From an optimization exercise on the open Yosys and OpenROAD flow, aimed at small area and a short achievable clock period; shortcuts taken in it are not production practice. Where RTL was checked, it was by simulation tests only, not by an equivalence proof against the original. Not every run is shown, and edits may drop behaviour that the tests do not exercise. No functional check of the RTL was part of runs 2 to 9. Power and IR drop assume default switching activity.

[design.v]
`timescale 1ns / 1ps
module Register(I, E, FunSel, Clock, Q);
    input wire[15:0] I;
    input wire E;
    input wire[2:0] FunSel;
    input wire Clock;
    output reg[15:0] Q;
    always @(posedge Clock) begin
        if(E == 0)
            begin 
            Q <= Q;
            end
        else
            begin
                if(FunSel == 3'b000) 
                    Q <= Q - 1;
                else if(FunSel == 3'b001) 
                    Q <= Q + 1;
                else if(FunSel == 3'b010)
                    Q <= I;
                else if(FunSel == 3'b011) 
                    Q <= 8'b0000000;
                else if(FunSel == 3'b100)
                    begin
                        Q[15:8] <= 8'b0000000;
                        Q[7:0] <= I[7:0];
                    end
                else if(FunSel == 3'b101) 
                    Q[7:0] <= I[7:0];
                else if(FunSel == 3'b110)
                    Q[15:8] <= I[7:0];
                else if(FunSel == 3'b111)
                    begin
                        Q[15:8] <= {8{I[7]}};
                        Q[7:0] <= I[7:0];
                    end                 
            end
    end
endmodule
`timescale 1ns / 1ps
module RegisterFile(I, OutASel, OutBSel, FunSel, RegSel, ScrSel, Clock, OutA, OutB);
    input wire [15:0] I;
    input wire [2:0] OutASel, OutBSel;
    input wire [2:0] FunSel;
    input wire [3:0] RegSel, ScrSel;
    input wire Clock;
    output reg [15:0] OutA, OutB;
    wire ENR1,ENR2,ENR3,ENR4,ENS1,ENS2,ENS3,ENS4;
    wire [15:0] QR1, QR2, QR3, QR4, QS1, QS2, QS3, QS4;
    assign {ENR1,ENR2,ENR3,ENR4} = ~RegSel;
    assign {ENS1,ENS2,ENS3,ENS4} = ~ScrSel;
    Register R1 (.I(I), .E(ENR1), .FunSel(FunSel), .Clock(Clock), .Q(QR1));
    Register R2 (.I(I), .E(ENR2), .FunSel(FunSel), .Clock(Clock), .Q(QR2));
    Register R3 (.I(I), .E(ENR3), .FunSel(FunSel), .Clock(Clock), .Q(QR3));
    Register R4 (.I(I), .E(ENR4), .FunSel(FunSel), .Clock(Clock), .Q(QR4));
    Register S1 (.I(I), .E(ENS1), .FunSel(FunSel), .Clock(Clock), .Q(QS1));
    Register S2 (.I(I), .E(ENS2), .FunSel(FunSel), .Clock(Clock), .Q(QS2));
    Register S3 (.I(I), .E(ENS3), .FunSel(FunSel), .Clock(Clock), .Q(QS3));
    Register S4 (.I(I), .E(ENS4), .FunSel(FunSel), .Clock(Clock), .Q(QS4));
    always @(*) begin
        case (OutASel)
            3'b000: OutA <= QR1;
            3'b001: OutA <= QR2;
            3'b010: OutA <= QR3;
            3'b011: OutA <= QR4;
            3'b100: OutA <= QS1;
            3'b101: OutA <= QS2;
            3'b110: OutA <= QS3;
            3'b111: OutA <= QS4;
        endcase
        case (OutBSel)
            3'b000: OutB <= QR1;
            3'b001: OutB <= QR2;
            3'b010: OutB <= QR3;
            3'b011: OutB <= QR4;
            3'b100: OutB <= QS1;
            3'b101: OutB <= QS2;
            3'b110: OutB <= QS3;
            3'b111: OutB <= QS4;
        endcase
    end
endmodule
`timescale 1ns / 1ps
module AddressRegisterFile(I, OutCSel, OutDSel, FunSel, RegSel, Clock, OutC, OutD);
    input wire [15:0] I;
    input wire [1:0] OutCSel, OutDSel;
    input wire [2:0] FunSel, RegSel;
    input wire Clock;
    output reg [15:0] OutC, OutD;
    wire EPC,EAR,ESP;
    wire [15:0] QPC, QAR, QSP;
    assign {EPC,EAR,ESP} = ~RegSel;
    Register PC (.I(I), .E(EPC), .FunSel(FunSel), .Clock(Clock), .Q(QPC));
    Register AR (.I(I), .E(EAR), .FunSel(FunSel), .Clock(Clock), .Q(QAR));
    Register SP (.I(I), .E(ESP), .FunSel(FunSel), .Clock(Clock), .Q(QSP));
    always @(*) begin
        case (OutCSel)
            2'b00: OutC <= QPC;
            2'b01: OutC <= QPC;
            2'b10: OutC <= QAR;
            2'b11: OutC <= QSP;
        endcase
        case (OutDSel)
            2'b00: OutD <= QPC;
            2'b01: OutD <= QPC;
            2'b10: OutD <= QAR;
            2'b11: OutD <= QSP;
        endcase
    end
endmodule
`timescale 1ns / 1ps
module InstructionRegister(I, Write, LH, Clock, IROut);
	input [7:0] I;
	input Write, LH, Clock;
	output reg [15:0] IROut;
    always @(posedge Clock) begin
        if(Write == 0) IROut <= IROut;
        else begin
            if(LH == 0)
                IROut[7:0] <= I;
            else
                IROut[15:8] <= I;
        end
    end
endmodule
`timescale 1ns / 1ps
module ArithmeticLogicUnit(A, B, FunSel, WF, Clock, ALUOut, FlagsOut);
    input wire [15:0] A, B;
    input wire [4:0] FunSel;
    input wire WF, Clock;
    output reg [15:0] ALUOut;
    output reg [3:0] FlagsOut;
    wire C = FlagsOut[2];
    wire N = FlagsOut[1];
    wire O = FlagsOut[0];
    reg carry_out;
    reg [3:0] NewFlags;
    always @(*) begin
        ALUOut = 16'd0;
        carry_out = 1'b0;
        case (FunSel)
           5'b00000: ALUOut[7:0] = A[7:0];                                               
           5'b00001: ALUOut[7:0] = B[7:0];                                               
           5'b00010: ALUOut[7:0] = ~A[7:0];                                              
           5'b00011: ALUOut[7:0] = ~B[7:0];                                              
           5'b00100: {carry_out, ALUOut[7:0]} = {1'b0, A[7:0]} + {1'b0, B[7:0]};         
           5'b00101: {carry_out, ALUOut[7:0]} = {1'b0, A[7:0]} + {1'b0, B[7:0]} + {8'b0, C};  
           5'b00110: {carry_out, ALUOut[7:0]} = {1'b0, A[7:0]} + {1'b0, ~B[7:0]} + 9'd1;  
           5'b00111: ALUOut[7:0] = A[7:0] & B[7:0];                                      
           5'b01000: ALUOut[7:0] = A[7:0] | B[7:0];                                      
           5'b01001: ALUOut[7:0] = A[7:0] ^ B[7:0];                                      
           5'b01010: ALUOut[7:0] = ~(A[7:0] & B[7:0]);                                   
           5'b01011: ALUOut[7:0] = {A[6:0], 1'b0};                                       
           5'b01100: ALUOut[7:0] = {1'b0, A[7:1]};                                       
           5'b01101: ALUOut[7:0] = {A[7], A[7:1]};                                       
           5'b01110: ALUOut[7:0] = {A[6:0], A[7]};                                       
           5'b01111: ALUOut[7:0] = {A[0], A[7:1]};                                       
           5'b10000: ALUOut = A;
           5'b10001: ALUOut = B;
           5'b10010: ALUOut = ~A;
           5'b10011: ALUOut = ~B;
           5'b10100: {carry_out, ALUOut} = {1'b0, A} + {1'b0, B};
           5'b10101: {carry_out, ALUOut} = {1'b0, A} + {1'b0, B} + {16'b0, C};
           5'b10110: {carry_out, ALUOut} = {1'b0, A} + {1'b0, ~B} + 17'd1;
           5'b10111: ALUOut = A & B;
           5'b11000: ALUOut = A | B;
           5'b11001: ALUOut = A ^ B;
           5'b11010: ALUOut = ~(A & B);
           5'b11011: ALUOut = {A[14:0], 1'b0};
           5'b11100: ALUOut = {1'b0, A[15:1]};
           5'b11101: ALUOut = {A[15], A[15:1]};
           5'b11110: ALUOut = {A[14:0], C};                                              
           5'b11111: ALUOut = {C, A[15:1]};                                              
        endcase
    end
    always @(*) begin
        case (FunSel)
           5'b00000, 5'b00001, 5'b00010, 5'b00011,
           5'b00111, 5'b01000, 5'b01001, 5'b01010:
               NewFlags = {ALUOut[7:0] == 8'd0, C, ALUOut[7], O};
           5'b00100, 5'b00101:
               NewFlags = {ALUOut[7:0] == 8'd0, carry_out, ALUOut[7], (A[7] == B[7]) && (A[7] != ALUOut[7])};
           5'b00110:
               NewFlags = {ALUOut[7:0] == 8'd0, ~carry_out, ALUOut[7], (A[7] != B[7]) && (A[7] != ALUOut[7])};
           5'b01011, 5'b01110:
               NewFlags = {ALUOut[7:0] == 8'd0, A[7], ALUOut[7], O};
           5'b01100:
               NewFlags = {ALUOut[7:0] == 8'd0, A[0], 1'b0, O};
           5'b01101:
               NewFlags = {ALUOut[7:0] == 8'd0, A[0], N, O};
           5'b01111:
               NewFlags = {ALUOut[7:0] == 8'd0, A[0], ALUOut[7], O};
           5'b10000, 5'b10001, 5'b10010, 5'b10011,
           5'b10111, 5'b11000, 5'b11001, 5'b11010:
               NewFlags = {ALUOut == 16'd0, C, ALUOut[15], O};
           5'b10100, 5'b10101:
               NewFlags = {ALUOut == 16'd0, carry_out, ALUOut[15], (A[15] == B[15]) && (A[15] != ALUOut[15])};
           5'b10110:
               NewFlags = {ALUOut == 16'd0, ~carry_out, ALUOut[15], (A[15] != B[15]) && (A[15] != ALUOut[15])};
           5'b11011, 5'b11110:
               NewFlags = {ALUOut == 16'd0, A[15], ALUOut[15], O};
           5'b11100:
               NewFlags = {ALUOut == 16'd0, A[0], 1'b0, O};
           5'b11101:
               NewFlags = {ALUOut == 16'd0, A[0], N, O};
           default:  
               NewFlags = {ALUOut == 16'd0, A[0], ALUOut[15], O};
        endcase
    end
    always @(posedge Clock) begin
        if (WF)
            FlagsOut <= NewFlags;
    end
endmodule
`timescale 1ns / 1ps
module ArithmeticLogicUnitSystem(
    RF_OutASel, RF_OutBSel, RF_FunSel, RF_RegSel, RF_ScrSel,
    ALU_FunSel, ALU_WF,
    ARF_OutCSel, ARF_OutDSel, ARF_FunSel, ARF_RegSel,
    IR_LH, IR_Write,
    MemOut,
    MuxASel, MuxBSel, MuxCSel, Clock,
    OutA, OutB, ALUOut, Flags_out, OutC, Address, IROut, MuxCOut);
    input wire [2:0] RF_OutASel, RF_OutBSel, RF_FunSel;
    input wire [3:0] RF_RegSel, RF_ScrSel;
    output wire [15:0] OutA, OutB;
    input wire [4:0] ALU_FunSel;
    input wire ALU_WF;
    output wire [15:0] ALUOut;
    output wire [3:0] Flags_out;
    input wire [1:0] ARF_OutCSel, ARF_OutDSel;
    input wire [2:0] ARF_FunSel, ARF_RegSel;
    output wire [15:0] OutC;
    wire [15:0] OutD;
    input wire IR_LH;
    input wire IR_Write;
    output wire [15:0] IROut;
    output wire [15:0] Address;
    input wire [7:0] MemOut;
    input wire [1:0] MuxASel;
    wire [15:0] MuxAOut;
    input wire [1:0] MuxBSel;
    wire [15:0] MuxBOut;
    input wire MuxCSel;
    output wire [7:0] MuxCOut;
    input wire Clock;
    assign Address = OutD;
    assign MuxCOut = (MuxCSel == 1'b0) ? ALUOut[7:0] : ALUOut[15:8];
        ArithmeticLogicUnit ALU(
            .A(OutA),
            .B(OutB),
            .FunSel(ALU_FunSel),
            .WF(ALU_WF),
            .Clock(Clock),
            .ALUOut(ALUOut),
            .FlagsOut(Flags_out)
        );
        assign MuxAOut = (MuxASel == 2'b00) ? ALUOut :
                         (MuxASel == 2'b01) ? OutC :
                         (MuxASel == 2'b10) ? {{8{1'b0}}, MemOut} :
                         IROut;
        assign MuxBOut = (MuxBSel == 2'b00) ? ALUOut :
                 (MuxBSel == 2'b01) ? OutC :
                 (MuxBSel == 2'b10) ? {{8{1'b0}}, MemOut} :
                 IROut;
        InstructionRegister IR(
            .I(MemOut),
            .Write(IR_Write),
            .LH(IR_LH),
            .Clock(Clock),
            .IROut(IROut)
        );
        RegisterFile RF(
            .I(MuxAOut),
            .OutASel(RF_OutASel),
            .OutBSel(RF_OutBSel),
            .FunSel(RF_FunSel),
            .RegSel(RF_RegSel),
            .ScrSel(RF_ScrSel),
            .Clock(Clock),
            .OutA(OutA),
            .OutB(OutB)
        );
        AddressRegisterFile ARF(
            .I(MuxBOut),
            .OutCSel(ARF_OutCSel),
            .OutDSel(ARF_OutDSel),
            .FunSel(ARF_FunSel),
            .RegSel(ARF_RegSel),
            .Clock(Clock),
            .OutC(OutC),
            .OutD(OutD)
        );
endmodule
[run.sh]
#!/bin/bash
# synth_recipe.tcl (not shown) runs the flow's synth.tcl, then flattens the netlist and writes it again
# the make line also repeats each setting of config.mk as NAME=value (left out here)
make -C /OpenROAD-flow-scripts/flow DESIGN_CONFIG=/design/flow/config.mk WORK_HOME=/design/flow/orfs CLKGATE_MAP_FILE= SYNTH_SCRIPT=/design/flow/synth_recipe.tcl finish
[config.mk]
export PLATFORM = sky130hd
export DESIGN_NAME = ArithmeticLogicUnitSystem
export DESIGN_NICKNAME = ArithmeticLogicUnitSystem
export VERILOG_FILES = /design/flow/design.v
export SDC_FILE = /design/flow/constraint.sdc
export NUM_CORES = 4
export LEC_CHECK = 0
export CAP_MARGIN = 20
export CORE_MARGIN = 2
export CORE_UTILIZATION = 40
export SETUP_SLACK_MARGIN = 0.2
export SLEW_MARGIN = 20
[constraint.sdc]
create_clock -name core_clock -period 9.0 [get_ports {Clock}]
set_input_delay 1.8000 -clock core_clock [delete_from_list [all_inputs] [get_ports {Clock}]]
set_output_delay 1.8000 -clock core_clock [all_outputs]
set_load 0.01 [all_outputs]
### The metal 1 layer, run 1

Scale bar: 50 µm. Supply wires on this layer in grey.
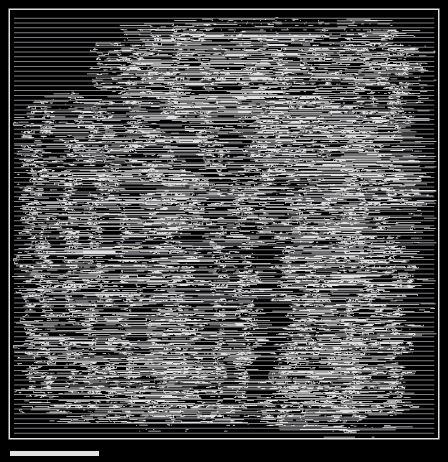
main direction	horizontal
longest straight run	65.3 µm
M1 GR Usage: 48.3%
detailed-route wire length: 104000 µm
via count: 24800

### The metal 2 layer, run 1

Scale bar: 50 µm. Cells faint in the background.
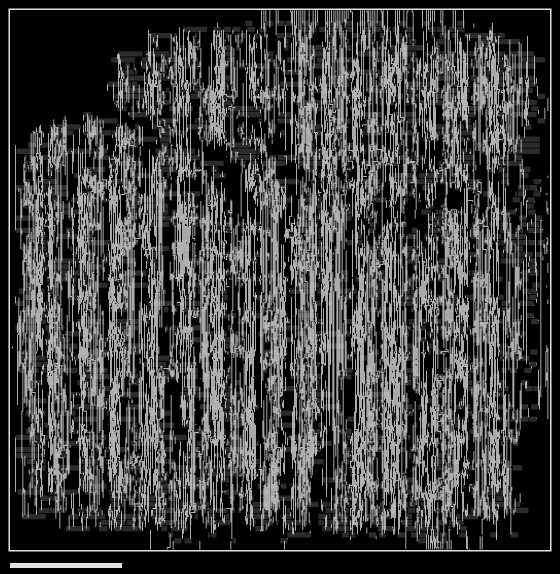
nets with wire on the layer	2588
longest straight run	98.6 µm
wire length on this layer	45.7 mm

==> reports/qor.yml, run 1 <==
outcome: "no timing/DRC/antenna violations"
yosysTopAreaCellShare_pct: 26.1
report.final.slew_viol_count: 0
wl_met1_um: 43800
cts_setup_buffers: 0
clk_pin_slew_ns: 0.09
final_util_pct: 46.9
clock_buffer_count: 18
ctsHoldBuffers: 0
post_cts_resized: 9
cts_tree: "yes"
dr_wl_met2_um: 45700
layout_commonest_cell: "nand2_1"
yosys.area.top_type: "edfxtp_1"
n_fill_cell: 5569
grt_pass1_vias: 22800
fin_worst_skew_ns: 0.0209
reg2reg_slack_ns: 2.63
cp-endpoint: "ALUOut[15]"
endpoint_kind: "output port"
syn_inst: 2905
holdWs_ns: 0.718
grt_pass1_wl_um: 150000
power_frac_seq_pct: 32.2
synth_ff_type: "edfxtp_1"
routed.top_layer: "met5"
viasPerCell: 6.63
clock_cell_area_share_pct: 2.42
final_cell_mix: "nand2_1 (296), nor2_1 (286), a21oi_1 (211), edfxtp_1 (196), buf_4 (152)"
dp_cells: 3704
p_clk_share_pct: 20.8
syn_area_per_cell_um2: 7.75
taps: 748
netlist_area_mm2: 0.0225
cts_htree_levels: 4
worstSetupStartpointType: "primary input"
design.seq.count: 196
overflow: 0
tns_ns: 0
cts_max_path_buffers: 2
min_path_cells: 1
die_w_um: 241
comb_power_share_pct: 47.1
place_congestion: 1.02
critPathKind: "in -> out"
tightest_slew_ns: 1.15
async_reset_ff_share_pct: 0
finalWorstSetupSlack_ns: 0.350
diodes: 0
period_share_pct: 96.1
yosys.area_share.simple_pct: 23.8
reg2reg_depth: 20
hold_end: "RF.S1.Q[3]$_DFFE_PP_"
grtUsageMet2_pct: 54.0
buffer_area_share_pct: 10.8
ir_worst_vdd_v: 0.000174
sh_seq_area_pct: 22.6
clk_latency_ns: 0.53
dominant-cell-class: "multi-input gates"
synth_seq_area_share_pct: 26.1
antenna_found_initial: 3
placed_cell_area_mm2: 0.0252
multi_input_gates: 2331
synth_xor_area_share_pct: 6.42
coreArea_mm2: 0.0554
io_pins: 157
inv_count: 118
rr_startpoint: "RF.S1.Q[0]$_DFFE_PP_"
ys_top_cells_by_area: "edfxtp_1 (26%), nand2_1 (4.9%), nor2_1 (4.9%)"
n_all_buffers: 314
row_count: 86
synth.ff_latch_count: 196
drc: 0
wl_met3_um: 9880
max_freq_ghz: 0.116
power.density_mw_per_mm2: 165
min_from: "RF.S1.Q[3]$_DFFE_PP_"
min_period_ns: 8.65
final_area_mm2: 0.0260
r2r_end: "RF.R1.Q[3]$_DFFE_PP_"
synth-compound-area-share_pct: 25.7
initial_core_util_pct: 40.6
synth_nets: 3028
antenna_left: 0
synth-edff-count: 196
synth_commonest_cells: "nand2_1 (296), nor2_1 (292), a21oi_1 (215), clkbuf_1 (206), edfxtp_1 (196)"
grt_busiest_layer: "met2"
leakage_uw: 0.00963
p_sw_share_pct: 44.0
crit_path_start: "RF_OutASel[2]"
grt_max_degree: 79
multi_input_area_mm2: 0.0153
wire_per_inst_um: 27.7
seqCellArea_mm2: 0.00589
power_uw: 4290
synth_warnings: 5
slew_headroom_pct: 23.3
required_ns: 7.20
drtIter0Drc: 3669
hold_path_class: "reg -> reg"
layout.nets: 3101
portBuffers: 156
clock-sinks: 196
arrival_ns: 6.85
syn_to_final_growth_pct: 15.5
internal_power_uw: 2400
multi_input_area_share_pct: 58.9
muxShareOfSynthArea_pct: 7.11
final-hold-violation-count: 0
synth_top_family_by_area: "compound AO/OA/AOI/OAI gates"
grt_util_met3_pct: 5.82
rsz0062_at_grt: "false"
synth_most_common_cell: "nand2_1"
### Met3 routing, run 1

Scale bar: 50 µm.
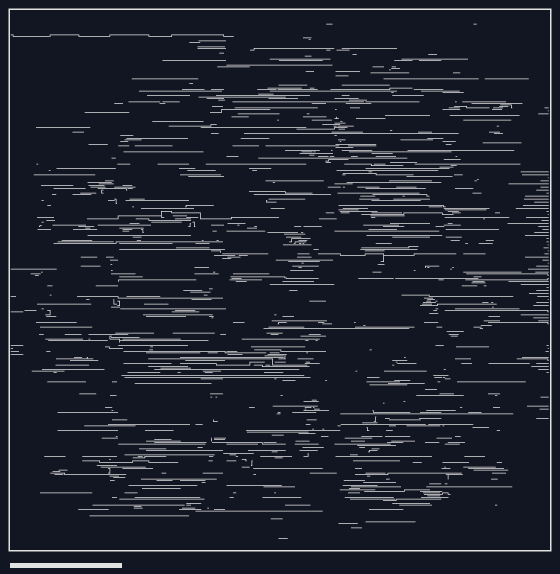
longest straight run	95.7 µm
nets with wire on the layer	548
share of all routed wire	9.5%
wire length on this layer	9880 µm
main direction	horizontal

-- run 1: critical path, cell delays in order --
cell             delay [ns]
clkdlybuf4s50_1        0.45
buf_4                  0.19
buf_12                 0.20
mux2_2                 0.35
a32oi_1                0.17
a31o_2                 0.29
ha_1                   0.35
a21oi_2                0.25
o21ai_1                0.18
o211a_1                0.26
a211o_1                0.30
nand2b_1               0.19
or4_4                  0.56
o211a_1                0.24
or3_1                  0.37
buf_4                  0.19
clkdlybuf4s50_1        0.48
-- run 1: power groups by stage --
| stage | clock network [µW] | registers [µW] | logic (µW) |
|---|---|---|---|
| global route | 923 | 1400 | 2150 |
| detailed placement | 0 | 1390 | 1930 |
| finish | 890 | 1380 | 2020 |
| CTS | 895 | 1370 | 1940 |
| floorplan | 0 | 1220 | 1260 |
| global placement | 0 | 1390 | 1920 |
-- run 1: sequential cells by signal (all words and copies together), names as in the netlist, 16 cells and up --
name and cells:
ARF.AR.Q 16, RF.R2.Q 16, ARF.PC.Q 16, RF.S3.Q 16, RF.R1.Q 16, RF.S1.Q 16
RF.R3.Q 16, RF.R4.Q 16, RF.S2.Q 16, ARF.SP.Q 16, IR.IROut 16, RF.S4.Q 16
--- run 2 (changed files replaced; the others as in run 1) ---
==> design.v <==
`timescale 1ns / 1ps
module Register(Clock, L, ld_lo, ld_hi, inc, dec, Q);
    input wire Clock;
    input wire [15:0] L;
    input wire ld_lo, ld_hi, inc, dec;
    output reg [15:0] Q;
    wire id = inc | dec;
    wire [16:0] c;
    wire [15:0] s;
    assign s[0] = Q[0] ^ id;
    assign c[1] = Q[0] & id;
    genvar i;
    generate
        for (i = 1; i < 16; i = i + 1) begin : g_fa
            wire ci = (i == 8) ? ((inc & (&Q[7:0])) | (dec & (|Q[7:0]))) : c[i];
            assign s[i]   = Q[i] ^ dec ^ ci;
            assign c[i+1] = (Q[i] & dec) | (Q[i] & ci) | (dec & ci);
        end
    endgenerate
    always @(posedge Clock) begin
        Q[7:0]  <= ld_lo ? L[7:0]  : s[7:0];
        Q[15:8] <= ld_hi ? L[15:8] : s[15:8];
    end
endmodule
`timescale 1ns / 1ps
module RegLoadCtl(I, FunSel, L, ld_lo, ld_hi, inc, dec);
    input wire [15:0] I;
    input wire [2:0] FunSel;
    output wire [15:0] L;
    output wire ld_lo, ld_hi, inc, dec;
    wire f_clr = (FunSel == 3'b011);
    wire f_ld  = (FunSel == 3'b010);
    wire f_hi  = (FunSel == 3'b110);
    wire f_sx  = (FunSel == 3'b111);
    assign L[7:0]  = f_clr ? 8'h00 : I[7:0];
    assign L[15:8] = ({8{f_ld}} & I[15:8]) | ({8{f_hi}} & I[7:0]) | ({8{f_sx & I[7]}});
    assign inc   = (FunSel == 3'b001);
    assign dec   = (FunSel == 3'b000);
    assign ld_lo = (FunSel[2] | FunSel[1]) & ~f_hi;              
    assign ld_hi = (FunSel[2] | FunSel[1]) & (FunSel != 3'b101);  
endmodule
module RegisterFile(I, OutASel, OutBSel, FunSel, RegSel, ScrSel, Clock, OutA, OutB);
    input wire [15:0] I;
    input wire [2:0] OutASel, OutBSel;
    input wire [2:0] FunSel;
    input wire [3:0] RegSel, ScrSel;
    input wire Clock;
    output wire [15:0] OutA, OutB;
    wire [15:0] L;
    wire lo, hi, inc, dec;
    RegLoadCtl ctl(.I(I), .FunSel(FunSel), .L(L), .ld_lo(lo), .ld_hi(hi), .inc(inc), .dec(dec));
    wire [7:0] en = ~{RegSel, ScrSel};
    wire [15:0] Q [0:7];
    genvar r;
    generate
        for (r = 0; r < 8; r = r + 1) begin : g_r
            Register R(.Clock(Clock), .L(L),
                       .ld_lo(en[7-r] & lo), .ld_hi(en[7-r] & hi),
                       .inc(en[7-r] & inc), .dec(en[7-r] & dec), .Q(Q[r]));
        end
    endgenerate
    reg [15:0] a, b;
    integer k;
    always @(*) begin
        a = 16'h0;
        b = 16'h0;
        for (k = 0; k < 8; k = k + 1) begin
            a = a | ({16{OutASel == k}} & Q[k]);
            b = b | ({16{OutBSel == k}} & Q[k]);
        end
    end
    assign OutA = a;
    assign OutB = b;
endmodule
`timescale 1ns / 1ps
module AddressRegisterFile(I, OutCSel, OutDSel, FunSel, RegSel, Clock, OutC, OutD);
    input wire [15:0] I;
    input wire [1:0] OutCSel, OutDSel;
    input wire [2:0] FunSel, RegSel;
    input wire Clock;
    output wire [15:0] OutC, OutD;
    wire [15:0] L;
    wire lo, hi, inc, dec;
    RegLoadCtl ctl(.I(I), .FunSel(FunSel), .L(L), .ld_lo(lo), .ld_hi(hi), .inc(inc), .dec(dec));
    wire [2:0] en = ~RegSel;  
    wire [15:0] QPC, QAR, QSP;
    Register PC(.Clock(Clock), .L(L), .ld_lo(en[2] & lo), .ld_hi(en[2] & hi),
                .inc(en[2] & inc), .dec(en[2] & dec), .Q(QPC));
    Register AR(.Clock(Clock), .L(L), .ld_lo(en[1] & lo), .ld_hi(en[1] & hi),
                .inc(en[1] & inc), .dec(en[1] & dec), .Q(QAR));
    Register SP(.Clock(Clock), .L(L), .ld_lo(en[0] & lo), .ld_hi(en[0] & hi),
                .inc(en[0] & inc), .dec(en[0] & dec), .Q(QSP));
    assign OutC = ({16{~OutCSel[1]}} & QPC) | ({16{OutCSel == 2'b10}} & QAR) | ({16{OutCSel == 2'b11}} & QSP);
    assign OutD = ({16{~OutDSel[1]}} & QPC) | ({16{OutDSel == 2'b10}} & QAR) | ({16{OutDSel == 2'b11}} & QSP);
endmodule
`timescale 1ns / 1ps
module InstructionRegister(I, Write, LH, Clock, IROut);
    input wire [7:0] I;
    input wire Write, LH, Clock;
    output reg [15:0] IROut;
    always @(posedge Clock) begin
        if (Write & ~LH) IROut[7:0]  <= I;
        if (Write &  LH) IROut[15:8] <= I;
    end
endmodule
`timescale 1ns / 1ps
module ArithmeticLogicUnit(A, B, FunSel, WF, Clock, ALUOut, FlagsOut);
    input wire [15:0] A, B;
    input wire [4:0] FunSel;
    input wire WF, Clock;
    output wire [15:0] ALUOut;
    output reg [3:0] FlagsOut;    
    wire C = FlagsOut[2];
    wire N = FlagsOut[1];
    wire O = FlagsOut[0];
    wire w = FunSel[4];
    wire [3:0] op = FunSel[3:0];
    wire sub = (op == 4'd6);
    wire [15:0] Bx = B ^ {16{sub}};
    wire cin = sub | ((op == 4'd5) & C);
    wire [8:0]  lo = {1'b0, A[7:0]} + {1'b0, Bx[7:0]} + {8'd0, cin};
    wire [8:0]  hi = {1'b0, A[15:8]} + {1'b0, Bx[15:8]} + {8'd0, lo[8]};
    wire [15:0] sum = {hi[7:0], lo[7:0]};
    reg [3:0] t;
    always @(*) begin
        case (op)
            4'd0:  t = 4'b1100;  
            4'd1:  t = 4'b1010;  
            4'd2:  t = 4'b0011;  
            4'd3:  t = 4'b0101;  
            4'd7:  t = 4'b1000;  
            4'd8:  t = 4'b1110;  
            4'd9:  t = 4'b0110;  
            4'd10: t = 4'b0111;  
            default: t = 4'b0000;
        endcase
    end
    wire [15:0] lg = ({16{t[3]}} & A & B) | ({16{t[2]}} & A & ~B) |
                     ({16{t[1]}} & ~A & B) | ({16{t[0]}} & ~A & ~B);
    wire s_add = (op == 4'd4) | (op == 4'd5) | sub;
    wire s_shl = (op == 4'd11) | (op == 4'd14);
    wire s_shr = (op == 4'd12) | (op == 4'd13) | (op == 4'd15);
    wire lsb  = (op == 4'd14) & (w ? C : A[7]);                   
    wire msb16 = (op == 4'd13) ? A[15] : ((op == 4'd15) & C);     
    wire msb8  = (op == 4'd13) ? A[7]  : ((op == 4'd15) & A[0]);  
    wire [15:0] shl = {A[14:0], lsb};
    wire [15:0] shr = {msb16, A[15:9], w ? A[8] : msb8, A[7:1]};
    wire [15:0] r = ({16{s_add}} & sum) | lg | ({16{s_shl}} & shl) | ({16{s_shr}} & shr);
    assign ALUOut = {r[15:8] & {8{w}}, r[7:0]};
    wire cout = w ? hi[8] : lo[8];
    wire am = w ? A[15] : A[7];
    wire bm = w ? Bx[15] : Bx[7];
    wire rm = w ? ALUOut[15] : ALUOut[7];
    wire Zn = ~|ALUOut;
    wire Cn = s_add ? (cout ^ sub) : s_shl ? am : s_shr ? A[0] : C;
    wire Nn = (op == 4'd13) ? N : rm;
    wire On = s_add ? ((am == bm) & (rm != am)) : O;
    always @(posedge Clock)
        if (WF) FlagsOut <= {Zn, Cn, Nn, On};
endmodule
`timescale 1ns / 1ps
module ArithmeticLogicUnitSystem(
    RF_OutASel, RF_OutBSel, RF_FunSel, RF_RegSel, RF_ScrSel,
    ALU_FunSel, ALU_WF,
    ARF_OutCSel, ARF_OutDSel, ARF_FunSel, ARF_RegSel,
    IR_LH, IR_Write,
    MemOut,
    MuxASel, MuxBSel, MuxCSel, Clock,
    OutA, OutB, ALUOut, Flags_out, OutC, Address, IROut, MuxCOut);
    input wire [2:0] RF_OutASel, RF_OutBSel, RF_FunSel;
    input wire [3:0] RF_RegSel, RF_ScrSel;
    output wire [15:0] OutA, OutB;
    input wire [4:0] ALU_FunSel;
    input wire ALU_WF;
    output wire [15:0] ALUOut;
    output wire [3:0] Flags_out;
    input wire [1:0] ARF_OutCSel, ARF_OutDSel;
    input wire [2:0] ARF_FunSel, ARF_RegSel;
    output wire [15:0] OutC;
    wire [15:0] OutD;
    input wire IR_LH;
    input wire IR_Write;
    output wire [15:0] IROut;
    output wire [15:0] Address;
    input wire [7:0] MemOut;
    input wire [1:0] MuxASel;
    wire [15:0] MuxAOut;
    input wire [1:0] MuxBSel;
    wire [15:0] MuxBOut;
    input wire MuxCSel;
    output wire [7:0] MuxCOut;
    input wire Clock;
    assign Address = OutD;
    assign MuxCOut = (MuxCSel == 1'b0) ? ALUOut[7:0] : ALUOut[15:8];
        ArithmeticLogicUnit ALU(
            .A(OutA),
            .B(OutB),
            .FunSel(ALU_FunSel),
            .WF(ALU_WF),
            .Clock(Clock),
            .ALUOut(ALUOut),
            .FlagsOut(Flags_out)
        );
        assign MuxAOut = (MuxASel == 2'b00) ? ALUOut :
                         (MuxASel == 2'b01) ? OutC :
                         (MuxASel == 2'b10) ? {{8{1'b0}}, MemOut} :
                         IROut;
        assign MuxBOut = (MuxBSel == 2'b00) ? ALUOut :
                 (MuxBSel == 2'b01) ? OutC :
                 (MuxBSel == 2'b10) ? {{8{1'b0}}, MemOut} :
                 IROut;
        InstructionRegister IR(
            .I(MemOut),
            .Write(IR_Write),
            .LH(IR_LH),
            .Clock(Clock),
            .IROut(IROut)
        );
        RegisterFile RF(
            .I(MuxAOut),
            .OutASel(RF_OutASel),
            .OutBSel(RF_OutBSel),
            .FunSel(RF_FunSel),
            .RegSel(RF_RegSel),
            .ScrSel(RF_ScrSel),
            .Clock(Clock),
            .OutA(OutA),
            .OutB(OutB)
        );
        AddressRegisterFile ARF(
            .I(MuxBOut),
            .OutCSel(ARF_OutCSel),
            .OutDSel(ARF_OutDSel),
            .FunSel(ARF_FunSel),
            .RegSel(ARF_RegSel),
            .Clock(Clock),
            .OutC(OutC),
            .OutD(OutD)
        );
endmodule
==> run 2 against run 1 <==
Compared with the run above:
- critical endpoint is now MuxCOut[6]
- design area fell by 22%
- combinational power rose by 36%
- sequential cell count unchanged
- sequential power rose by 28%
- synthesized cell count down 38%
- total power grew 24%
- routed wire length fell by 36%
==> reports/qor.yml, run 2 <==
outcome: "no timing/DRC/antenna violations"
dr_wl_met2_um: 30400  # -33%
min_path_cells: 3  # +2
io_pins: 157  # unchanged
endpoint_kind: "output port"
muxShareOfSynthArea_pct: 15.5  # +8.4 points
yosysTopAreaCellShare_pct: 20.8  # -5.3 points
worstSetupStartpointType: "primary input"
wl_met1_um: 27600  # -37%
setup_viol: 0
crit_path_start: "RF_OutBSel[2]"
die_w_um: 210  # -13%
synth-compound-area-share_pct: 18.6  # -7.1 points
clk_pin_slew_ns: 0.08  # about the same
p_sw_share_pct: 44.5  # +0.53 points
cp_num_buf_inv: 4  # -1
slew_headroom_pct: 19.2  # -4.1 points
final_area_mm2: 0.0203  # -22%
grt_max_degree: 33  # -58%
row_count: 75  # -13%
tns_ns: 0  # unchanged
antenna_found_initial: 4  # +1
syn_to_final_growth_pct: 20.3
crit_path_cell_trace: "dlygate4sd2_1, buf_4, and2_1, a22oi_1, o21a_2, xor2_1, fa_2, fa_2, a211oi_2, o21bai_1, a21o_1, a21o_1, a21o_1, fa_2, inv_1, fa_1, nor2b_1, o31a_1, o21a_1, o21a_1, o311ai_4, and2_4, mux2_2, dlygate4sd2_1"
maxCapViolations: 0
slowest_stage: "fa_2"
grt_pass1_wl_um: 99400  # -34%
fin_cells: 2543
syn_area_per_cell_um2: 9.41  # +21%
layout.nets: 2216  # -29%
ir_worst_vdd_v: 0.000229  # +31%
power.density_mw_per_mm2: 262  # +59%
antenna_left: 0  # unchanged
cts_max_path_buffers: 2  # unchanged
required_ns: 7.20  # about the same
post-place-ws_ns: -0.582
wl_met3_um: 5770  # -42%
syn_inst: 1798  # -38%
cts_htree_levels: 4  # unchanged
finalWorstSetupSlack_ns: 0.338  # -0.0117 ns
rsz0062_at_grt: "true"
hold_end: "ARF.AR.Q[15]$_DFF_P_"
initial_core_util_pct: 40.4  # -0.22 points
synth_nets: 2024  # -33%
final-hold-violation-count: 0  # unchanged
power_uw: 5320  # +24%
crit_fanout: 4
reg2reg_depth: 23  # +15%
period_share_pct: 96.2  # +0.13 points
min_from: "ARF.AR.Q[15]$_DFF_P_"
tightest_slew_ns: 1.21  # +0.0639 ns
synth_warnings: 4  # -1
final_util_pct: 48.6  # +1.7 points
cts_setup_buffers: 2  # +2
r2r_end: "RF.g_r[7].R.Q[14]$_DFF_P_"
largest_register_ffs: 128
critPathKind: "in -> out"
synth_fa_ha_area_share_pct: 19.1
synth_ff_type: "dfxtp_1"
grtUsageMet2_pct: 48.1  # -5.9 points
path_depth: 24  # +7
synth_seq_area_share_pct: 24.4  # -1.8 points
hold_path_class: "reg -> reg"
wire_per_inst_um: 26.3  # -5.2%
ctsHoldBuffers: 0  # unchanged
comb_power_share_pct: 51.5  # +4.4 points
portBuffers: 156  # unchanged
viasPerCell: 6.20  # -6.5%
cp-endpoint: "MuxCOut[6]"
report.final.slew_viol_count: 0  # unchanged
drc: 0  # unchanged
leakage_uw: 0.00837  # -13%
arrival_ns: 6.86  # about the same
power_frac_seq_pct: 33.2  # +1.0 points
synth.distinct_cells: 76
dp_cells: 2506  # -32%
final_cell_mix: "nor2_1 (184), dfxtp_1 (176), clkdlybuf4s50_1 (143), fa_1 (133), buf_4 (121)"
max_freq_ghz: 0.115  # -0.14%
synth_top_family_by_area: "adder cells"
cts_tree: "yes"
p_clk_share_pct: 15.3  # -5.5 points
coreArea_mm2: 0.0419  # -24%
place_congestion: 0.968  # -5.2%
holdWs_ns: 0.723  # +0.00534 ns
overflow: 0  # unchanged
rr_startpoint: "RF.g_r[7].R.Q[0]$_DFF_P_"
synth.ff_latch_count: 196  # unchanged
yosys.area_share.simple_pct: 14.2  # -9.6 points
synth-edff-count: 20  # -90%
internal_power_uw: 2950  # +23%
async_reset_ff_share_pct: 0  # unchanged
netlist_area_mm2: 0.0169  # -25%
min_period_ns: 8.66  # +0.0117 ns
post_cts_resized: 23  # +14
largest-register: "RF.g_r.R.Q"
placed_cell_area_mm2: 0.0196  # -22%
yosys.area.top_type: "dfxtp_1"
synth_xor_area_share_pct: 4.04  # -2.4 points
drive_gt1_share_pct: 16.2
grt_pass1_vias: 15200  # -34%
routed.top_layer: "met5"
reg2reg_slack_ns: 2.86  # +0.23 ns
grt_util_met3_pct: 5.36  # -0.47 points
layout_commonest_cell: "nor2_1"
ys_top_cells_by_area: "dfxtp_1 (21%), fa_1 (16%), mux2i_1 (6.3%)"
switchingPower_uw: 2370
synth_most_common_cell: "nor2_1"
max_stage_delay_ns: 0.39  # -0.17 ns
crit_family: "compound AO/OA/AOI/OAI gates"
synth_commonest_cells: "nor2_1 (184), dfxtp_1 (176), fa_1 (136), a21oi_1 (120), mux2i_1 (106)"
drtIter0Drc: 1536  # -58%
[run 2: cell types whose count changed in the layout (fill, tap and decap cells not counted), sizes merged, moves of 45 or more]
cell and delta:
a21oi -95, a22oi -58, dfxtp +176, edfxtp -176, fa +134, inv -62
mux2 +51, nand2 -199, nand3 -73, nor2 -108, nor3 -45, o21ai -67
or3 -51, xnor2 -63
[run 2: power by group through the flow]
stage          combinational, µW  clock (µW)  sequential [µW]
2_1_floorplan               1640           0             1500
3_3_place_gp                2620           0             1760
3_5_place_dp                2670           0             1770
4_1_cts                     2690         830             1750
5_1_grt                     2970         856             1790
6_report                    2740         817             1770
[run 2: cells by family after synthesis]
kind of cell,Yosys count
compound gates,466
mux,216
simple gates,498
buf+inv,167
fa+ha+maj,177
flops,196
xor+xnor,78
[run 2: area by class of cell]
class | count | area, µm²
clock inverter | 10 | 119
inverter | 58 | 218
fill | 4002 | 21500
timing repair buffer | 282 | 2520
antenna | 1 | 2.50
sequential | 196 | 4120
clock buffer | 22 | 474
tap | 539 | 674
multi-input combinational | 1435 | 12200
### Routing congestion, run 2

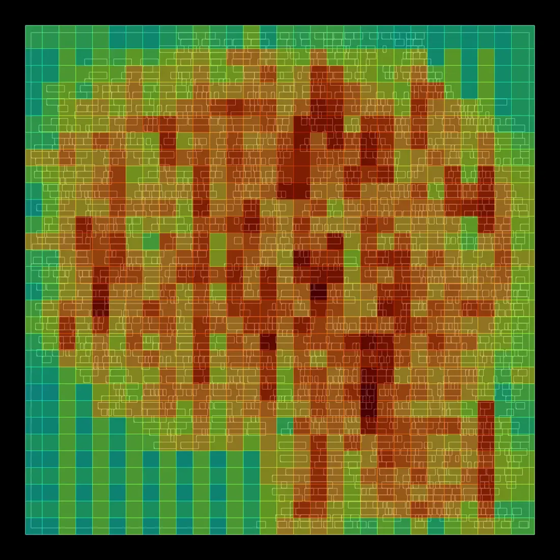
Total GRT Usage: 30.6%
grt peak-use layer: met2
M1 GR Usage: 41.1%

### The metal 1 layer, run 2

Scale bar: 50 µm. Supply wires on this layer in grey.
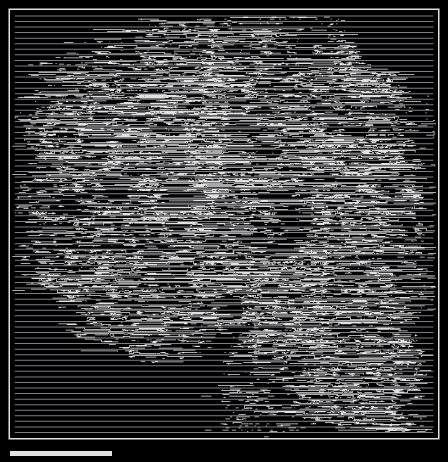
nets with wire on the layer	2071
share of all routed wire	41%
main direction	horizontal
longest straight run	54.7 µm
via count: 15800
detailed-route wire length: 66800 µm

### Clock wiring as the flow saved it, run 2

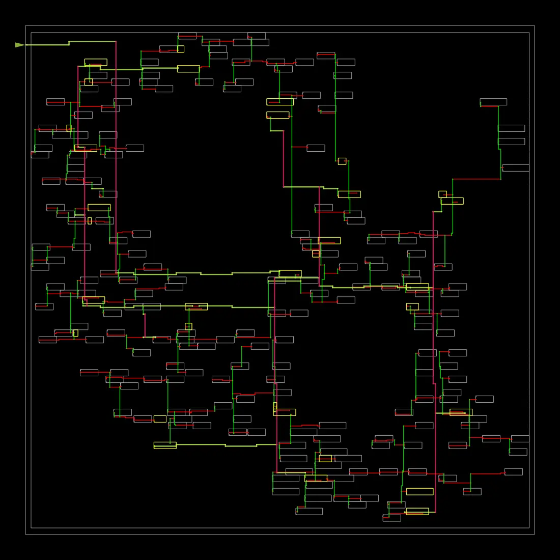
Inserted Clock Buffers: 17
CLK BUF: 22
clock latency (worst-skew pair): 0.50 ns
clock skew: 0.0145 ns
clk sinks: 196

--- run 3 (diff from run 2) ---
--- a/config.mk
+++ b/config.mk
@@ -8,5 +8,5 @@
 export CAP_MARGIN = 20
 export CORE_MARGIN = 2
 export CORE_UTILIZATION = 40
-export SETUP_SLACK_MARGIN = 0.2
+export SETUP_SLACK_MARGIN = 2.5
 export SLEW_MARGIN = 20
==> run 3 against run 2 <==
Compared with the run above:
- routed wire length grew 4.1%
- worst setup slack gained 0.29 ns
- die area is the same
- sequential power is essentially flat
- sequential share of layout area shrank 1.1 points
- critical endpoint unchanged
- largest cell class unchanged
- largest power group unchanged
==> reports/qor.yml, run 3 <==
outcome: "no timing/DRC/antenna violations"
io_pins: 157  # unchanged
syn_area_per_cell_um2: 9.41  # unchanged
netlist_area_mm2: 0.0169  # unchanged
numCtsBuffers: 17  # unchanged
post-place-ws_ns: -0.340  # +0.242 ns
grtUsageMet2_pct: 50.3  # +2.1 points
leakage_uw: 0.00887  # +6.0%
crit_fanout: 4  # unchanged
synth.distinct_cells: 76  # unchanged
slew_headroom_pct: 19.3  # +0.098 points
viasPerCell: 6.25  # +0.84%
synth-compound-area-share_pct: 18.6  # unchanged
cp_num_buf_inv: 3  # -1
path_depth: 21  # -13%
ir_worst_vdd_v: 0.000197  # -14%
wl_met3_um: 6250  # +8.2%
layout.nets: 2265  # +2.2%
diodes: 0  # -1
max_stage_delay_ns: 0.49  # +0.10 ns
place_congestion: 0.987  # +2.0%
syn_to_final_growth_pct: 27.4
slowest_stage: "mux4_2"
overflow: 0  # unchanged
yosys.area_share.simple_pct: 14.2  # unchanged
row_count: 75  # unchanged
hold_path_class: "reg -> reg"
tightest_slew_ns: 1.21  # -0.00147 ns
muxShareOfSynthArea_pct: 15.5  # unchanged
drc: 0  # unchanged
synth_top_family_by_area: "adder cells"
routed.top_layer: "met5"
final-hold-violation-count: 0  # unchanged
maxCapViolations: 0  # unchanged
rsz0062_at_grt: "true"
min_path_cells: 3  # unchanged
grt_pass1_vias: 15700  # +3.2%
coreArea_mm2: 0.0419  # unchanged
portBuffers: 156  # unchanged
finalWorstSetupSlack_ns: 0.632  # +0.294 ns
grt_pass1_wl_um: 102000  # +2.7%
cts_htree_levels: 4  # unchanged
required_ns: 7.20  # about the same
fin_cells: 2591  # +1.9%
arrival_ns: 6.57  # -0.29 ns
crit_family: "compound AO/OA/AOI/OAI gates"
yosys.area.top_type: "dfxtp_1"
endpoint_kind: "output port"
ctsHoldBuffers: 0  # unchanged
crit_path_cell_trace: "buf_12, mux4_2, mux2_4, fa_2, fa_2, a211oi_2, o21bai_1, a21o_1, a21o_1, a21o_1, fa_2, inv_2, fa_2, nor2b_2, o31a_1, o21a_1, o21a_1, o311ai_4, and2_4, mux2_4, buf_6"
synth_seq_area_share_pct: 24.4  # unchanged
report.final.slew_viol_count: 0  # unchanged
wire_per_inst_um: 26.8  # +2.2%
worstSetupStartpointType: "primary input"
die_w_um: 210  # unchanged
critPathKind: "in -> out"
antenna_left: 0  # unchanged
yosysTopAreaCellShare_pct: 20.8  # unchanged
post_cts_resized: 194  # +740%
layout_commonest_cell: "nor2_1"
tns_ns: 0  # unchanged
dr.pass1.iters: 7
max_freq_ghz: 0.120  # +3.5%
dp_cells: 2494  # -0.48%
grt_max_degree: 33  # unchanged
initial_core_util_pct: 40.4  # unchanged
setup_viol: 0  # unchanged
die-area_mm2: 0.0439
cts_max_path_buffers: 2  # unchanged
min_period_ns: 8.37  # -0.294 ns
drtIter0Drc: 1762  # +15%
synth_ff_type: "dfxtp_1"
grt_util_met3_pct: 6.64  # +1.3 points
synth-edff-count: 20  # unchanged
clock-sinks: 196  # unchanged
synth_warnings: 4  # unchanged
largest-register: "RF.g_r.R.Q"
drive_gt1_share_pct: 23.7  # +7.6 points
cts_setup_buffers: 32  # +30
grt_busiest_layer: "met2"
clk_pin_slew_ns: 0.08  # about the same
wl_met1_um: 28100  # +1.9%
syn_inst: 1798  # unchanged
synth_most_common_cell: "nor2_1"
period_share_pct: 93.0  # -3.3 points
synth_commonest_cells: "nor2_1 (184), dfxtp_1 (176), fa_1 (136), a21oi_1 (120), mux2i_1 (106)"
synth_fa_ha_area_share_pct: 19.1  # unchanged
synth_nets: 2024  # unchanged
die_y_um: 210
reg2reg_depth: 23  # unchanged
grt_usage_pct: 31.4  # +0.87 points
synth.ff_latch_count: 196  # unchanged
dr_wl_met2_um: 31900  # +5.0%
holdWs_ns: 0.717  # -0.00622 ns
antenna_found_initial: 3  # -1
cts_root_buffer: "clkbuf_16"
crit_top_cell: "fa_2"
final_cell_mix: "nor2_1 (180), dfxtp_1 (176), buf_4 (139), fa_1 (132), clkdlybuf4s50_1 (121)"
dp_hpwl_um: 53200
cts_tree: "yes"
largest_register_ffs: 128  # unchanged
ys_top_cells_by_area: "dfxtp_1 (21%), fa_1 (16%), mux2i_1 (6.3%)"
synth_xor_area_share_pct: 4.04  # unchanged
power.density_mw_per_mm2: 269  # +2.8%
async_reset_ff_share_pct: 0  # unchanged
run 3: metrics by stage:
stage / util [%] / total power, µW / area, µm²
floorplan: - / 3190 / 17100
global placement: 47.1 / 4440 / 19700
detailed placement: 47.1 / 4500 / 19700
CTS: 49.8 / 5490 / 20800
global route: 51.5 / 6090 / 21500
finish: 51.5 / 5790 / 21500
run 3: power by group:
group	total, µW	leakage [µW]	switching [µW]	internal [µW]
clock network	805	0.000275	392	413
registers	1780	0.00167	576	1200
logic	3210	0.00693	1620	1590
total	5790	0.00887	2590	3200
run 3: final timing paths:
check	start	to	slack, ns
worst max register to register	RF.g_r[7].R.Q[0]$_DFF_P_	RF.g_r[5].R.Q[14]$_DFF_P_	2.99
worst min-delay path	ARF.SP.Q[12]$_DFF_P_	ARF.SP.Q[12]$_DFF_P_	0.72
worst min register to register	ARF.SP.Q[12]$_DFF_P_	ARF.SP.Q[12]$_DFF_P_	0.72
worst max-delay path	RF_OutASel[0]	MuxCOut[6]	0.63
run 3: area by class of cell:
type,count,area (µm²)
fillers,3839,20300
clock buffers,18,429
repair buffers,330,3040
well taps,539,674
clock inverters,14,151
inverters,58,218
flip-flops and latches,196,4120
multi-input cells,1436,12900
### Signal wires on met4, run 3

Scale bar: 50 µm. Supply wires on this layer in grey. Cells faint in the background.
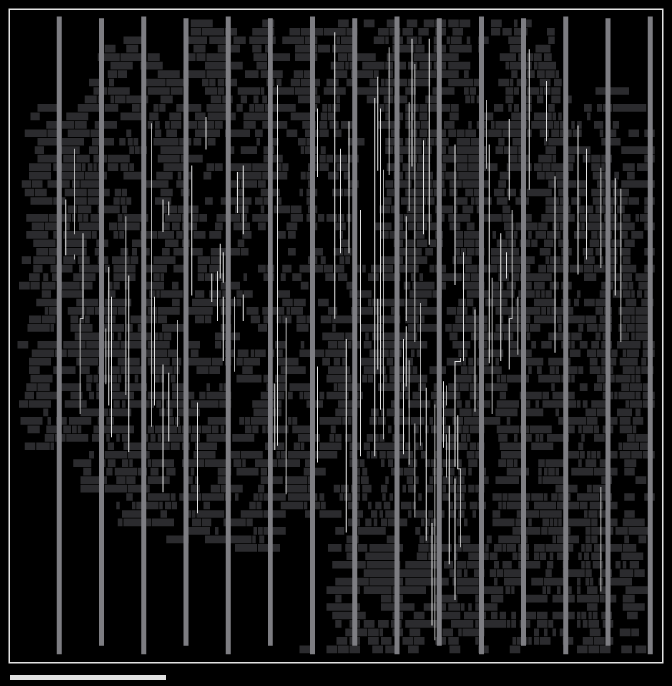
wire length on this layer	3300 µm
longest straight run	116 µm
nets with wire on the layer	71
main direction	vertical

### The metal 1 layer, run 3

Scale bar: 50 µm. Supply wires on this layer in grey.
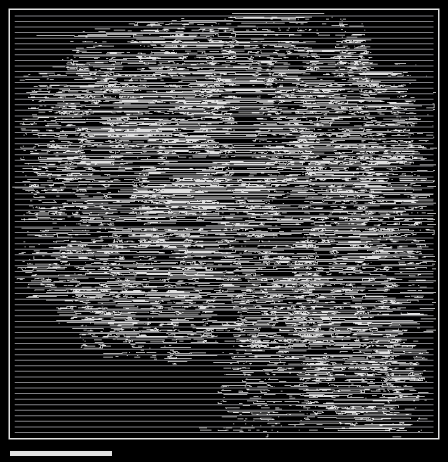
nets with wire on the layer	2095
wire length on this layer	28.1 mm
share of all routed wire	40%
longest straight run	82.8 µm
detailed-route wire length: 69600 µm
M1 GR Usage: 40.9%
via count: 16200

### Clock wiring as the flow saved it, run 3

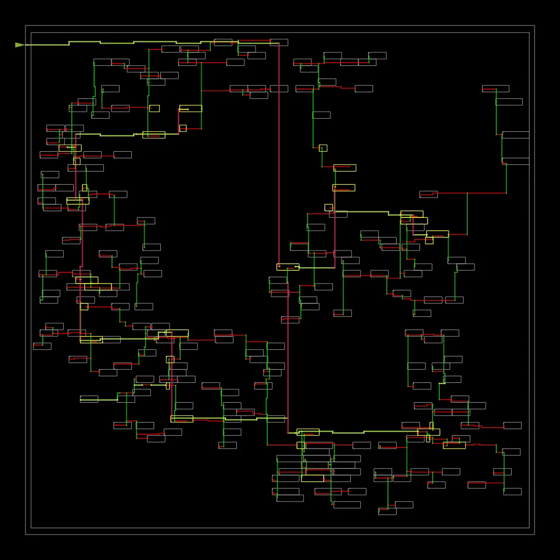
clock latency (worst-skew pair): 0.48 ns
FFs & Latches: 196
clock skew: 0.0144 ns

--- run 4 (diff from run 3) ---
--- a/design.v
+++ b/design.v
@@ -118,9 +118,29 @@
     wire sub = (op == 4'd6);
     wire [15:0] Bx = B ^ {16{sub}};
     wire cin = sub | ((op == 4'd5) & C);
-    wire [8:0]  lo = {1'b0, A[7:0]} + {1'b0, Bx[7:0]} + {8'd0, cin};
-    wire [8:0]  hi = {1'b0, A[15:8]} + {1'b0, Bx[15:8]} + {8'd0, lo[8]};
-    wire [15:0] sum = {hi[7:0], lo[7:0]};
+    wire k = (op == 4'd5) & C & ~sub;           
+    wire [15:0] p = A ^ Bx;
+    wire [16:0] gl [0:5];
+    wire [16:0] pl [0:5];
+    assign gl[0] = {A & Bx, cin};
+    assign pl[0] = {p, 1'b0};
+    genvar l, i;
+    generate
+        for (l = 0; l < 5; l = l + 1) begin : g_lvl
+            for (i = 0; i < 17; i = i + 1) begin : g_bit
+                if (i >= (1 << l)) begin : g_node
+                    assign gl[l+1][i] = gl[l][i] | (pl[l][i] & gl[l][i - (1 << l)]);
+                    assign pl[l+1][i] = pl[l][i] & pl[l][i - (1 << l)];
+                end else begin : g_pass
+                    assign gl[l+1][i] = gl[l][i];
+                    assign pl[l+1][i] = pl[l][i];
+                end
+            end
+        end
+    endgenerate
+    wire [16:0] c = gl[5];
+    wire [15:0] sum = {p[15:1] ^ c[15:1], A[0] ^ B[0] ^ k};
+    wire c8 = c[8], c16 = c[16];
     reg [3:0] t;
     always @(*) begin
         case (op)
@@ -147,7 +167,7 @@
     wire [15:0] shr = {msb16, A[15:9], w ? A[8] : msb8, A[7:1]};
     wire [15:0] r = ({16{s_add}} & sum) | lg | ({16{s_shl}} & shl) | ({16{s_shr}} & shr);
     assign ALUOut = {r[15:8] & {8{w}}, r[7:0]};
-    wire cout = w ? hi[8] : lo[8];
+    wire cout = w ? c16 : c8;
     wire am = w ? A[15] : A[7];
     wire bm = w ? Bx[15] : Bx[7];
     wire rm = w ? ALUOut[15] : ALUOut[7];
--- a/config.mk
+++ b/config.mk
@@ -5,8 +5,9 @@
 export SDC_FILE = /design/flow/constraint.sdc
 export NUM_CORES = 4
 export LEC_CHECK = 0
+export ABC_AREA = 1
 export CAP_MARGIN = 20
 export CORE_MARGIN = 2
 export CORE_UTILIZATION = 40
-export SETUP_SLACK_MARGIN = 2.5
+export SETUP_SLACK_MARGIN = 3.0
 export SLEW_MARGIN = 20
==> run 4 against run 3 <==
Compared with the run above:
- still clean on timing, DRC and antenna
- routed wire length rose by 10%
- synthesized area up 1.0%
- global-route usage rose by 3.6 points
- clock skew is 0.0052 ns higher
- design area is 2.0% higher
- via count rose by 14%
- critical path type unchanged
- critical endpoint is now MuxCOut[4]
- largest cell class unchanged
- largest power group unchanged
==> reports/qor.yml, run 4 <==
outcome: "no timing/DRC/antenna violations"
viasPerCell: 5.75  # -8.1%
path_depth: 18  # -14%
clk_latency_ns: 0.52  # +0.04 ns
crit_family: "compound AO/OA/AOI/OAI gates"
cts_root_buffer: "clkbuf_16"
powerSeq_uw: 1530  # -14%
setup_viol: 0  # unchanged
dr.pass1.iters: 6  # -1
reg2reg_depth: 16  # -30%
grt_util_met3_pct: 5.23  # -1.4 points
power.density_mw_per_mm2: 229  # -15%
holdWs_ns: 0.584  # -0.133 ns
drive_gt1_share_pct: 20.2  # -3.5 points
crit_path_cell_trace: "buf_6, inv_6, nand3_4, o21ai_0, nor2_1, nand2_2, xor2_1, ha_4, a21oi_2, o21ai_2, a21oi_2, nand2_1, nand2_1, nand3_1, nand4_1, nand2_4, o21ai_4, buf_6"
row_count: 75  # unchanged
grt_pass1_wl_um: 114000  # +12%
async_reset_ff_share_pct: 0  # unchanged
synth_nets: 2642  # +31%
r2r_end: "RF.g_r[4].R.Q[15]$_DFF_P_"
syn_inst: 2419  # +35%
dp_cells: 3083  # +24%
grt_pass1_vias: 17800  # +14%
leakage_uw: 0.0103  # +16%
coreArea_mm2: 0.0420  # +0.45%
clock-sinks: 196  # unchanged
p_clk_share_pct: 16.0  # +2.1 points
final-hold-violation-count: 0  # unchanged
cts_max_path_buffers: 2  # unchanged
required_ns: 7.20  # about the same
die_y_um: 211  # +0.49%
initial_core_util_pct: 40.6  # +0.22 points
crit_path_start: "RF_OutBSel[2]"
largest_register_ffs: 128  # unchanged
power_frac_seq_pct: 30.4  # -0.3 points
use_met1_pct: 50.4  # +9.5 points
max_stage_delay_ns: 0.31  # -0.18 ns
grt_usage_pct: 35.0  # +3.6 points
grtUsageMet2_pct: 52.1  # +1.9 points
vias: 18500  # +14%
yosys.area.top_type: "dfxtp_1"
routed.top_layer: "met4"
post-place-ws_ns: 0.800  # +1.14 ns
grt_max_degree: 21  # -36%
drtIter0Drc: 1866  # +5.9%
arrival_ns: 4.66  # -1.91 ns
tightest_slew_ns: 0.886  # -0.324 ns
synth_most_common_cell: "nand2_1"
overflow: 0  # unchanged
syn_to_final_growth_pct: 28.6
synth.ff_latch_count: 196  # unchanged
wl_met3_um: 5830  # -6.7%
slew_headroom_pct: 40.5  # +21 points
cts_tree: "yes"
die-area_mm2: 0.0444  # +0.98%
dr_wl_met2_um: 32900  # +3.0%
layout_commonest_cell: "nand2_1"
wire_per_inst_um: 23.8  # -11%
rr_startpoint: "RF.g_r[4].R.Q[4]$_DFF_P_"
ir_worst_vdd_v: 0.000143  # -27%
synth-edff-count: 20  # unchanged
finalWorstSetupSlack_ns: 2.54  # +1.91 ns
fin_cells: 3227  # +25%
tns_ns: 0  # unchanged
die_w_um: 211  # +0.49%
maxCapViolations: 0  # unchanged
period_share_pct: 71.7  # -21 points
cp_num_buf_inv: 3  # unchanged
min_path_cells: 3  # unchanged
rsz0062_at_grt: "true"
synth_ff_type: "dfxtp_1"
ctsHoldBuffers: 0  # unchanged
p_comb_uw: 2700  # -16%
drc: 0  # unchanged
ys_top_cells_by_area: "dfxtp_1 (21%), nand2_1 (18%), fa_1 (15%)"
critPathKind: "in -> out"
top_power_group: "combinational cells"
clk_pin_slew_ns: 0.08  # about the same
antenna_found_initial: 1  # -2
final_util_pct: 52.3  # +0.79 points
synth_warnings: 4  # unchanged
yosysTopAreaCellShare_pct: 20.6  # -0.21 points
min_from: "RF.g_r[6].R.Q[0]$_DFF_P_"
place_congestion: 1.06  # +7.5%
dp_hpwl_um: 60200  # +13%
p_sw_share_pct: 49.0  # +4.2 points
netlist_area_mm2: 0.0171  # +1.0%
max_freq_ghz: 0.155  # +30%
cts_htree_levels: 4  # unchanged
hold_path_class: "reg -> reg"
synth_seq_area_share_pct: 24.1  # -0.24 points
crit_fanout: 9  # +5
wl_um: 76800  # +10%
placed_cell_area_mm2: 0.0193  # -2.0%
largest-register: "RF.g_r.R.Q"
endpoint_kind: "output port"
hold_end: "RF.g_r[6].R.Q[0]$_DFF_P_"
numCtsBuffers: 17  # unchanged
n_fill_cell: 4155  # +8.2%
slowest_stage: "o21ai_0"
cts_setup_buffers: 81  # +150%
synth_commonest_cells: "nand2_1 (824), inv_1 (244), o21ai_0 (209), dfxtp_1 (176), nor2_1 (161)"
power_uw: 5030  # -13%
internal_power_uw: 2570  # -20%
report.final.slew_viol_count: 0  # unchanged
post_cts_resized: 377  # +94%
switchingPower_uw: 2460  # -4.9%
layout.nets: 2897  # +28%
portBuffers: 156  # unchanged
comb_power_share_pct: 53.6  # -1.8 points
final_cell_mix: "nand2_1 (784), inv_1 (216), o21ai_0 (186), dfxtp_1 (176), nor2_1 (118)"
reg2reg_slack_ns: 4.33  # +1.34 ns
worstSetupStartpointType: "primary input"
io_pins: 157  # unchanged
run 4: cell count changes after synthesis, sizes merged, moves of 81 or more:
| cell | delta |
|---|---|
| mux2 | -81 |
| o21ai | +157 |
| mux2i | -108 |
| nand2 | +759 |
| nand3 | +91 |
| inv | +206 |
run 4: cell families after synthesis:
logic type      synth area share, %
fa+ha+maj                      18.5
compound gates                 12.9
flops                          24.1
simple gates                   33.4
buf+inv                        7.48
xor+xnor                       3.59
run 4: worst max path at each step:
stage	endpoint	slack [ns]
final	MuxCOut[4]	2.54
after global routing	ALUOut[10]	2.37
after CTS	ALUOut[10]	2.54
after detailed placement	MuxCOut[4]	0.80
after global placement	MuxCOut[4]	0.81
after floorplan	ARF.AR.Q[15]$_DFF_P_	2.82
run 4: layout make-up:
class	instances	area [µm²]	share of cell area (%)
multi-input cells	1906	12800	58.3
flip-flops and latches	196	4120	18.8
repair buffers	284	2660	12.1
inverters	266	1100	5.01
well taps	539	674	3.07
clock buffers	17	425	1.94
clock inverters	15	160	0.729
repair inverters	3	18.8	0.0854
diodes	1	2.50	0.0114
### Clock wiring as the flow saved it, run 4

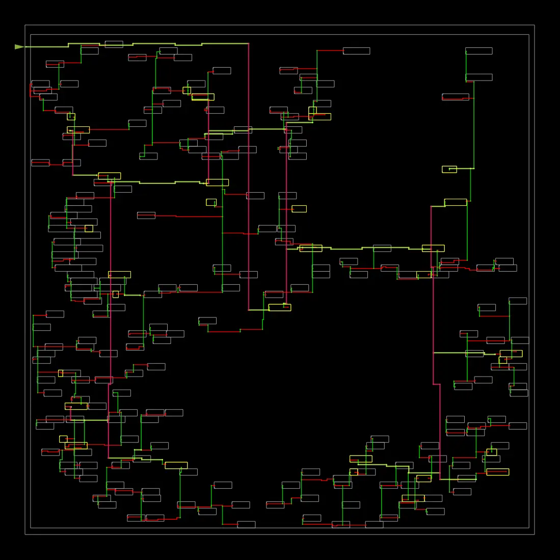
clock skew: 0.0195 ns
clk pwr: 807 µW

### Met3 routing, run 4

Scale bar: 50 µm.
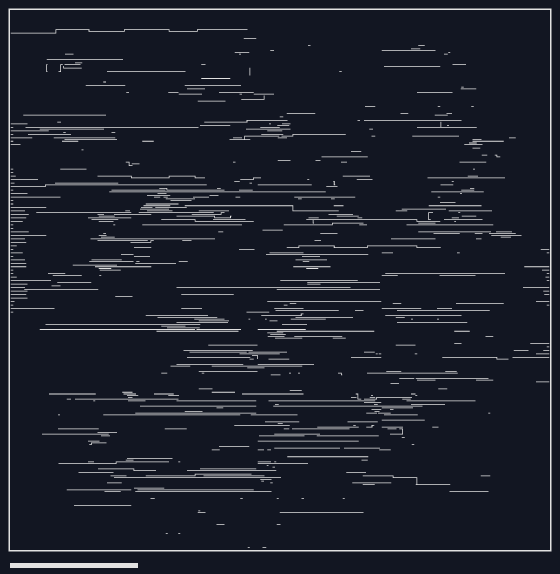
longest straight run	84.2 µm
main direction	horizontal
nets with wire on the layer	363
share of all routed wire	7.6%

### Signal wires on met4, run 4

Scale bar: 50 µm. Supply wires on this layer in grey. Cells faint in the background.
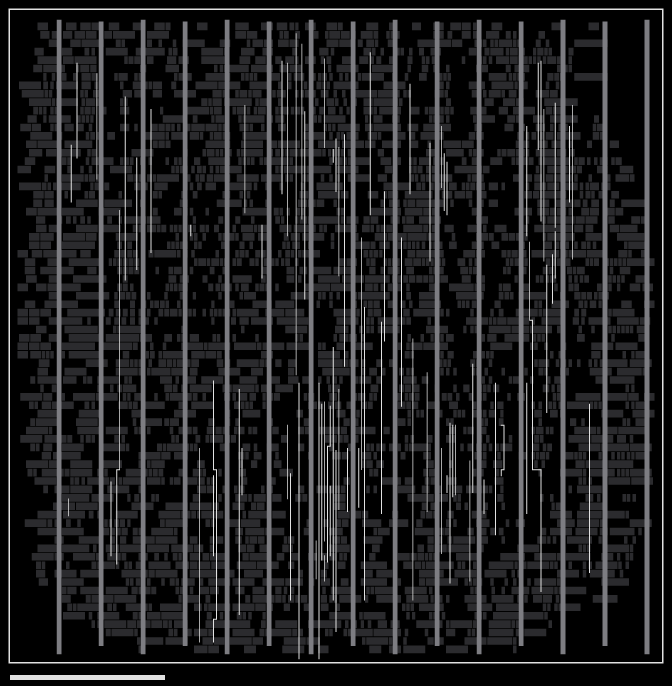
main direction	vertical
wire length on this layer	3340 µm
share of all routed wire	4.3%

--- run 5 (diff from run 4) ---
--- a/config.mk
+++ b/config.mk
@@ -5,7 +5,6 @@
 export SDC_FILE = /design/flow/constraint.sdc
 export NUM_CORES = 4
 export LEC_CHECK = 0
-export ABC_AREA = 1
 export CAP_MARGIN = 20
 export CORE_MARGIN = 2
 export CORE_UTILIZATION = 40
==> run 5 against run 4 <==
Compared with the run above:
- still clean on timing, DRC and antenna
- clock skew down 0.0017 ns
- clock-buffer cell count up 2
- sequential share of layout area up 0.23 points
- die area down 1.6%
- cell count down 21%
- sequential cell count unchanged
- first-iteration DRC count down 21%
- global-route usage down 5.7 points
- fmax down 12%
==> reports/qor.yml, run 5 <==
diodes: 0  # -1
dp_cells: 2405  # -22%
dp_hpwl_um: 47700  # -21%
cts_max_path_buffers: 2  # unchanged
dr.pass1.iters: 6  # unchanged
dominant-cell-class: "multi-input gates"
die_w_um: 209  # -0.82%
async_reset_ff_share_pct: 0  # unchanged
largest_register_ffs: 128  # unchanged
die-area_mm2: 0.0437  # -1.6%
overflow: 0  # unchanged
synth_seq_area_share_pct: 24.5  # +0.41 points
crit_fanout: 11  # +2
cts_root_buffer: "clkbuf_16"
min_from: "ARF.SP.Q[14]$_DFF_P_"
routed.top_layer: "met4"
design.seq.count: 196  # unchanged
multi_input_area_share_pct: 59.8  # +1.5 points
slowest_stage: "a311o_2"
portBuffers: 156  # unchanged
cts_tree: "yes"
p_comb_uw: 3710  # +37%
tns_ns: 0  # unchanged
taps: 539  # unchanged
max_freq_ghz: 0.136  # -12%
wire_per_inst_um: 25.2  # +5.8%
die_y_um: 209  # -0.82%
io_pins: 157  # unchanged
outcome: "no timing/DRC/antenna violations"
critPathKind: "in -> out"
synth_warnings: 4  # unchanged
rr_startpoint: "RF.g_r[3].R.Q[1]$_DFF_P_"
setup_viol: 0  # unchanged
report.final.slew_viol_count: 0  # unchanged
synth_ff_type: "dfxtp_1"
p_sw_share_pct: 45.5  # -3.4 points
inv_count: 55  # -80%
required_ns: 7.20  # about the same
placed_cell_area_mm2: 0.0193  # -0.20%
p_clk_share_pct: 12.7  # -3.3 points
fin_cells: 2553  # -21%
maxCapViolations: 0  # unchanged
coreArea_mm2: 0.0417  # -0.89%
rsz0062_at_grt: "true"
drtIter0Drc: 1482  # -21%
layout_commonest_cell: "nor2_1"
crit_path_start: "RF_OutASel[2]"
yosys.area.top_type: "dfxtp_1"
arrival_ns: 5.54  # +0.88 ns
leakage_uw: 0.00900  # -12%
hold_path_class: "reg -> reg"
wl_met3_um: 5380  # -7.7%
layout.nets: 2224  # -23%
use_met1_pct: 37.5  # -13 points
viasPerCell: 6.19  # +7.7%
seqCellArea_mm2: 0.00412  # unchanged
drive_gt1_share_pct: 26.0  # +5.8 points
synth.ff_latch_count: 196  # unchanged
syn_to_final_growth_pct: 29.2
power.density_mw_per_mm2: 290  # +27%
buffer_area_share_pct: 14.3  # +2.2 points
row_count: 75  # unchanged
synth_most_common_cell: "nor2_1"
holdWs_ns: 0.699  # +0.115 ns
n_fill_cell: 3813  # -8.2%
drc: 0  # unchanged
antenna_found_initial: 0  # -1
yosysTopAreaCellShare_pct: 21.0  # +0.35 points
cts_htree_levels: 4  # unchanged
netlist_area_mm2: 0.0168  # -1.7%
grt_max_degree: 33  # +57%
switchingPower_uw: 2860  # +16%
ys_top_cells_by_area: "dfxtp_1 (21%), fa_1 (16%), mux2i_1 (6.5%)"
final-hold-violation-count: 0  # unchanged
final_util_pct: 52.1  # -0.17 points
post-place-ws_ns: 0.391  # -0.410 ns
grtUsageMet2_pct: 48.2  # -3.9 points
slew_headroom_pct: 25.5  # -15 points
syn_inst: 1760  # -27%
tightest_slew_ns: 1.11  # +0.227 ns
numCtsBuffers: 17  # unchanged
synth_nets: 1983  # -25%
crit_family: "compound AO/OA/AOI/OAI gates"
grt_usage_pct: 29.4  # -5.7 points
initial_core_util_pct: 40.3  # -0.31 points
finalWorstSetupSlack_ns: 1.66  # -0.885 ns
sh_seq_area_pct: 19.0  # +0.23 points
crit_path_cell_trace: "clkdlybuf4s15_2, buf_6, and2_1, a221oi_1, o22ai_1, buf_4, ha_2, o211ai_1, buf_4, or4_4, a21oi_2, o21ai_1, a311o_2, and2_4, mux2_2, buf_6"
final_cell_mix: "nor2_1 (192), dfxtp_1 (176), a21oi_1 (164), fa_1 (129), buf_4 (127)"
place_congestion: 0.960  # -9.4%
clk_pin_slew_ns: 0.07  # about the same
power_uw: 6290  # +25%
synth_commonest_cells: "nor2_1 (193), a21oi_1 (176), dfxtp_1 (176), fa_1 (132), mux2i_1 (109)"
powerSeq_uw: 1780  # +16%
clock_buffer_count: 19  # +2
n_all_buffers: 325  # +14%
comb_power_share_pct: 59.0  # +5.4 points
run 5: repair_timing:
| action | CTS | global route |
|---|---|---|
| endpoints found under the setup margin | 185 | 59 |
| pin swaps | 61 | 26 |
| setup buffers | 94 | 12 |
| hold buffers | 0 | 0 |
| cloned | 8 | 0 |
| resized for setup | 262 | 64 |
run 5: path summary, 6_finish.rpt:
| path | to | slack, ns | depth (start not counted) |
|---|---|---|---|
| hold / removal | ARF.SP.Q[14]$_DFF_P_ | 0.70 | 2 |
| setup reg to reg | RF.g_r[7].R.Q[10]$_DFF_P_ | 3.78 | 21 |
| setup / recovery | MuxCOut[7] | 1.66 | 16 |
| hold reg to reg | ARF.SP.Q[14]$_DFF_P_ | 0.70 | 2 |
run 5: kinds of logic after synthesis:
| group | Yosys count | share of synthesized area, % |
|---|---|---|
| buffers and inverters | 160 | 3.93 |
| muxes | 240 | 17.9 |
| and+or+nand+nor | 469 | 13.0 |
| adders and majority gates | 174 | 18.9 |
| xor gates and xnor gates | 82 | 4.27 |
| AOI/OAI and AO/OA | 439 | 17.4 |
| DFF | 196 | 24.5 |
### Met3 routing, run 5

Scale bar: 50 µm.
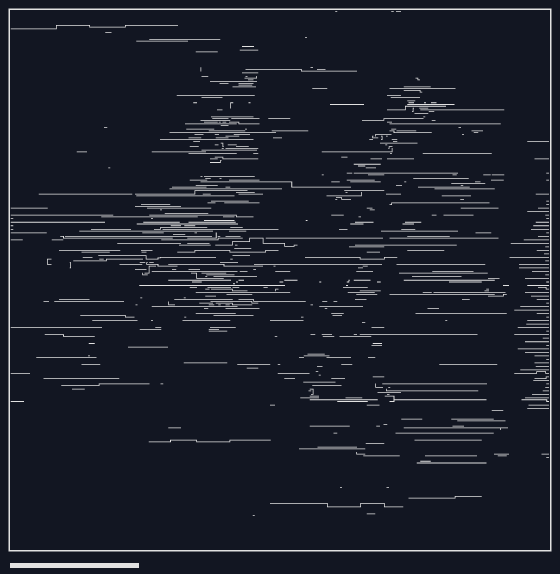
nets with wire on the layer	363
longest straight run	56.6 µm
share of all routed wire	8.4%
wire length on this layer	5380 µm
main direction	horizontal
via count: 15800
met3 usage: 5.88%
detailed-route wire length: 64300 µm

### Clock wiring as the flow saved it, run 5

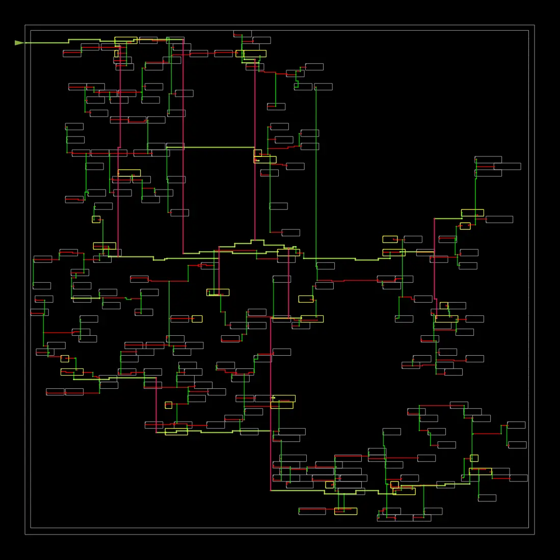
clk pwr: 802 µW
clock latency (worst-skew pair): 0.51 ns
clock skew: 0.0178 ns

### The metal 1 layer, run 5

Scale bar: 50 µm. Supply wires on this layer in grey.
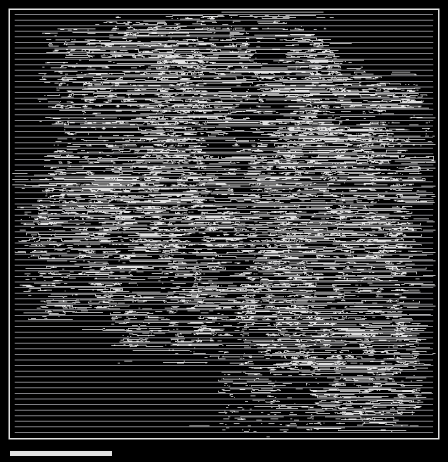
main direction	horizontal
share of all routed wire	40%
longest straight run	56.1 µm

--- run 6 (diff from run 5) ---
==> flow/run.sh (new file) <==
#!/bin/bash
# Standard ORFS layout with small port buffers and power (area) recovery
# after global routing. Each stage's full tool output is in orfs/logs; the
# make output is kept in flow_make.log.
set -euo pipefail
bash standard.sh "BUFFER_PORTS_ARGS=-buffer_cell sky130_fd_sc_hd__buf_2" RECOVER_POWER=100 finish > flow_make.log 2>&1
==> standard.sh (new file) <==
#!/bin/bash
# synth_recipe.tcl (not shown) runs the flow's synth.tcl, then flattens the netlist and writes it again
# the make line also repeats each setting of config.mk as NAME=value (left out here)
make -C /OpenROAD-flow-scripts/flow DESIGN_CONFIG=/design/flow/config.mk WORK_HOME=/design/flow/orfs CLKGATE_MAP_FILE= SYNTH_SCRIPT=/design/flow/synth_recipe.tcl "${@:-finish}"
--- a/config.mk
+++ b/config.mk
@@ -5,6 +5,7 @@
 export SDC_FILE = /design/flow/constraint.sdc
 export NUM_CORES = 4
 export LEC_CHECK = 0
+export ABC_AREA = 1
 export CAP_MARGIN = 20
 export CORE_MARGIN = 2
 export CORE_UTILIZATION = 40
removed: run.sh
==> run 6 against run 5 <==
Compared with the run above:
- combinational power decreased by 35%
- sequential share of layout area increased by 1.2 points
- critical path depth increased by 6
- clock skew increased by 0.0022 ns
- critical endpoint is now MuxCOut[2]
- largest cell class unchanged
- highest routed layer is now met5
==> reports/qor.yml, run 6 <==
critPathKind: "in -> out"
grt_usage_pct: 33.7  # +4.4 points
power.density_mw_per_mm2: 234  # -19%
place_congestion: 1.02  # +5.9%
portBuffers: 156  # unchanged
rr_startpoint: "RF.g_r[4].R.Q[4]$_DFF_P_"
taps: 539  # unchanged
die-area_mm2: 0.0444  # +1.7%
crit_fanout: 8  # -3
layout.nets: 2875  # +29%
cts_root_buffer: "clkbuf_16"
synth.ff_latch_count: 196  # unchanged
slowest_stage: "nand3_1"
reg2reg_slack_ns: 4.09  # +0.31 ns
n_all_buffers: 265  # -18%
tns_ns: 0  # unchanged
final_util_pct: 48.5  # -3.6 points
overflow: 0  # unchanged
layout_commonest_cell: "nand2_1"
cts_max_path_buffers: 2  # unchanged
cts_tree: "yes"
crit_path_start: "RF_OutBSel[1]"
reg2reg_depth: 15  # -29%
routed.top_layer: "met5"
final-hold-violation-count: 0  # unchanged
synth_warnings: 4  # unchanged
coreArea_mm2: 0.0420  # +0.90%
wire_per_inst_um: 23.1  # -8.5%
cp-endpoint: "MuxCOut[2]"
dr.pass1.iters: 6  # unchanged
synth_nets: 2642  # +33%
crit_family: "simple AND/OR/NAND/NOR gates"
drc: 0  # unchanged
n_fill_cell: 4400  # +15%
synth_most_common_cell: "nand2_1"
die_y_um: 211  # +0.82%
seqCellArea_mm2: 0.00412  # unchanged
maxCapViolations: 0  # unchanged
drtIter0Drc: 1943  # +31%
synth_ff_type: "dfxtp_1"
holdWs_ns: 0.585  # -0.114 ns
numCtsBuffers: 17  # unchanged
multi_input_area_share_pct: 60.2  # +0.34 points
post-place-ws_ns: 1.85  # +1.46 ns
setup_viol: 0  # unchanged
inv_count: 266  # +380%
slew_headroom_pct: 39.8  # +14 points
max_freq_ghz: 0.132  # -2.9%
grtUsageMet2_pct: 51.8  # +3.6 points
required_ns: 7.20  # about the same
dp_cells: 3078  # +28%
buffer_area_share_pct: 8.01  # -6.3 points
leakage_uw: 0.00979  # +8.8%
netlist_area_mm2: 0.0171  # +1.7%
use_met1_pct: 46.1  # +8.6 points
viasPerCell: 5.70  # -7.9%
r2r_end: "RF.g_r[4].R.Q[15]$_DFF_P_"
io_pins: 157  # unchanged
ys_top_cells_by_area: "dfxtp_1 (21%), nand2_1 (18%), fa_1 (15%)"
hold_path_class: "reg -> reg"
path_depth: 22  # +6
async_reset_ff_share_pct: 0  # unchanged
die_w_um: 211  # +0.82%
grt_util_met3_pct: 5.68  # -0.20 points
grt_max_degree: 23  # -30%
fin_cells: 3205  # +26%
synth_seq_area_share_pct: 24.1  # -0.41 points
outcome: "no timing/DRC/antenna violations"
dominant-cell-class: "multi-input gates"
diodes: 1  # +1
synth_commonest_cells: "nand2_1 (824), inv_1 (244), o21ai_0 (209), dfxtp_1 (176), nor2_1 (161)"
yosys.area.top_type: "dfxtp_1"
min_path_cells: 3  # +1
initial_core_util_pct: 40.6  # +0.31 points
min_from: "RF.g_r[6].R.Q[0]$_DFF_P_"
cts_htree_levels: 4  # unchanged
yosysTopAreaCellShare_pct: 20.6  # -0.35 points
finalWorstSetupSlack_ns: 1.44  # -0.223 ns
syn_inst: 2419  # +37%
final_cell_mix: "nand2_1 (808), inv_1 (227), o21ai_0 (190), dfxtp_1 (176), nor2_1 (138)"
arrival_ns: 5.76  # +0.22 ns
## run 6: metrics by stage
step	cell area (µm²)	power, µW
finish	20400	4770
global route	20400	5050
CTS	20400	4720
detailed placement	18500	3580
global placement	18500	3540
floorplan	17200	2690
## run 6: how the worst min path moves through the flow
stage / to
finish: RF.g_r[6].R.Q[0]$_DFF_P_
global route: RF.g_r[6].R.Q[0]$_DFF_P_
CTS: RF.g_r[6].R.Q[0]$_DFF_P_
detailed placement: RF.g_r[6].R.Q[0]$_DFF_P_
global placement: RF.g_r[6].R.Q[0]$_DFF_P_
floorplan: RF.g_r[6].R.Q[0]$_DFF_P_
## run 6: cells by family after synthesis
kind of cell	after synthesis	synth area share, %
XOR/XNOR	70	3.59
flip-flops	196	24.1
buffers and inverters	317	7.48
AO/OA/AOI/OAI	383	12.9
AND/OR/NAND/NOR	1279	33.4
adder cells (fa/ha/maj)	174	18.5
## run 6: report_power, final
group / switching, µW / total (µW) / internal, µW
Clock: 432 / 842 / 411
Combinational: 1560 / 2400 / 846
Sequential: 378 / 1520 / 1150
## run 6: what timing repair did
item                       in CTS  in global routing
setup buffers                  70                 23
setup endpoints to repair      33                 33
pin swaps                      67                 51
resized for setup             182                 87
### Met3 routing, run 6

Scale bar: 50 µm.
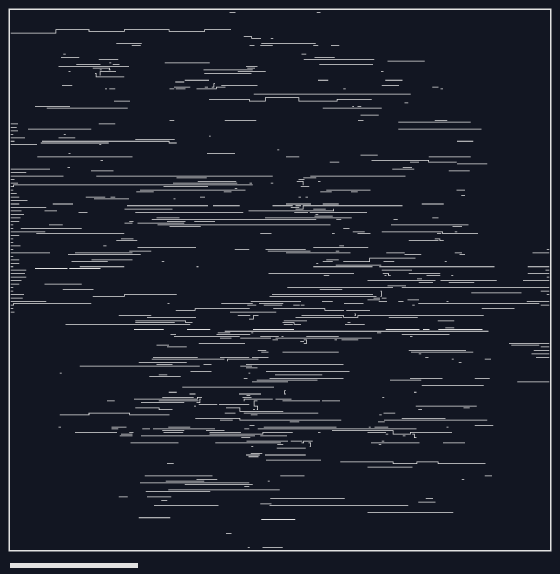
nets with wire on the layer	370
share of all routed wire	8.2%
main direction	horizontal

### Clock wiring as the flow saved it, run 6

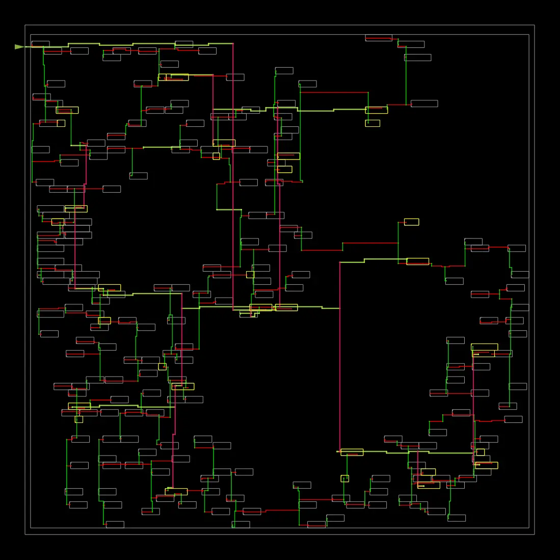
clock latency (worst-skew pair): 0.52 ns
clock skew: 0.0200 ns
clk pwr: 842 µW
CLK BUF: 19

### The metal 2 layer, run 6

Scale bar: 50 µm. Cells faint in the background.
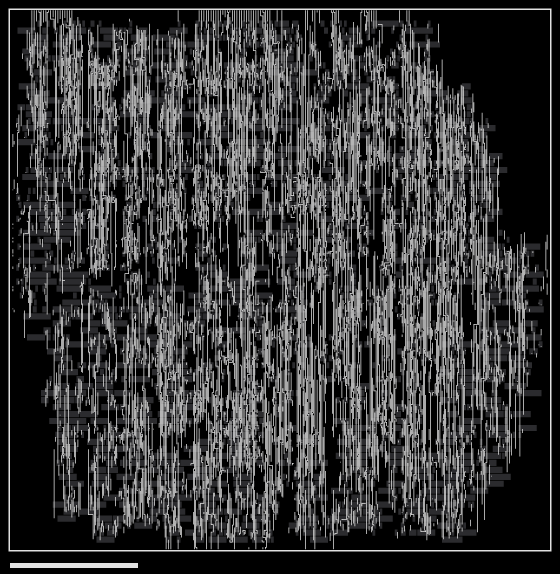
main direction	vertical
nets with wire on the layer	2342
via count: 18300
detailed-route wire length: 73900 µm

## Run 7: files that changed since run 6, shown whole
==> design.v <==
`timescale 1ns / 1ps
module Register(Clock, L, ld_lo, ld_hi, inc, dec, Q);
    input wire Clock;
    input wire [15:0] L;
    input wire ld_lo, ld_hi, inc, dec;
    output reg [15:0] Q;
    wire id = inc | dec;
    wire [16:0] c;
    wire [15:0] s;
    assign s[0] = Q[0] ^ id;
    assign c[1] = Q[0] & id;
    genvar i;
    generate
        for (i = 1; i < 16; i = i + 1) begin : g_fa
            wire ci = (i == 8) ? ((inc & (&Q[7:0])) | (dec & (|Q[7:0]))) : c[i];
            assign s[i]   = Q[i] ^ dec ^ ci;
            assign c[i+1] = (Q[i] & dec) | (Q[i] & ci) | (dec & ci);
        end
    endgenerate
    always @(posedge Clock) begin
        Q[7:0]  <= ld_lo ? L[7:0]  : s[7:0];
        Q[15:8] <= ld_hi ? L[15:8] : s[15:8];
    end
endmodule
`timescale 1ns / 1ps
module Dec3to8(sel, oh);
    input wire [2:0] sel;
    output wire [7:0] oh;
    assign oh = 8'd1 << sel;
endmodule
module RdMux8(oh, d0, d1, d2, d3, d4, d5, d6, d7, out);
    input wire [7:0] oh;
    input wire [15:0] d0, d1, d2, d3, d4, d5, d6, d7;
    output wire [15:0] out;
    assign out = ({16{oh[0]}} & d0) | ({16{oh[1]}} & d1) | ({16{oh[2]}} & d2) | ({16{oh[3]}} & d3) |
                 ({16{oh[4]}} & d4) | ({16{oh[5]}} & d5) | ({16{oh[6]}} & d6) | ({16{oh[7]}} & d7);
endmodule
module RegLoadCtl(ALUOut, OutC, MemOut, IROut, MuxSel, FunSel, L, ld_lo, ld_hi, inc, dec);
    input wire [15:0] ALUOut, OutC, IROut;
    input wire [7:0] MemOut;
    input wire [1:0] MuxSel;
    input wire [2:0] FunSel;
    output wire [15:0] L;
    output wire ld_lo, ld_hi, inc, dec;
    wire [15:0] I = (MuxSel == 2'b00) ? ALUOut :
                    (MuxSel == 2'b01) ? OutC :
                    (MuxSel == 2'b10) ? {8'h00, MemOut} : IROut;
    wire f_clr = (FunSel == 3'b011);
    wire f_ld  = (FunSel == 3'b010);
    wire f_hi  = (FunSel == 3'b110);
    wire f_sx  = (FunSel == 3'b111);
    assign L[7:0]  = f_clr ? 8'h00 : I[7:0];
    assign L[15:8] = ({8{f_ld}} & I[15:8]) | ({8{f_hi}} & I[7:0]) | ({8{f_sx & I[7]}});
    assign inc   = (FunSel == 3'b001);
    assign dec   = (FunSel == 3'b000);
    assign ld_lo = (FunSel[2] | FunSel[1]) & ~f_hi;              
    assign ld_hi = (FunSel[2] | FunSel[1]) & (FunSel != 3'b101);  
endmodule
module RegisterFile(L, ld_lo, ld_hi, inc, dec, OutASel, OutBSel, RegSel, ScrSel, Clock, OutA, OutB);
    input wire [15:0] L;
    input wire ld_lo, ld_hi, inc, dec;
    input wire [2:0] OutASel, OutBSel;
    input wire [3:0] RegSel, ScrSel;
    input wire Clock;
    output wire [15:0] OutA, OutB;
    wire [7:0] en = ~{RegSel, ScrSel};
    wire [15:0] Q [0:7];
    genvar r;
    generate
        for (r = 0; r < 8; r = r + 1) begin : g_r
            Register R(.Clock(Clock), .L(L), .ld_lo(en[7-r] & ld_lo), .ld_hi(en[7-r] & ld_hi),
                       .inc(en[7-r] & inc), .dec(en[7-r] & dec), .Q(Q[r]));
        end
    endgenerate
    wire [7:0] ohA, ohB;
    Dec3to8 decA(.sel(OutASel), .oh(ohA));
    Dec3to8 decB(.sel(OutBSel), .oh(ohB));
    RdMux8 muxA(.oh(ohA), .d0(Q[0]), .d1(Q[1]), .d2(Q[2]), .d3(Q[3]), .d4(Q[4]), .d5(Q[5]), .d6(Q[6]), .d7(Q[7]), .out(OutA));
    RdMux8 muxB(.oh(ohB), .d0(Q[0]), .d1(Q[1]), .d2(Q[2]), .d3(Q[3]), .d4(Q[4]), .d5(Q[5]), .d6(Q[6]), .d7(Q[7]), .out(OutB));
endmodule
`timescale 1ns / 1ps
module RdMux3(oh, d0, d1, d2, out);
    input wire [2:0] oh;
    input wire [15:0] d0, d1, d2;
    output wire [15:0] out;
    assign out = ({16{oh[0]}} & d0) | ({16{oh[1]}} & d1) | ({16{oh[2]}} & d2);
endmodule
module AddressRegisterFile(L, ld_lo, ld_hi, inc, dec, OutCSel, OutDSel, RegSel, Clock, OutC, OutD);
    input wire [15:0] L;
    input wire ld_lo, ld_hi, inc, dec;
    input wire [1:0] OutCSel, OutDSel;
    input wire [2:0] RegSel;
    input wire Clock;
    output wire [15:0] OutC, OutD;
    wire [2:0] en = ~RegSel;  
    wire [15:0] QPC, QAR, QSP;
    Register PC(.Clock(Clock), .L(L), .ld_lo(en[2] & ld_lo), .ld_hi(en[2] & ld_hi),
                .inc(en[2] & inc), .dec(en[2] & dec), .Q(QPC));
    Register AR(.Clock(Clock), .L(L), .ld_lo(en[1] & ld_lo), .ld_hi(en[1] & ld_hi),
                .inc(en[1] & inc), .dec(en[1] & dec), .Q(QAR));
    Register SP(.Clock(Clock), .L(L), .ld_lo(en[0] & ld_lo), .ld_hi(en[0] & ld_hi),
                .inc(en[0] & inc), .dec(en[0] & dec), .Q(QSP));
    wire [2:0] ohC = {OutCSel == 2'b11, OutCSel == 2'b10, ~OutCSel[1]};
    wire [2:0] ohD = {OutDSel == 2'b11, OutDSel == 2'b10, ~OutDSel[1]};
    RdMux3 muxC(.oh(ohC), .d0(QPC), .d1(QAR), .d2(QSP), .out(OutC));
    RdMux3 muxD(.oh(ohD), .d0(QPC), .d1(QAR), .d2(QSP), .out(OutD));
endmodule
`timescale 1ns / 1ps
module InstructionRegister(I, Write, LH, Clock, IROut);
    input wire [7:0] I;
    input wire Write, LH, Clock;
    output reg [15:0] IROut;
    always @(posedge Clock) begin
        if (Write & ~LH) IROut[7:0]  <= I;
        if (Write &  LH) IROut[15:8] <= I;
    end
endmodule
`timescale 1ns / 1ps
module KSCarry(g, t, cin, c);
    input wire [15:0] g, t;
    input wire cin;
    output wire [16:0] c;
    wire [16:0] gl [0:5];
    wire [16:0] pl [0:5];
    assign gl[0] = {g, cin};
    assign pl[0] = {t, 1'b0};
    genvar l, i;
    generate
        for (l = 0; l < 5; l = l + 1) begin : g_lvl
            for (i = 0; i < 17; i = i + 1) begin : g_bit
                if (i >= (1 << l)) begin : g_node
                    assign gl[l+1][i] = gl[l][i] | (pl[l][i] & gl[l][i - (1 << l)]);
                    assign pl[l+1][i] = pl[l][i] & pl[l][i - (1 << l)];
                end else begin : g_pass
                    assign gl[l+1][i] = gl[l][i];
                    assign pl[l+1][i] = pl[l][i];
                end
            end
        end
    endgenerate
    assign c = gl[5];
endmodule
module ArithmeticLogicUnit(A, B, FunSel, WF, Clock, ALUOut, FlagsOut);
    input wire [15:0] A, B;
    input wire [4:0] FunSel;
    input wire WF, Clock;
    output wire [15:0] ALUOut;
    output reg [3:0] FlagsOut;    
    wire C = FlagsOut[2];
    wire N = FlagsOut[1];
    wire O = FlagsOut[0];
    wire w = FunSel[4];
    wire [3:0] op = FunSel[3:0];
    wire sub = (op == 4'd6);
    wire [15:0] Bx = B ^ {16{sub}};
    wire cin = sub | ((op == 4'd5) & C);
    wire [16:0] c;
    KSCarry ks(.g(A & Bx), .t(A | Bx), .cin(cin), .c(c));
    wire [15:0] sum = (A ^ B) ^ (c[15:0] ^ {16{sub}});
    reg [3:0] t;
    always @(*) begin
        case (op)
            4'd0:  t = 4'b1100;  
            4'd1:  t = 4'b1010;  
            4'd2:  t = 4'b0011;  
            4'd3:  t = 4'b0101;  
            4'd7:  t = 4'b1000;  
            4'd8:  t = 4'b1110;  
            4'd9:  t = 4'b0110;  
            4'd10: t = 4'b0111;  
            default: t = 4'b0000;
        endcase
    end
    wire [15:0] lg = ({16{t[3]}} & A & B) | ({16{t[2]}} & A & ~B) |
                     ({16{t[1]}} & ~A & B) | ({16{t[0]}} & ~A & ~B);
    wire s_add = (op == 4'd4) | (op == 4'd5) | sub;
    wire s_shl = (op == 4'd11) | (op == 4'd14);
    wire s_shr = (op == 4'd12) | (op == 4'd13) | (op == 4'd15);
    wire lsb   = (op == 4'd14) & (w ? C : A[7]);                  
    wire msb16 = (op == 4'd13) ? A[15] : ((op == 4'd15) & C);     
    wire msb8  = (op == 4'd13) ? A[7]  : ((op == 4'd15) & A[0]);  
    wire [15:0] shl = {A[14:0], lsb};
    wire [15:0] shr = {msb16, A[15:9], w ? A[8] : msb8, A[7:1]};
    wire [15:0] r = ({16{s_add}} & sum) | lg | ({16{s_shl}} & shl) | ({16{s_shr}} & shr);
    assign ALUOut = {r[15:8] & {8{w}}, r[7:0]};
    wire cout = w ? c[16] : c[8];
    wire am = w ? A[15] : A[7];
    wire bm = w ? Bx[15] : Bx[7];
    wire rm = w ? ALUOut[15] : ALUOut[7];
    wire Zn = ~|ALUOut;
    wire Cn = s_add ? (cout ^ sub) : s_shl ? am : s_shr ? A[0] : C;
    wire Nn = (op == 4'd13) ? N : rm;
    wire On = s_add ? ((am == bm) & (rm != am)) : O;
    always @(posedge Clock)
        if (WF) FlagsOut <= {Zn, Cn, Nn, On};
endmodule
`timescale 1ns / 1ps
module ArithmeticLogicUnitSystem(
    RF_OutASel, RF_OutBSel, RF_FunSel, RF_RegSel, RF_ScrSel,
    ALU_FunSel, ALU_WF,
    ARF_OutCSel, ARF_OutDSel, ARF_FunSel, ARF_RegSel,
    IR_LH, IR_Write,
    MemOut,
    MuxASel, MuxBSel, MuxCSel, Clock,
    OutA, OutB, ALUOut, Flags_out, OutC, Address, IROut, MuxCOut);
    input wire [2:0] RF_OutASel, RF_OutBSel, RF_FunSel;
    input wire [3:0] RF_RegSel, RF_ScrSel;
    output wire [15:0] OutA, OutB;
    input wire [4:0] ALU_FunSel;
    input wire ALU_WF;
    output wire [15:0] ALUOut;
    output wire [3:0] Flags_out;
    input wire [1:0] ARF_OutCSel, ARF_OutDSel;
    input wire [2:0] ARF_FunSel, ARF_RegSel;
    output wire [15:0] OutC;
    input wire IR_LH;
    input wire IR_Write;
    output wire [15:0] IROut;
    output wire [15:0] Address;
    input wire [7:0] MemOut;
    input wire [1:0] MuxASel;
    input wire [1:0] MuxBSel;
    input wire MuxCSel;
    output wire [7:0] MuxCOut;
    input wire Clock;
    assign MuxCOut = MuxCSel ? ALUOut[15:8] : ALUOut[7:0];
    ArithmeticLogicUnit ALU(.A(OutA), .B(OutB), .FunSel(ALU_FunSel), .WF(ALU_WF), .Clock(Clock),
                            .ALUOut(ALUOut), .FlagsOut(Flags_out));
    InstructionRegister IR(.I(MemOut), .Write(IR_Write), .LH(IR_LH), .Clock(Clock), .IROut(IROut));
    wire [15:0] LA;
    wire a_lo, a_hi, a_inc, a_dec;
    RegLoadCtl ctlA(.ALUOut(ALUOut), .OutC(OutC), .MemOut(MemOut), .IROut(IROut), .MuxSel(MuxASel),
                    .FunSel(RF_FunSel), .L(LA), .ld_lo(a_lo), .ld_hi(a_hi), .inc(a_inc), .dec(a_dec));
    RegisterFile RF(.L(LA), .ld_lo(a_lo), .ld_hi(a_hi), .inc(a_inc), .dec(a_dec),
                    .OutASel(RF_OutASel), .OutBSel(RF_OutBSel), .RegSel(RF_RegSel), .ScrSel(RF_ScrSel),
                    .Clock(Clock), .OutA(OutA), .OutB(OutB));
    wire [15:0] LB;
    wire b_lo, b_hi, b_inc, b_dec;
    RegLoadCtl ctlB(.ALUOut(ALUOut), .OutC(OutC), .MemOut(MemOut), .IROut(IROut), .MuxSel(MuxBSel),
                    .FunSel(ARF_FunSel), .L(LB), .ld_lo(b_lo), .ld_hi(b_hi), .inc(b_inc), .dec(b_dec));
    AddressRegisterFile ARF(.L(LB), .ld_lo(b_lo), .ld_hi(b_hi), .inc(b_inc), .dec(b_dec),
                            .OutCSel(ARF_OutCSel), .OutDSel(ARF_OutDSel), .RegSel(ARF_RegSel),
                            .Clock(Clock), .OutC(OutC), .OutD(Address));
endmodule
==> config.mk <==
export PLATFORM = sky130hd
export DESIGN_NAME = ArithmeticLogicUnitSystem
export DESIGN_NICKNAME = ArithmeticLogicUnitSystem
export VERILOG_FILES = /design/flow/design.v
export SDC_FILE = /design/flow/constraint.sdc
export NUM_CORES = 4
export LEC_CHECK = 0
export ABC_AREA = 1
export CAP_MARGIN = 20
export CORE_MARGIN = 2
export CORE_UTILIZATION = 40
export SETUP_SLACK_MARGIN = 3.0
export SLEW_MARGIN = 20
export SYNTH_HIERARCHICAL = 1
==> run 7 against run 6 <==
Compared with the run above:
- worst setup slack better by 0.062 ns
- worst hold slack better by 0.061 ns
- register-to-register slack improved by 0.39 ns
- non-clock buffer count increased by 19
- first-iteration DRC count rose by 33%
- design area increased by 9.1%
- critical path depth rose by 1
- via count is 14% higher
- sequential share of layout area is 1.7 points lower
- synthesized cell count grew 28%
- sequential cell count unchanged
- critical path type unchanged
==> reports/qor.yml, run 7 <==
initial_core_util_pct: 40.6  # -0.061 points
layout.nets: 3494  # +22%
powerSeq_uw: 1640  # +8%
critPathKind: "in -> out"
async_reset_ff_share_pct: 0  # unchanged
synth_most_common_cell: "nand2_1"
syn_area_per_cell_um2: 6.14
post_cts_resized: 272  # +49%
r2r_end: "RF.g_r[6].R.Q[14]$_DFF_P_"
rr_startpoint: "RF.g_r[0].R.Q[0]$_DFF_P_"
fin_worst_skew_ns: 0.0231  # +0.00308 ns
layout_commonest_cell: "nand2_1"
leakage_uw: 0.0118  # +20%
arrival_ns: 5.70  # -0.06 ns
p_clk_share_pct: 16.6  # -1.1 points
netlist_area_mm2: 0.0189  # +11%
clk_latency_ns: 0.52  # about the same
seqCellArea_mm2: 0.00412  # unchanged
crit_family: "simple AND/OR/NAND/NOR gates"
drive_gt1_share_pct: 16.8
yosys.area_share.simple_pct: 49.1  # +16 points
sh_seq_area_pct: 18.5
buffer_area_share_pct: 8.50  # +0.49 points
drtIter0Drc: 2588  # +33%
die_w_um: 222  # +5.2%
synth_commonest_cells: "nand2_1 (1611), nor2_1 (315), nand3_1 (236), inv_1 (184), dfxtp_1 (176)"
post-place-ws_ns: 1.43  # -0.424 ns
dp_cells: 3772  # +23%
min_period_ns: 7.50
synth_fa_ha_area_share_pct: 16.2  # -2.4 points
cts_root_buffer: "clkbuf_16"
clk_pin_slew_ns: 0.09
synth.ff_latch_count: 196  # unchanged
cts_htree_levels: 4  # unchanged
max_freq_ghz: 0.133  # +0.83%
synth_warnings: 11  # +7
final_util_pct: 47.7  # -0.81 points
p_sw_share_pct: 52.6  # +3.0 points
holdWs_ns: 0.647  # +0.0614 ns
n_all_buffers: 284  # +7.2%
tightest_slew_ns: 1.39
rsz0062_at_grt: "true"
finalWorstSetupSlack_ns: 1.50  # +0.0622 ns
dp_hpwl_um: 54500
synth_nets: 3293  # +25%
taps: 607  # +13%
drc: 0  # unchanged
grt_pass1_vias: 19300
final_area_mm2: 0.0222  # +9.1%
n_fill_cell: 4842  # +10%
power_frac_seq_pct: 32.1  # about the same
multi_input_area_share_pct: 62.4  # +2.2 points
crit_path_start: "ALU_FunSel[1]"
grt_max_degree: 28  # +22%
reg2reg_slack_ns: 4.48  # +0.39 ns
crit_top_cell: "nand2_1"
diodes: 2  # +1
slew_headroom_pct: 7.15  # -33 points
worstSetupStartpointType: "primary input"
place_congestion: 0.976  # -4.1%
portBuffers: 156  # unchanged
switchingPower_uw: 2700  # +14%
placed_cell_area_mm2: 0.0198  # +6.6%
largest_register_ffs: 128
outcome: "no timing/DRC/antenna violations"
clock_cell_area_share_pct: 2.80
numCtsBuffers: 17  # unchanged
overflow: 0  # unchanged
p_comb_uw: 2640  # +10%
synth-compound-area-share_pct: 2.25  # -11 points
ys_top_cells_by_area: "nand2_1 (32%), dfxtp_1 (19%), fa_1 (15%)"
synth_seq_area_share_pct: 21.8  # -2.4 points
ctsHoldBuffers: 0
crit_path_cell_trace: "clkbuf_1, ha_1, nand3_1, clkbuf_1, xor2_1, nand2_2, nand2_1, nand2_1, nand2_2, nand2_1, nand2_1, nand2_4, clkbuf_1, nand3b_1, nand2_1, nand2_1, nand2_1, nand2_2, nor2_1, clkinvlp_2, nand2_1, nand2_1, clkbuf_1"
yosys.area.top_type: "nand2_1"
die_y_um: 222  # +5.2%
cts_max_path_buffers: 2  # unchanged
reg2reg_depth: 26  # +11
comb_power_share_pct: 51.4  # +1.0 points
required_ns: 7.20  # about the same
syn_inst: 3085  # +28%
grt_pass1_wl_um: 114000
endpoint_kind: "output port"
dominant-cell-class: "multi-input gates"
wire_per_inst_um: 19.2  # -17%
fin_cells: 3908  # +22%
top_power_group: "combinational cells"
cp-endpoint: "MuxCOut[7]"
p_clk_uw: 849  # +0.8%
io_pins: 157  # unchanged
die-area_mm2: 0.0491  # +11%
muxShareOfSynthArea_pct: 0.0529  # +0.053 points
slowest_stage: "clkbuf_1"
synth_ff_type: "dfxtp_1"
largest-register: "RF.g_r.R.Q"
power_uw: 5130  # +7.5%
dr.pass1.iters: 19  # +13
crit_fanout: 7  # -1
antenna_left: 0
coreArea_mm2: 0.0467  # +11%
tns_ns: 0  # unchanged
clock_buffer_count: 17  # -2
yosysTopAreaCellShare_pct: 31.9  # +11 points
cts_tree: "yes"
setup_viol: 0  # unchanged
maxCapViolations: 0  # unchanged
synth_xor_area_share_pct: 0.925  # -2.7 points
max_stage_delay_ns: 0.65
row_count: 79
cts_setup_buffers: 68  # -2.9%
path_depth: 23  # +4.5%
synth.distinct_cells: 40
final_cell_mix: "nand2_1 (1510), nor2_1 (251), nand3_1 (233), dfxtp_1 (176), inv_1 (156)"
clock-sinks: 196
viasPerCell: 5.32  # -6.6%
final-hold-violation-count: 0  # unchanged
ir_worst_vdd_v: 0.000172
antenna_found_initial: 0
synth_top_family_by_area: "simple AND/OR/NAND/NOR gates"
hold_path_class: "reg -> reg"
power.density_mw_per_mm2: 231  # -1.5%
inv_count: 238  # -11%
internal_power_uw: 2430  # +1.1%
syn_to_final_growth_pct: 17.5
## run 7: cell types whose count changed after synthesis, sizes merged, moves of 26 or more
cell	change
o22ai	-33
o21ai	-189
nand2	+794
a21oi	-30
nand4	-44
ha	-26
nand3	+115
buf	+69
nor2	+140
inv	-26
xor2	-44
## run 7: worst min path at each step
stage | startpoint | end | cells after the start
after floorplan | ARF.AR.Q[15]$_DFF_P_ | ARF.AR.Q[15]$_DFF_P_ | 4
after global placement | RF.g_r[5].R.Q[15]$_DFF_P_ | RF.g_r[5].R.Q[15]$_DFF_P_ | 4
after detailed placement | ARF.SP.Q[15]$_DFF_P_ | ARF.SP.Q[15]$_DFF_P_ | 4
after CTS | ARF.SP.Q[15]$_DFF_P_ | ARF.SP.Q[15]$_DFF_P_ | 4
after global routing | ARF.SP.Q[15]$_DFF_P_ | ARF.SP.Q[15]$_DFF_P_ | 4
final | ARF.SP.Q[15]$_DFF_P_ | ARF.SP.Q[15]$_DFF_P_ | 4
## run 7: layer usage
metal  share of wire (%)  track usage (%)  vias up  routed length (µm)
met5                   0                0        -                   0
met3                 9.9             5.42      215                7460
li1                    -                -     9799                   -
met1                  40             40.4     9707               30500
met2                  44             47.5     1081               33400
met4                 5.1             14.7        0                3860
### Met3 routing, run 7

Scale bar: 50 µm.
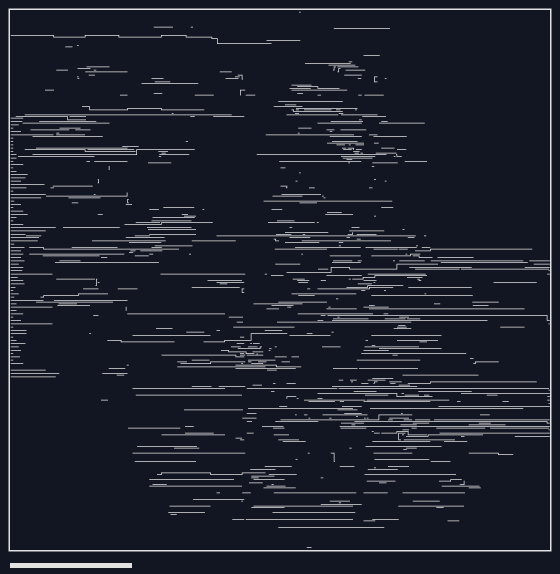
share of all routed wire	9.9%
main direction	horizontal
wire length on this layer	7460 µm
nets with wire on the layer	455
via count: 20800
met3 usage: 5.42%
detailed-route wire length: 75200 µm

### Routing congestion, run 7

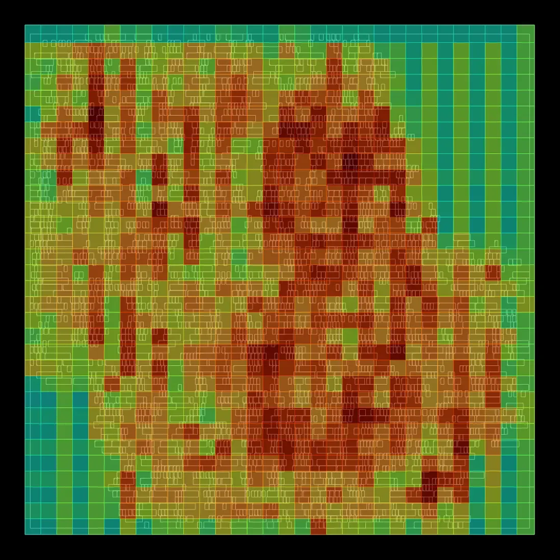
M1 GR Usage: 40.4%
Total GRT Usage: 30.3%

### The metal 2 layer, run 7

Scale bar: 50 µm. Cells faint in the background.
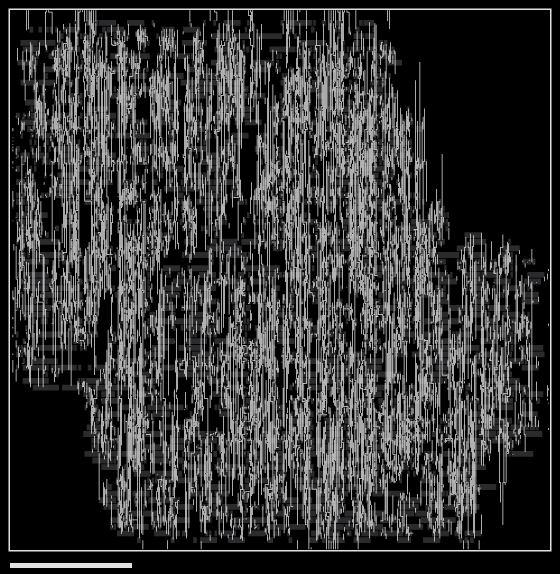
main direction	vertical
nets with wire on the layer	2651
wire length on this layer	33.4 mm
share of all routed wire	44%

--- run 8 (diff from run 7) ---
--- a/design.v
+++ b/design.v
@@ -116,47 +116,63 @@
     end
 endmodule
 `timescale 1ns / 1ps
-module KSCarry(g, t, cin, c);
-    input wire [15:0] g, t;
-    input wire cin;
-    output wire [16:0] c;
-    wire [16:0] gl [0:5];
-    wire [16:0] pl [0:5];
-    assign gl[0] = {g, cin};
-    assign pl[0] = {t, 1'b0};
-    genvar l, i;
+module AluGT(A, B, sub, ng, nt);
+    input wire [15:0] A, B;
+    input wire sub;
+    output wire [15:0] ng, nt;
+    wire [15:0] Bx = B ^ {16{sub}};
+    assign ng = ~(A & Bx);
+    assign nt = ~(A | Bx);
+endmodule
+module KSLevel #(parameter D = 1, parameter INV = 1) (gi, pi, go, po);
+    input wire [16:0] gi, pi;
+    output wire [16:0] go, po;
+    genvar i;
     generate
-        for (l = 0; l < 5; l = l + 1) begin : g_lvl
-            for (i = 0; i < 17; i = i + 1) begin : g_bit
-                if (i >= (1 << l)) begin : g_node
-                    assign gl[l+1][i] = gl[l][i] | (pl[l][i] & gl[l][i - (1 << l)]);
-                    assign pl[l+1][i] = pl[l][i] & pl[l][i - (1 << l)];
-                end else begin : g_pass
-                    assign gl[l+1][i] = gl[l][i];
-                    assign pl[l+1][i] = pl[l][i];
+        for (i = 0; i < 17; i = i + 1) begin : g_bit
+            if (i >= D) begin : g_node
+                if (INV) begin : g_inv    
+                    assign go[i] = ~(gi[i] & (pi[i] | gi[i-D]));
+                    assign po[i] = ~(pi[i] | pi[i-D]);
+                end else begin : g_true   
+                    assign go[i] = ~(gi[i] | (pi[i] & gi[i-D]));
+                    assign po[i] = ~(pi[i] & pi[i-D]);
                 end
+            end else begin : g_pass
+                assign go[i] = ~gi[i];
+                assign po[i] = ~pi[i];
             end
         end
     endgenerate
-    assign c = gl[5];
-endmodule
-module ArithmeticLogicUnit(A, B, FunSel, WF, Clock, ALUOut, FlagsOut);
+endmodule
+module AluLogic(A, B, t, lg);
+    input wire [15:0] A, B;
+    input wire [3:0] t;
+    output wire [15:0] lg;
+    wire [15:0] u = (B & {16{t[3]}}) | (~B & {16{t[2]}});    
+    wire [15:0] v = (B & {16{t[1]}}) | (~B & {16{t[0]}});    
+    assign lg = (A & u) | (~A & v);
+endmodule
+module AluPreMix(A, B, lg, sub, s_add, s_shl, s_shr, lsb, msb16, msb8, w, r0, r1);
+    input wire [15:0] A, B, lg;
+    input wire sub, s_add, s_shl, s_shr, lsb, msb16, msb8, w;
+    output wire [15:0] r0, r1;
+    wire [15:0] p = A ^ B ^ {16{sub}};
+    wire [15:0] shl = {A[14:0], lsb};
+    wire [15:0] shr = {msb16, A[15:9], w ? A[8] : msb8, A[7:1]};
+    wire [15:0] oth = lg | ({16{s_shl}} & shl) | ({16{s_shr}} & shr);
+    wire [15:0] m = {{8{w}}, 8'hff};
+    assign r0 = m & (({16{s_add}} &  p) | oth);
+    assign r1 = m & (({16{s_add}} & ~p) | oth);
+endmodule
+module AluPre(A, B, FunSel, C, r0, r1);
     input wire [15:0] A, B;
     input wire [4:0] FunSel;
-    input wire WF, Clock;
-    output wire [15:0] ALUOut;
-    output reg [3:0] FlagsOut;    
-    wire C = FlagsOut[2];
-    wire N = FlagsOut[1];
-    wire O = FlagsOut[0];
+    input wire C;
+    output wire [15:0] r0, r1;
     wire w = FunSel[4];
     wire [3:0] op = FunSel[3:0];
     wire sub = (op == 4'd6);
-    wire [15:0] Bx = B ^ {16{sub}};
-    wire cin = sub | ((op == 4'd5) & C);
-    wire [16:0] c;
-    KSCarry ks(.g(A & Bx), .t(A | Bx), .cin(cin), .c(c));
-    wire [15:0] sum = (A ^ B) ^ (c[15:0] ^ {16{sub}});
     reg [3:0] t;
     always @(*) begin
         case (op)
@@ -171,28 +187,71 @@
             default: t = 4'b0000;
         endcase
     end
-    wire [15:0] lg = ({16{t[3]}} & A & B) | ({16{t[2]}} & A & ~B) |
-                     ({16{t[1]}} & ~A & B) | ({16{t[0]}} & ~A & ~B);
+    wire [15:0] lg;
+    AluLogic lu(.A(A), .B(B), .t(t), .lg(lg));
     wire s_add = (op == 4'd4) | (op == 4'd5) | sub;
     wire s_shl = (op == 4'd11) | (op == 4'd14);
     wire s_shr = (op == 4'd12) | (op == 4'd13) | (op == 4'd15);
     wire lsb   = (op == 4'd14) & (w ? C : A[7]);                  
     wire msb16 = (op == 4'd13) ? A[15] : ((op == 4'd15) & C);     
     wire msb8  = (op == 4'd13) ? A[7]  : ((op == 4'd15) & A[0]);  
-    wire [15:0] shl = {A[14:0], lsb};
-    wire [15:0] shr = {msb16, A[15:9], w ? A[8] : msb8, A[7:1]};
-    wire [15:0] r = ({16{s_add}} & sum) | lg | ({16{s_shl}} & shl) | ({16{s_shr}} & shr);
-    assign ALUOut = {r[15:8] & {8{w}}, r[7:0]};
-    wire cout = w ? c[16] : c[8];
+    AluPreMix mix(.A(A), .B(B), .lg(lg), .sub(sub), .s_add(s_add), .s_shl(s_shl), .s_shr(s_shr),
+                  .lsb(lsb), .msb16(msb16), .msb8(msb8), .w(w), .r0(r0), .r1(r1));
+endmodule
+module AluSel(c, r0, r1, r);
+    input wire [15:0] c, r0, r1;
+    output wire [15:0] r;
+    assign r = (c & r1) | (~c & r0);
+endmodule
+module AluFlags(A, B, FunSel, c8, c16, r, F, Fn);
+    input wire [15:0] A, B, r;
+    input wire [4:0] FunSel;
+    input wire c8, c16;
+    input wire [3:0] F;      
+    output wire [3:0] Fn;
+    wire w = FunSel[4];
+    wire [3:0] op = FunSel[3:0];
+    wire sub = (op == 4'd6);
+    wire s_add = (op == 4'd4) | (op == 4'd5) | sub;
+    wire s_shl = (op == 4'd11) | (op == 4'd14);
+    wire s_shr = (op == 4'd12) | (op == 4'd13) | (op == 4'd15);
+    wire cout = w ? c16 : c8;
     wire am = w ? A[15] : A[7];
-    wire bm = w ? Bx[15] : Bx[7];
-    wire rm = w ? ALUOut[15] : ALUOut[7];
-    wire Zn = ~|ALUOut;
-    wire Cn = s_add ? (cout ^ sub) : s_shl ? am : s_shr ? A[0] : C;
-    wire Nn = (op == 4'd13) ? N : rm;
-    wire On = s_add ? ((am == bm) & (rm != am)) : O;
+    wire bm = (w ? B[15] : B[7]) ^ sub;
+    wire rm = w ? r[15] : r[7];
+    wire Zn = ~|r;
+    wire Cn = s_add ? (cout ^ sub) : s_shl ? am : s_shr ? A[0] : F[2];
+    wire Nn = (op == 4'd13) ? F[1] : rm;
+    wire On = s_add ? ((am == bm) & (rm != am)) : F[0];
+    assign Fn = {Zn, Cn, Nn, On};
+endmodule
+module ArithmeticLogicUnit(A, B, FunSel, WF, Clock, ALUOut, FlagsOut);
+    input wire [15:0] A, B;
+    input wire [4:0] FunSel;
+    input wire WF, Clock;
+    output wire [15:0] ALUOut;
+    output reg [3:0] FlagsOut;    
+    wire C = FlagsOut[2];
+    wire [3:0] op = FunSel[3:0];
+    wire sub = (op == 4'd6);
+    wire ncin = ~(sub | ((op == 4'd5) & C));
+    wire [15:0] ng, nt;
+    AluGT gt(.A(A), .B(B), .sub(sub), .ng(ng), .nt(nt));
+    wire [16:0] g0, p0, g1, p1, g2, p2, g3, p3, g4, p4, c, p5;
+    assign g0 = {ng, ncin};
+    assign p0 = {nt, 1'b1};
+    KSLevel #(.D(1),  .INV(1)) l0(.gi(g0), .pi(p0), .go(g1), .po(p1));
+    KSLevel #(.D(2),  .INV(0)) l1(.gi(g1), .pi(p1), .go(g2), .po(p2));
+    KSLevel #(.D(4),  .INV(1)) l2(.gi(g2), .pi(p2), .go(g3), .po(p3));
+    KSLevel #(.D(8),  .INV(0)) l3(.gi(g3), .pi(p3), .go(g4), .po(p4));
+    KSLevel #(.D(16), .INV(1)) l4(.gi(g4), .pi(p4), .go(c),  .po(p5));
+    wire [15:0] r0, r1;
+    AluPre pre(.A(A), .B(B), .FunSel(FunSel), .C(C), .r0(r0), .r1(r1));
+    AluSel sel(.c(c[15:0]), .r0(r0), .r1(r1), .r(ALUOut));
+    wire [3:0] Fn;
+    AluFlags fl(.A(A), .B(B), .FunSel(FunSel), .c8(c[8]), .c16(c[16]), .r(ALUOut), .F(FlagsOut), .Fn(Fn));
     always @(posedge Clock)
-        if (WF) FlagsOut <= {Zn, Cn, Nn, On};
+        if (WF) FlagsOut <= Fn;
 endmodule
 `timescale 1ns / 1ps
 module ArithmeticLogicUnitSystem(
==> run.sh (new file) <==
#!/bin/bash
# synth_recipe.tcl (not shown) runs the flow's synth.tcl, then flattens the netlist and writes it again
# the make line also repeats each setting of config.mk as NAME=value (left out here)
make -C /OpenROAD-flow-scripts/flow DESIGN_CONFIG=/design/flow/config.mk WORK_HOME=/design/flow/orfs CLKGATE_MAP_FILE= SYNTH_SCRIPT=/design/flow/synth_recipe.tcl finish
--- a/config.mk
+++ b/config.mk
@@ -5,7 +5,6 @@
 export SDC_FILE = /design/flow/constraint.sdc
 export NUM_CORES = 4
 export LEC_CHECK = 0
-export ABC_AREA = 1
 export CAP_MARGIN = 20
 export CORE_MARGIN = 2
 export CORE_UTILIZATION = 40
removed: flow/run.sh
removed: standard.sh
==> run 8 against run 7 <==
Compared with the run above:
- register-to-register slack got worse by 0.24 ns
- synthesized cell count down 48%
- first-iteration DRC count shrank 35%
- sequential cell count unchanged
- worst setup slack better by 1.1 ns
- total power rose by 23%
- non-clock buffer count increased by 77
- critical endpoint is now MuxCOut[3]
==> reports/qor.yml, run 8 <==
outcome: "no timing/DRC/antenna violations"
portBuffers: 156  # unchanged
top_power_group: "combinational cells"
cts_setup_buffers: 154  # +130%
power.density_mw_per_mm2: 285  # +24%
dr.pass1.iters: 10  # -9
r2r_end: "ALU.FlagsOut[2]$_DFFE_PP_"
rsz0062_at_grt: "true"
antenna_left: 0  # unchanged
cts_htree_levels: 4  # unchanged
cts_tree: "yes"
power_frac_seq_pct: 29.8  # -2.3 points
max_freq_ghz: 0.157  # +18%
post-place-ws_ns: 1.19  # -0.237 ns
ctsHoldBuffers: 0  # unchanged
rr_startpoint: "RF.g_r[4].R.Q[6]$_DFF_P_"
die_y_um: 211  # -4.9%
slew_headroom_pct: 19.6  # +12 points
final_cell_mix: "dfxtp_1 (176), mux2_2 (171), fa_1 (143), buf_4 (133), clkdlybuf4s50_1 (116)"
netlist_area_mm2: 0.0171  # -9.7%
dp_cells: 2203  # -42%
clk_pin_slew_ns: 0.09  # about the same
period_share_pct: 70.7
io_pins: 157  # unchanged
finalWorstSetupSlack_ns: 2.64  # +1.14 ns
clock-sinks: 196  # unchanged
reg2reg_depth: 32  # +23%
arrival_ns: 4.56  # -1.14 ns
setup_viol: 0  # unchanged
antenna_found_initial: 2  # +2
max_stage_delay_ns: 0.34  # -0.31 ns
synth_nets: 1802  # -45%
powerSeq_uw: 1880  # +15%
comb_power_share_pct: 57.3  # +5.9 points
die_w_um: 211  # -4.9%
tightest_slew_ns: 1.21  # -0.181 ns
wire_per_inst_um: 26.1  # +36%
worstSetupStartpointType: "primary input"
fin_worst_skew_ns: 0.0226  # -0.000422 ns
internal_power_uw: 3530  # +45%
dp_hpwl_um: 43800  # -20%
grt_pass1_wl_um: 93300  # -18%
critPathKind: "in -> out"
syn_area_per_cell_um2: 10.7  # +75%
layout_commonest_cell: "dfxtp_1"
ir_worst_vdd_v: 0.000147  # -14%
crit_family: "multiplexers"
coreArea_mm2: 0.0420  # -9.9%
required_ns: 7.20  # about the same
grt_pass1_vias: 14900  # -23%
final-hold-violation-count: 0  # unchanged
final_area_mm2: 0.0221  # -0.53%
maxCapViolations: 0  # unchanged
min_from: "ALU.FlagsOut[0]$_DFFE_PP_"
min_period_ns: 6.36  # -1.14 ns
row_count: 75  # -5.1%
p_sw_share_pct: 44.1  # -8.6 points
path_depth: 12  # -48%
placed_cell_area_mm2: 0.0187  # -5.2%
largest-register: "RF.g_r.R.Q"
cp_num_buf_inv: 4
cts_max_path_buffers: 2  # unchanged
leakage_uw: 0.00932  # -21%
drtIter0Drc: 1694  # -35%
viasPerCell: 6.22  # +17%
numCtsBuffers: 17  # unchanged
layout.nets: 2084  # -40%
overflow: 0  # unchanged
cp-endpoint: "MuxCOut[3]"
fin_cells: 2427  # -38%
tns_ns: 0  # unchanged
slowest_stage: "mux4_2"
grt_usage_pct: 28.1  # -2.2 points
crit_path_cell_trace: "buf_4, nor3b_4, buf_2, a22oi_2, nand4_1, buf_4, mux4_2, a221oi_4, o22ai_2, mux2_4, mux2_4, buf_6"
clk_latency_ns: 0.49  # -0.03 ns
initial_core_util_pct: 40.6  # +0.073 points
drc: 0  # unchanged
largest_register_ffs: 128  # unchanged
switchingPower_uw: 2780  # +3.1%
p_clk_uw: 814  # -4.1%
diodes: 0  # -2
p_clk_share_pct: 12.9  # -3.7 points
reg2reg_slack_ns: 4.24  # -0.24 ns
p_comb_uw: 3620  # +37%
die-area_mm2: 0.0444  # -9.6%
report.final.slew_viol_count: 0
crit_fanout: 10  # +3
synth_warnings: 11  # unchanged
hold_path_class: "reg -> reg"
cts_root_buffer: "clkbuf_16"
endpoint_kind: "output port"
post_cts_resized: 370  # +36%
syn_inst: 1593  # -48%
place_congestion: 1.00  # +3.0%
syn_to_final_growth_pct: 29.4
grt_max_degree: 32  # +14%
drive_gt1_share_pct: 39.5  # +23 points
crit_path_start: "RF_OutASel[2]"
## run 8: through the flow
stage	hold WS [ns]	utilization [%]	total power, µW
final	0.614	52.6	6310
after global routing	0.608	52.6	6640
after detailed placement	0.582	44.6	4580
after CTS	0.601	51.1	5980
after floorplan	0.631	-	3440
after global placement	0.571	44.5	4510
## run 8: layer usage
layer | track usage (%) | share of wire, %
met1 | 36.9 | 41
met2 | 43.4 | 45
met3 | 5.23 | 8.7
met4 | 16.2 | 6.2
met5 | 0 | 0.021
## run 8: worst min-delay path by stage
stage	to	slack (ns)	depth (start not counted)
floorplan	ARF.AR.Q[15]$_DFF_P_	0.63	3
global placement	ALU.FlagsOut[1]$_DFFE_PP_	0.57	1
detailed placement	ALU.FlagsOut[1]$_DFFE_PP_	0.58	1
CTS	ALU.FlagsOut[1]$_DFFE_PP_	0.60	1
global route	ALU.FlagsOut[1]$_DFFE_PP_	0.61	1
finish	ALU.FlagsOut[0]$_DFFE_PP_	0.61	1
## run 8: cell type report
type	count	area [µm²]
clock buffers	18	439
clock inverters	14	155
fillers	3632	19900
inverters	70	265
multi-input cells	1229	13000
flip-flops and latches	196	4120
well taps	539	674
repair buffers	361	3500
### Signal wires on met4, run 8

Scale bar: 50 µm. Supply wires on this layer in grey. Cells faint in the background.
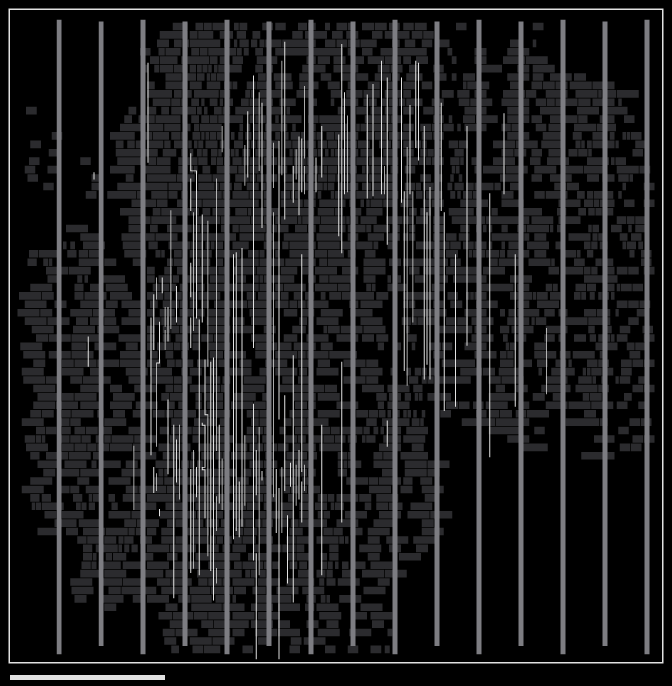
wire length on this layer	3900 µm
longest straight run	91.8 µm
main direction	vertical
via count: 15100
detailed-route wire length: 63300 µm

### The metal 2 layer, run 8

Scale bar: 50 µm. Cells faint in the background.
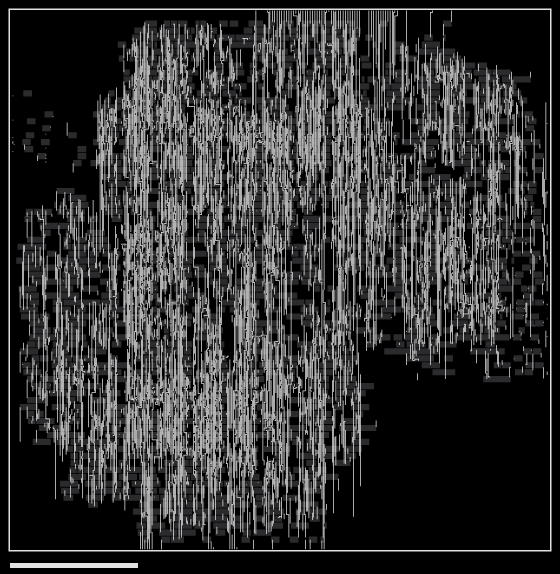
main direction	vertical
wire length on this layer	28.2 mm
longest straight run	59.8 µm
nets with wire on the layer	1858
share of all routed wire	45%
met2 usage: 43.4%

### Met3 routing, run 8

Scale bar: 50 µm.
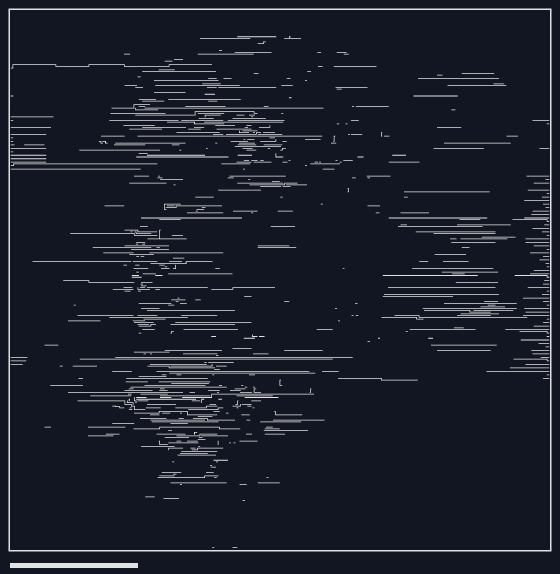
nets with wire on the layer	381
main direction	horizontal
wire length on this layer	5480 µm
share of all routed wire	8.6%

--- run 9 (diff from run 8) ---
--- a/config.mk
+++ b/config.mk
@@ -8,6 +8,6 @@
 export CAP_MARGIN = 20
 export CORE_MARGIN = 2
 export CORE_UTILIZATION = 40
-export SETUP_SLACK_MARGIN = 3.0
+export SETUP_SLACK_MARGIN = 2.2
 export SLEW_MARGIN = 20
 export SYNTH_HIERARCHICAL = 1
==> run 9 against run 8 <==
Compared with the run above:
- still clean on timing, DRC and antenna
- sequential share of layout area up 1.7 points
- combinational power down 16%
- register-to-register slack better by 0.34 ns
- sequential power about the same
- non-clock buffer count is 96 lower
- synthesized area unchanged
==> reports/qor.yml, run 9 <==
slowest_stage: "clkdlybuf4s50_1"
clock_cell_area_share_pct: 3.07  # +0.38 points
fin_cells: 2327  # -4.1%
row_count: 75  # unchanged
design.seq.count: 196  # unchanged
buffer_area_share_pct: 11.8  # -4.0 points
coreArea_mm2: 0.0420  # unchanged
crit_fanout: 11  # +1
taps: 539  # unchanged
cts_max_path_buffers: 2  # unchanged
ctsHoldBuffers: 0  # unchanged
endpoint_kind: "output port"
report.final.slew_viol_count: 0  # unchanged
syn_inst: 1593  # unchanged
multi_input_gates: 1225  # -0.33%
placed_cell_area_mm2: 0.0187  # -0.37%
arrival_ns: 5.06  # +0.50 ns
multi_input_area_mm2: 0.0122  # -6.0%
die_y_um: 211  # unchanged
tightest_slew_ns: 1.19  # -0.0177 ns
initial_core_util_pct: 40.6  # unchanged
power.density_mw_per_mm2: 283  # -0.83%
sh_seq_area_pct: 20.4  # +1.7 points
viasPerCell: 6.15  # -1.1%
crit_path_cell_trace: "buf_4, nor3b_4, buf_6, a22oi_1, nand4_1, buf_4, xor2_1, nor2_2, nor2_1, nand2_1, o21ai_1, inv_1, inv_1, mux2_4, mux2_4, clkdlybuf4s50_1"
worstSetupStartpointType: "primary input"
final_area_mm2: 0.0203  # -8.4%
outcome: "no timing/DRC/antenna violations"
drive_gt1_share_pct: 28.5  # -11 points
max_stage_delay_ns: 0.48  # +0.14 ns
clk_pin_slew_ns: 0.08  # about the same
seqCellArea_mm2: 0.00412  # unchanged
critPathKind: "in -> out"
cts_root_buffer: "clkbuf_16"
leakage_uw: 0.00857  # -8.1%
dominant-cell-class: "multi-input gates"
numCtsBuffers: 17  # unchanged
required_ns: 7.20  # about the same
max_freq_ghz: 0.146  # -7.2%
power_uw: 5730  # -9.2%
n_all_buffers: 265  # -27%
final-hold-violation-count: 0  # unchanged
layout_commonest_cell: "dfxtp_1"
period_share_pct: 76.2  # +5.5 points
netlist_area_mm2: 0.0171  # unchanged
cts_tree: "yes"
n_fill_cell: 3905  # +7.5%
largest_register_ffs: 128  # unchanged
clock-sinks: 196  # unchanged
min_period_ns: 6.86  # +0.492 ns
overflow: 0  # unchanged
drc: 0  # unchanged
inv_count: 70  # unchanged
die_w_um: 211  # unchanged
wl_um: 60100  # -5.0%
maxCapViolations: 0  # unchanged
grt_pass1_vias: 14300  # -4.0%
post-place-ws_ns: 1.23  # +0.0405 ns
diodes: 0  # unchanged
holdWs_ns: 0.638  # +0.0248 ns
drtIter0Drc: 1589  # -6.2%
multi_input_area_share_pct: 60.2  # +1.6 points
layout.nets: 1984  # -4.8%
grt_max_degree: 32  # unchanged
slew_headroom_pct: 20.6  # +1.0 points
largest-register: "RF.g_r.R.Q"
syn_to_final_growth_pct: 18.5
antenna_found_initial: 0  # -2
crit_family: "buffers and inverters"
hold_path_class: "reg -> reg"
syn_area_per_cell_um2: 10.7  # unchanged
ir_worst_vdd_v: 0.000148  # +0.15%
final_cell_mix: "dfxtp_1 (176), mux2_2 (172), fa_1 (143), clkdlybuf4s50_1 (143), a22oi_1 (112)"
dr.pass1.iters: 9  # -1
portBuffers: 156  # unchanged
cts_htree_levels: 4  # unchanged
synth_nets: 1802  # unchanged
antenna_left: 0  # unchanged
dp_cells: 2202  # -0.045%
cp_num_buf_inv: 6  # +2
setup_viol: 0  # unchanged
die-area_mm2: 0.0444  # unchanged
dp_hpwl_um: 45300  # +3.4%
io_pins: 157  # unchanged
vias: 14300  # -5.2%
rsz0062_at_grt: "true"
place_congestion: 0.941  # -6.4%
finalWorstSetupSlack_ns: 2.14  # -0.492 ns
grt_pass1_wl_um: 91000  # -2.5%
synth_warnings: 11  # unchanged
tns_ns: 0  # unchanged
-- run 9: timing repair --
item	4_1_cts	5_1_grt
endpoints found under the setup margin	24	19
gates resized for setup	73	44
setup buffers	85	4
gates cloned	4	0
pin swaps	34	7
-- run 9: report_power, final --
group	leakage, µW	switching, µW	internal (µW)
logic	0.00659	1490	1540
clock network	0.000311	383	460
registers	0.00166	602	1250
total	0.00857	2480	3250
-- run 9: routing by layer --
metal  up-vias  routed length [µm]  track usage, %  share of wire, %
met5         -                   0               0                 0
met4         0                2720            11.3               4.5
met1      7131               24600            35.8                41
li1       6275                   -               -                 -
met2       750               28500            45.2                47
met3       156                4280            4.37               7.1
-- run 9: final timing paths --
check / start / end / slack (ns) / cells past startpoint
max: RF_OutBSel[2] / MuxCOut[6] / 2.14 / 16
min: ALU.FlagsOut[1]$_DFFE_PP_ / ALU.FlagsOut[1]$_DFFE_PP_ / 0.64 / 1
max reg2reg: ARF.AR.Q[3]$_DFF_P_ / ARF.AR.Q[15]$_DFF_P_ / 4.58 / 12
min reg2reg: ALU.FlagsOut[1]$_DFFE_PP_ / ALU.FlagsOut[1]$_DFFE_PP_ / 0.64 / 1
### Clock wiring as the flow saved it, run 9

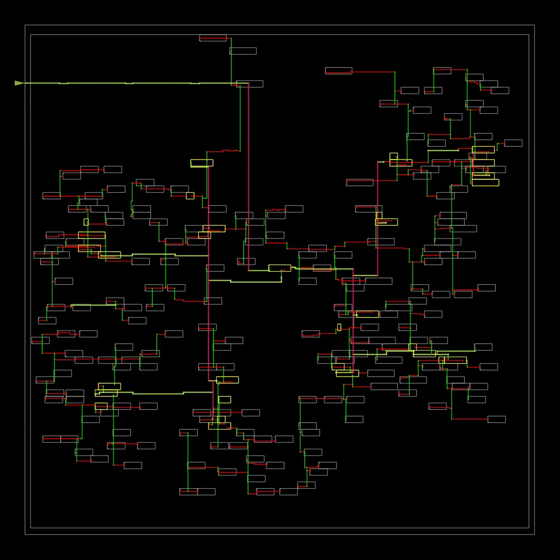
clk pwr: 843 µW
CLK BUF: 23
clock latency (worst-skew pair): 0.47 ns
clock skew: 0.0119 ns

### Signal wires on met4, run 9

Scale bar: 50 µm. Supply wires on this layer in grey. Cells faint in the background.
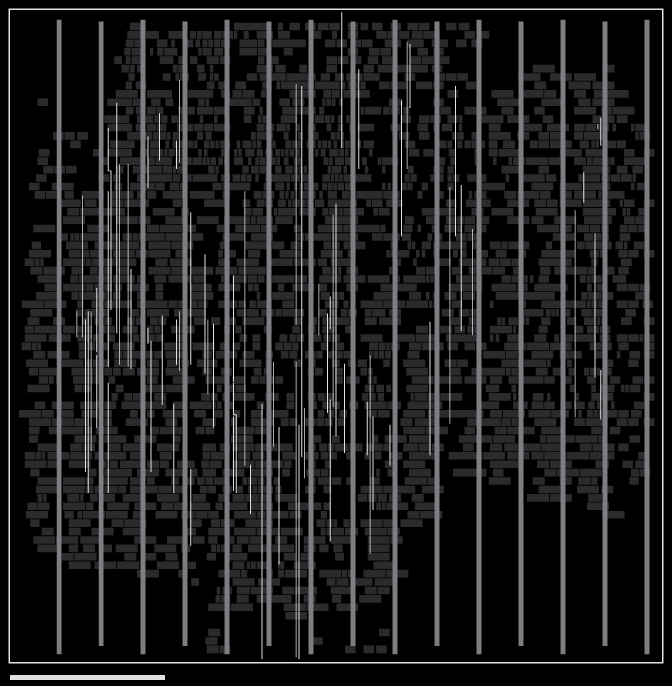
main direction	vertical
longest straight run	120 µm
wire length on this layer	2720 µm
share of all routed wire	4.5%
nets with wire on the layer	61

### Routing congestion, run 9

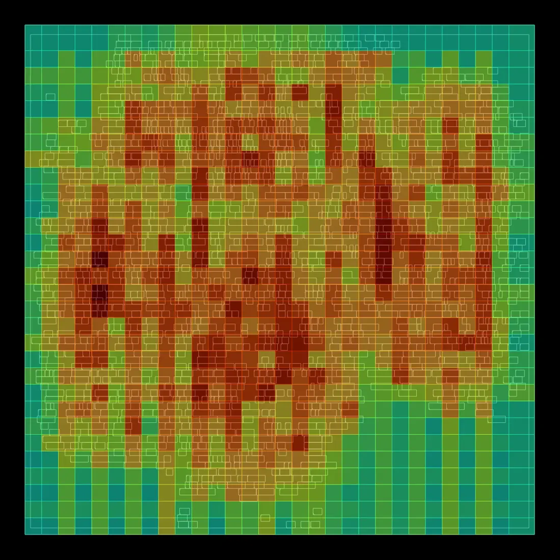
WL/cell: 25.8 µm
M1 GR Usage: 35.8%
met3 usage: 4.37%
Total GRT Usage: 27.4%
Final Core Density: 48.2%

[what the ideal ports hide]
How much do the figures lean on ideal ports? The routed layouts below were timed once more, with nothing changed but the port constraints. Step 1, drivers: a clkbuf_16 drives Clock and a buf_2 each remaining input, both assumed. Step 2 times the ports against the registers' clock, not the clock port: input delays grow and output delays shrink by t, the midpoint of the rising clock arrivals with the driver on. Three values: no drivers, after step 1, after step 2; two values: the first two.
run | t (ns) | setup WS [ns] | hold slack, ns | worst setup path at the end | latest minus earliest clock arrival (ns)
run 1 | 0.577 | 0.350 / 0.319 / 0.319 | 0.718 / 0.718 / 0.718 | input to output | 0.021 / 0.021
run 2 | 0.550 | 0.338 / 0.289 / 0.289 | 0.723 / 0.723 / 0.723 | input to output | 0.015 / 0.015
run 3 | 0.529 | 0.632 / 0.556 / 0.556 | 0.717 / 0.717 / 0.717 | input to output | 0.014 / 0.014
run 4 | 0.566 | 2.544 / 2.481 / 2.481 | 0.584 / 0.584 / 0.584 | input to output | 0.019 / 0.019
run 5 | 0.560 | 1.659 / 1.499 / 1.499 | 0.699 / 0.699 / 0.699 | input to output | 0.017 / 0.018
run 6 | 0.575 | 1.436 / 1.380 / 1.380 | 0.585 / 0.585 / 0.585 | input to output | 0.020 / 0.020
run 7 | 0.570 | 1.499 / 1.474 / 1.474 | 0.647 / 0.647 / 0.647 | input to output | 0.023 / 0.023
run 8 | 0.529 | 2.636 / 2.570 / 2.338 | 0.614 / 0.614 / 0.614 | input to register | 0.023 / 0.022
run 9 | 0.518 | 2.144 / 2.106 / 2.012 | 0.638 / 0.638 / 0.638 | input to register | 0.012 / 0.012
After both steps setup and hold are still met in every run listed. The setup slack of run 8, which loses most, moves by -0.066 ns with the drivers and by -0.298 ns with both steps.
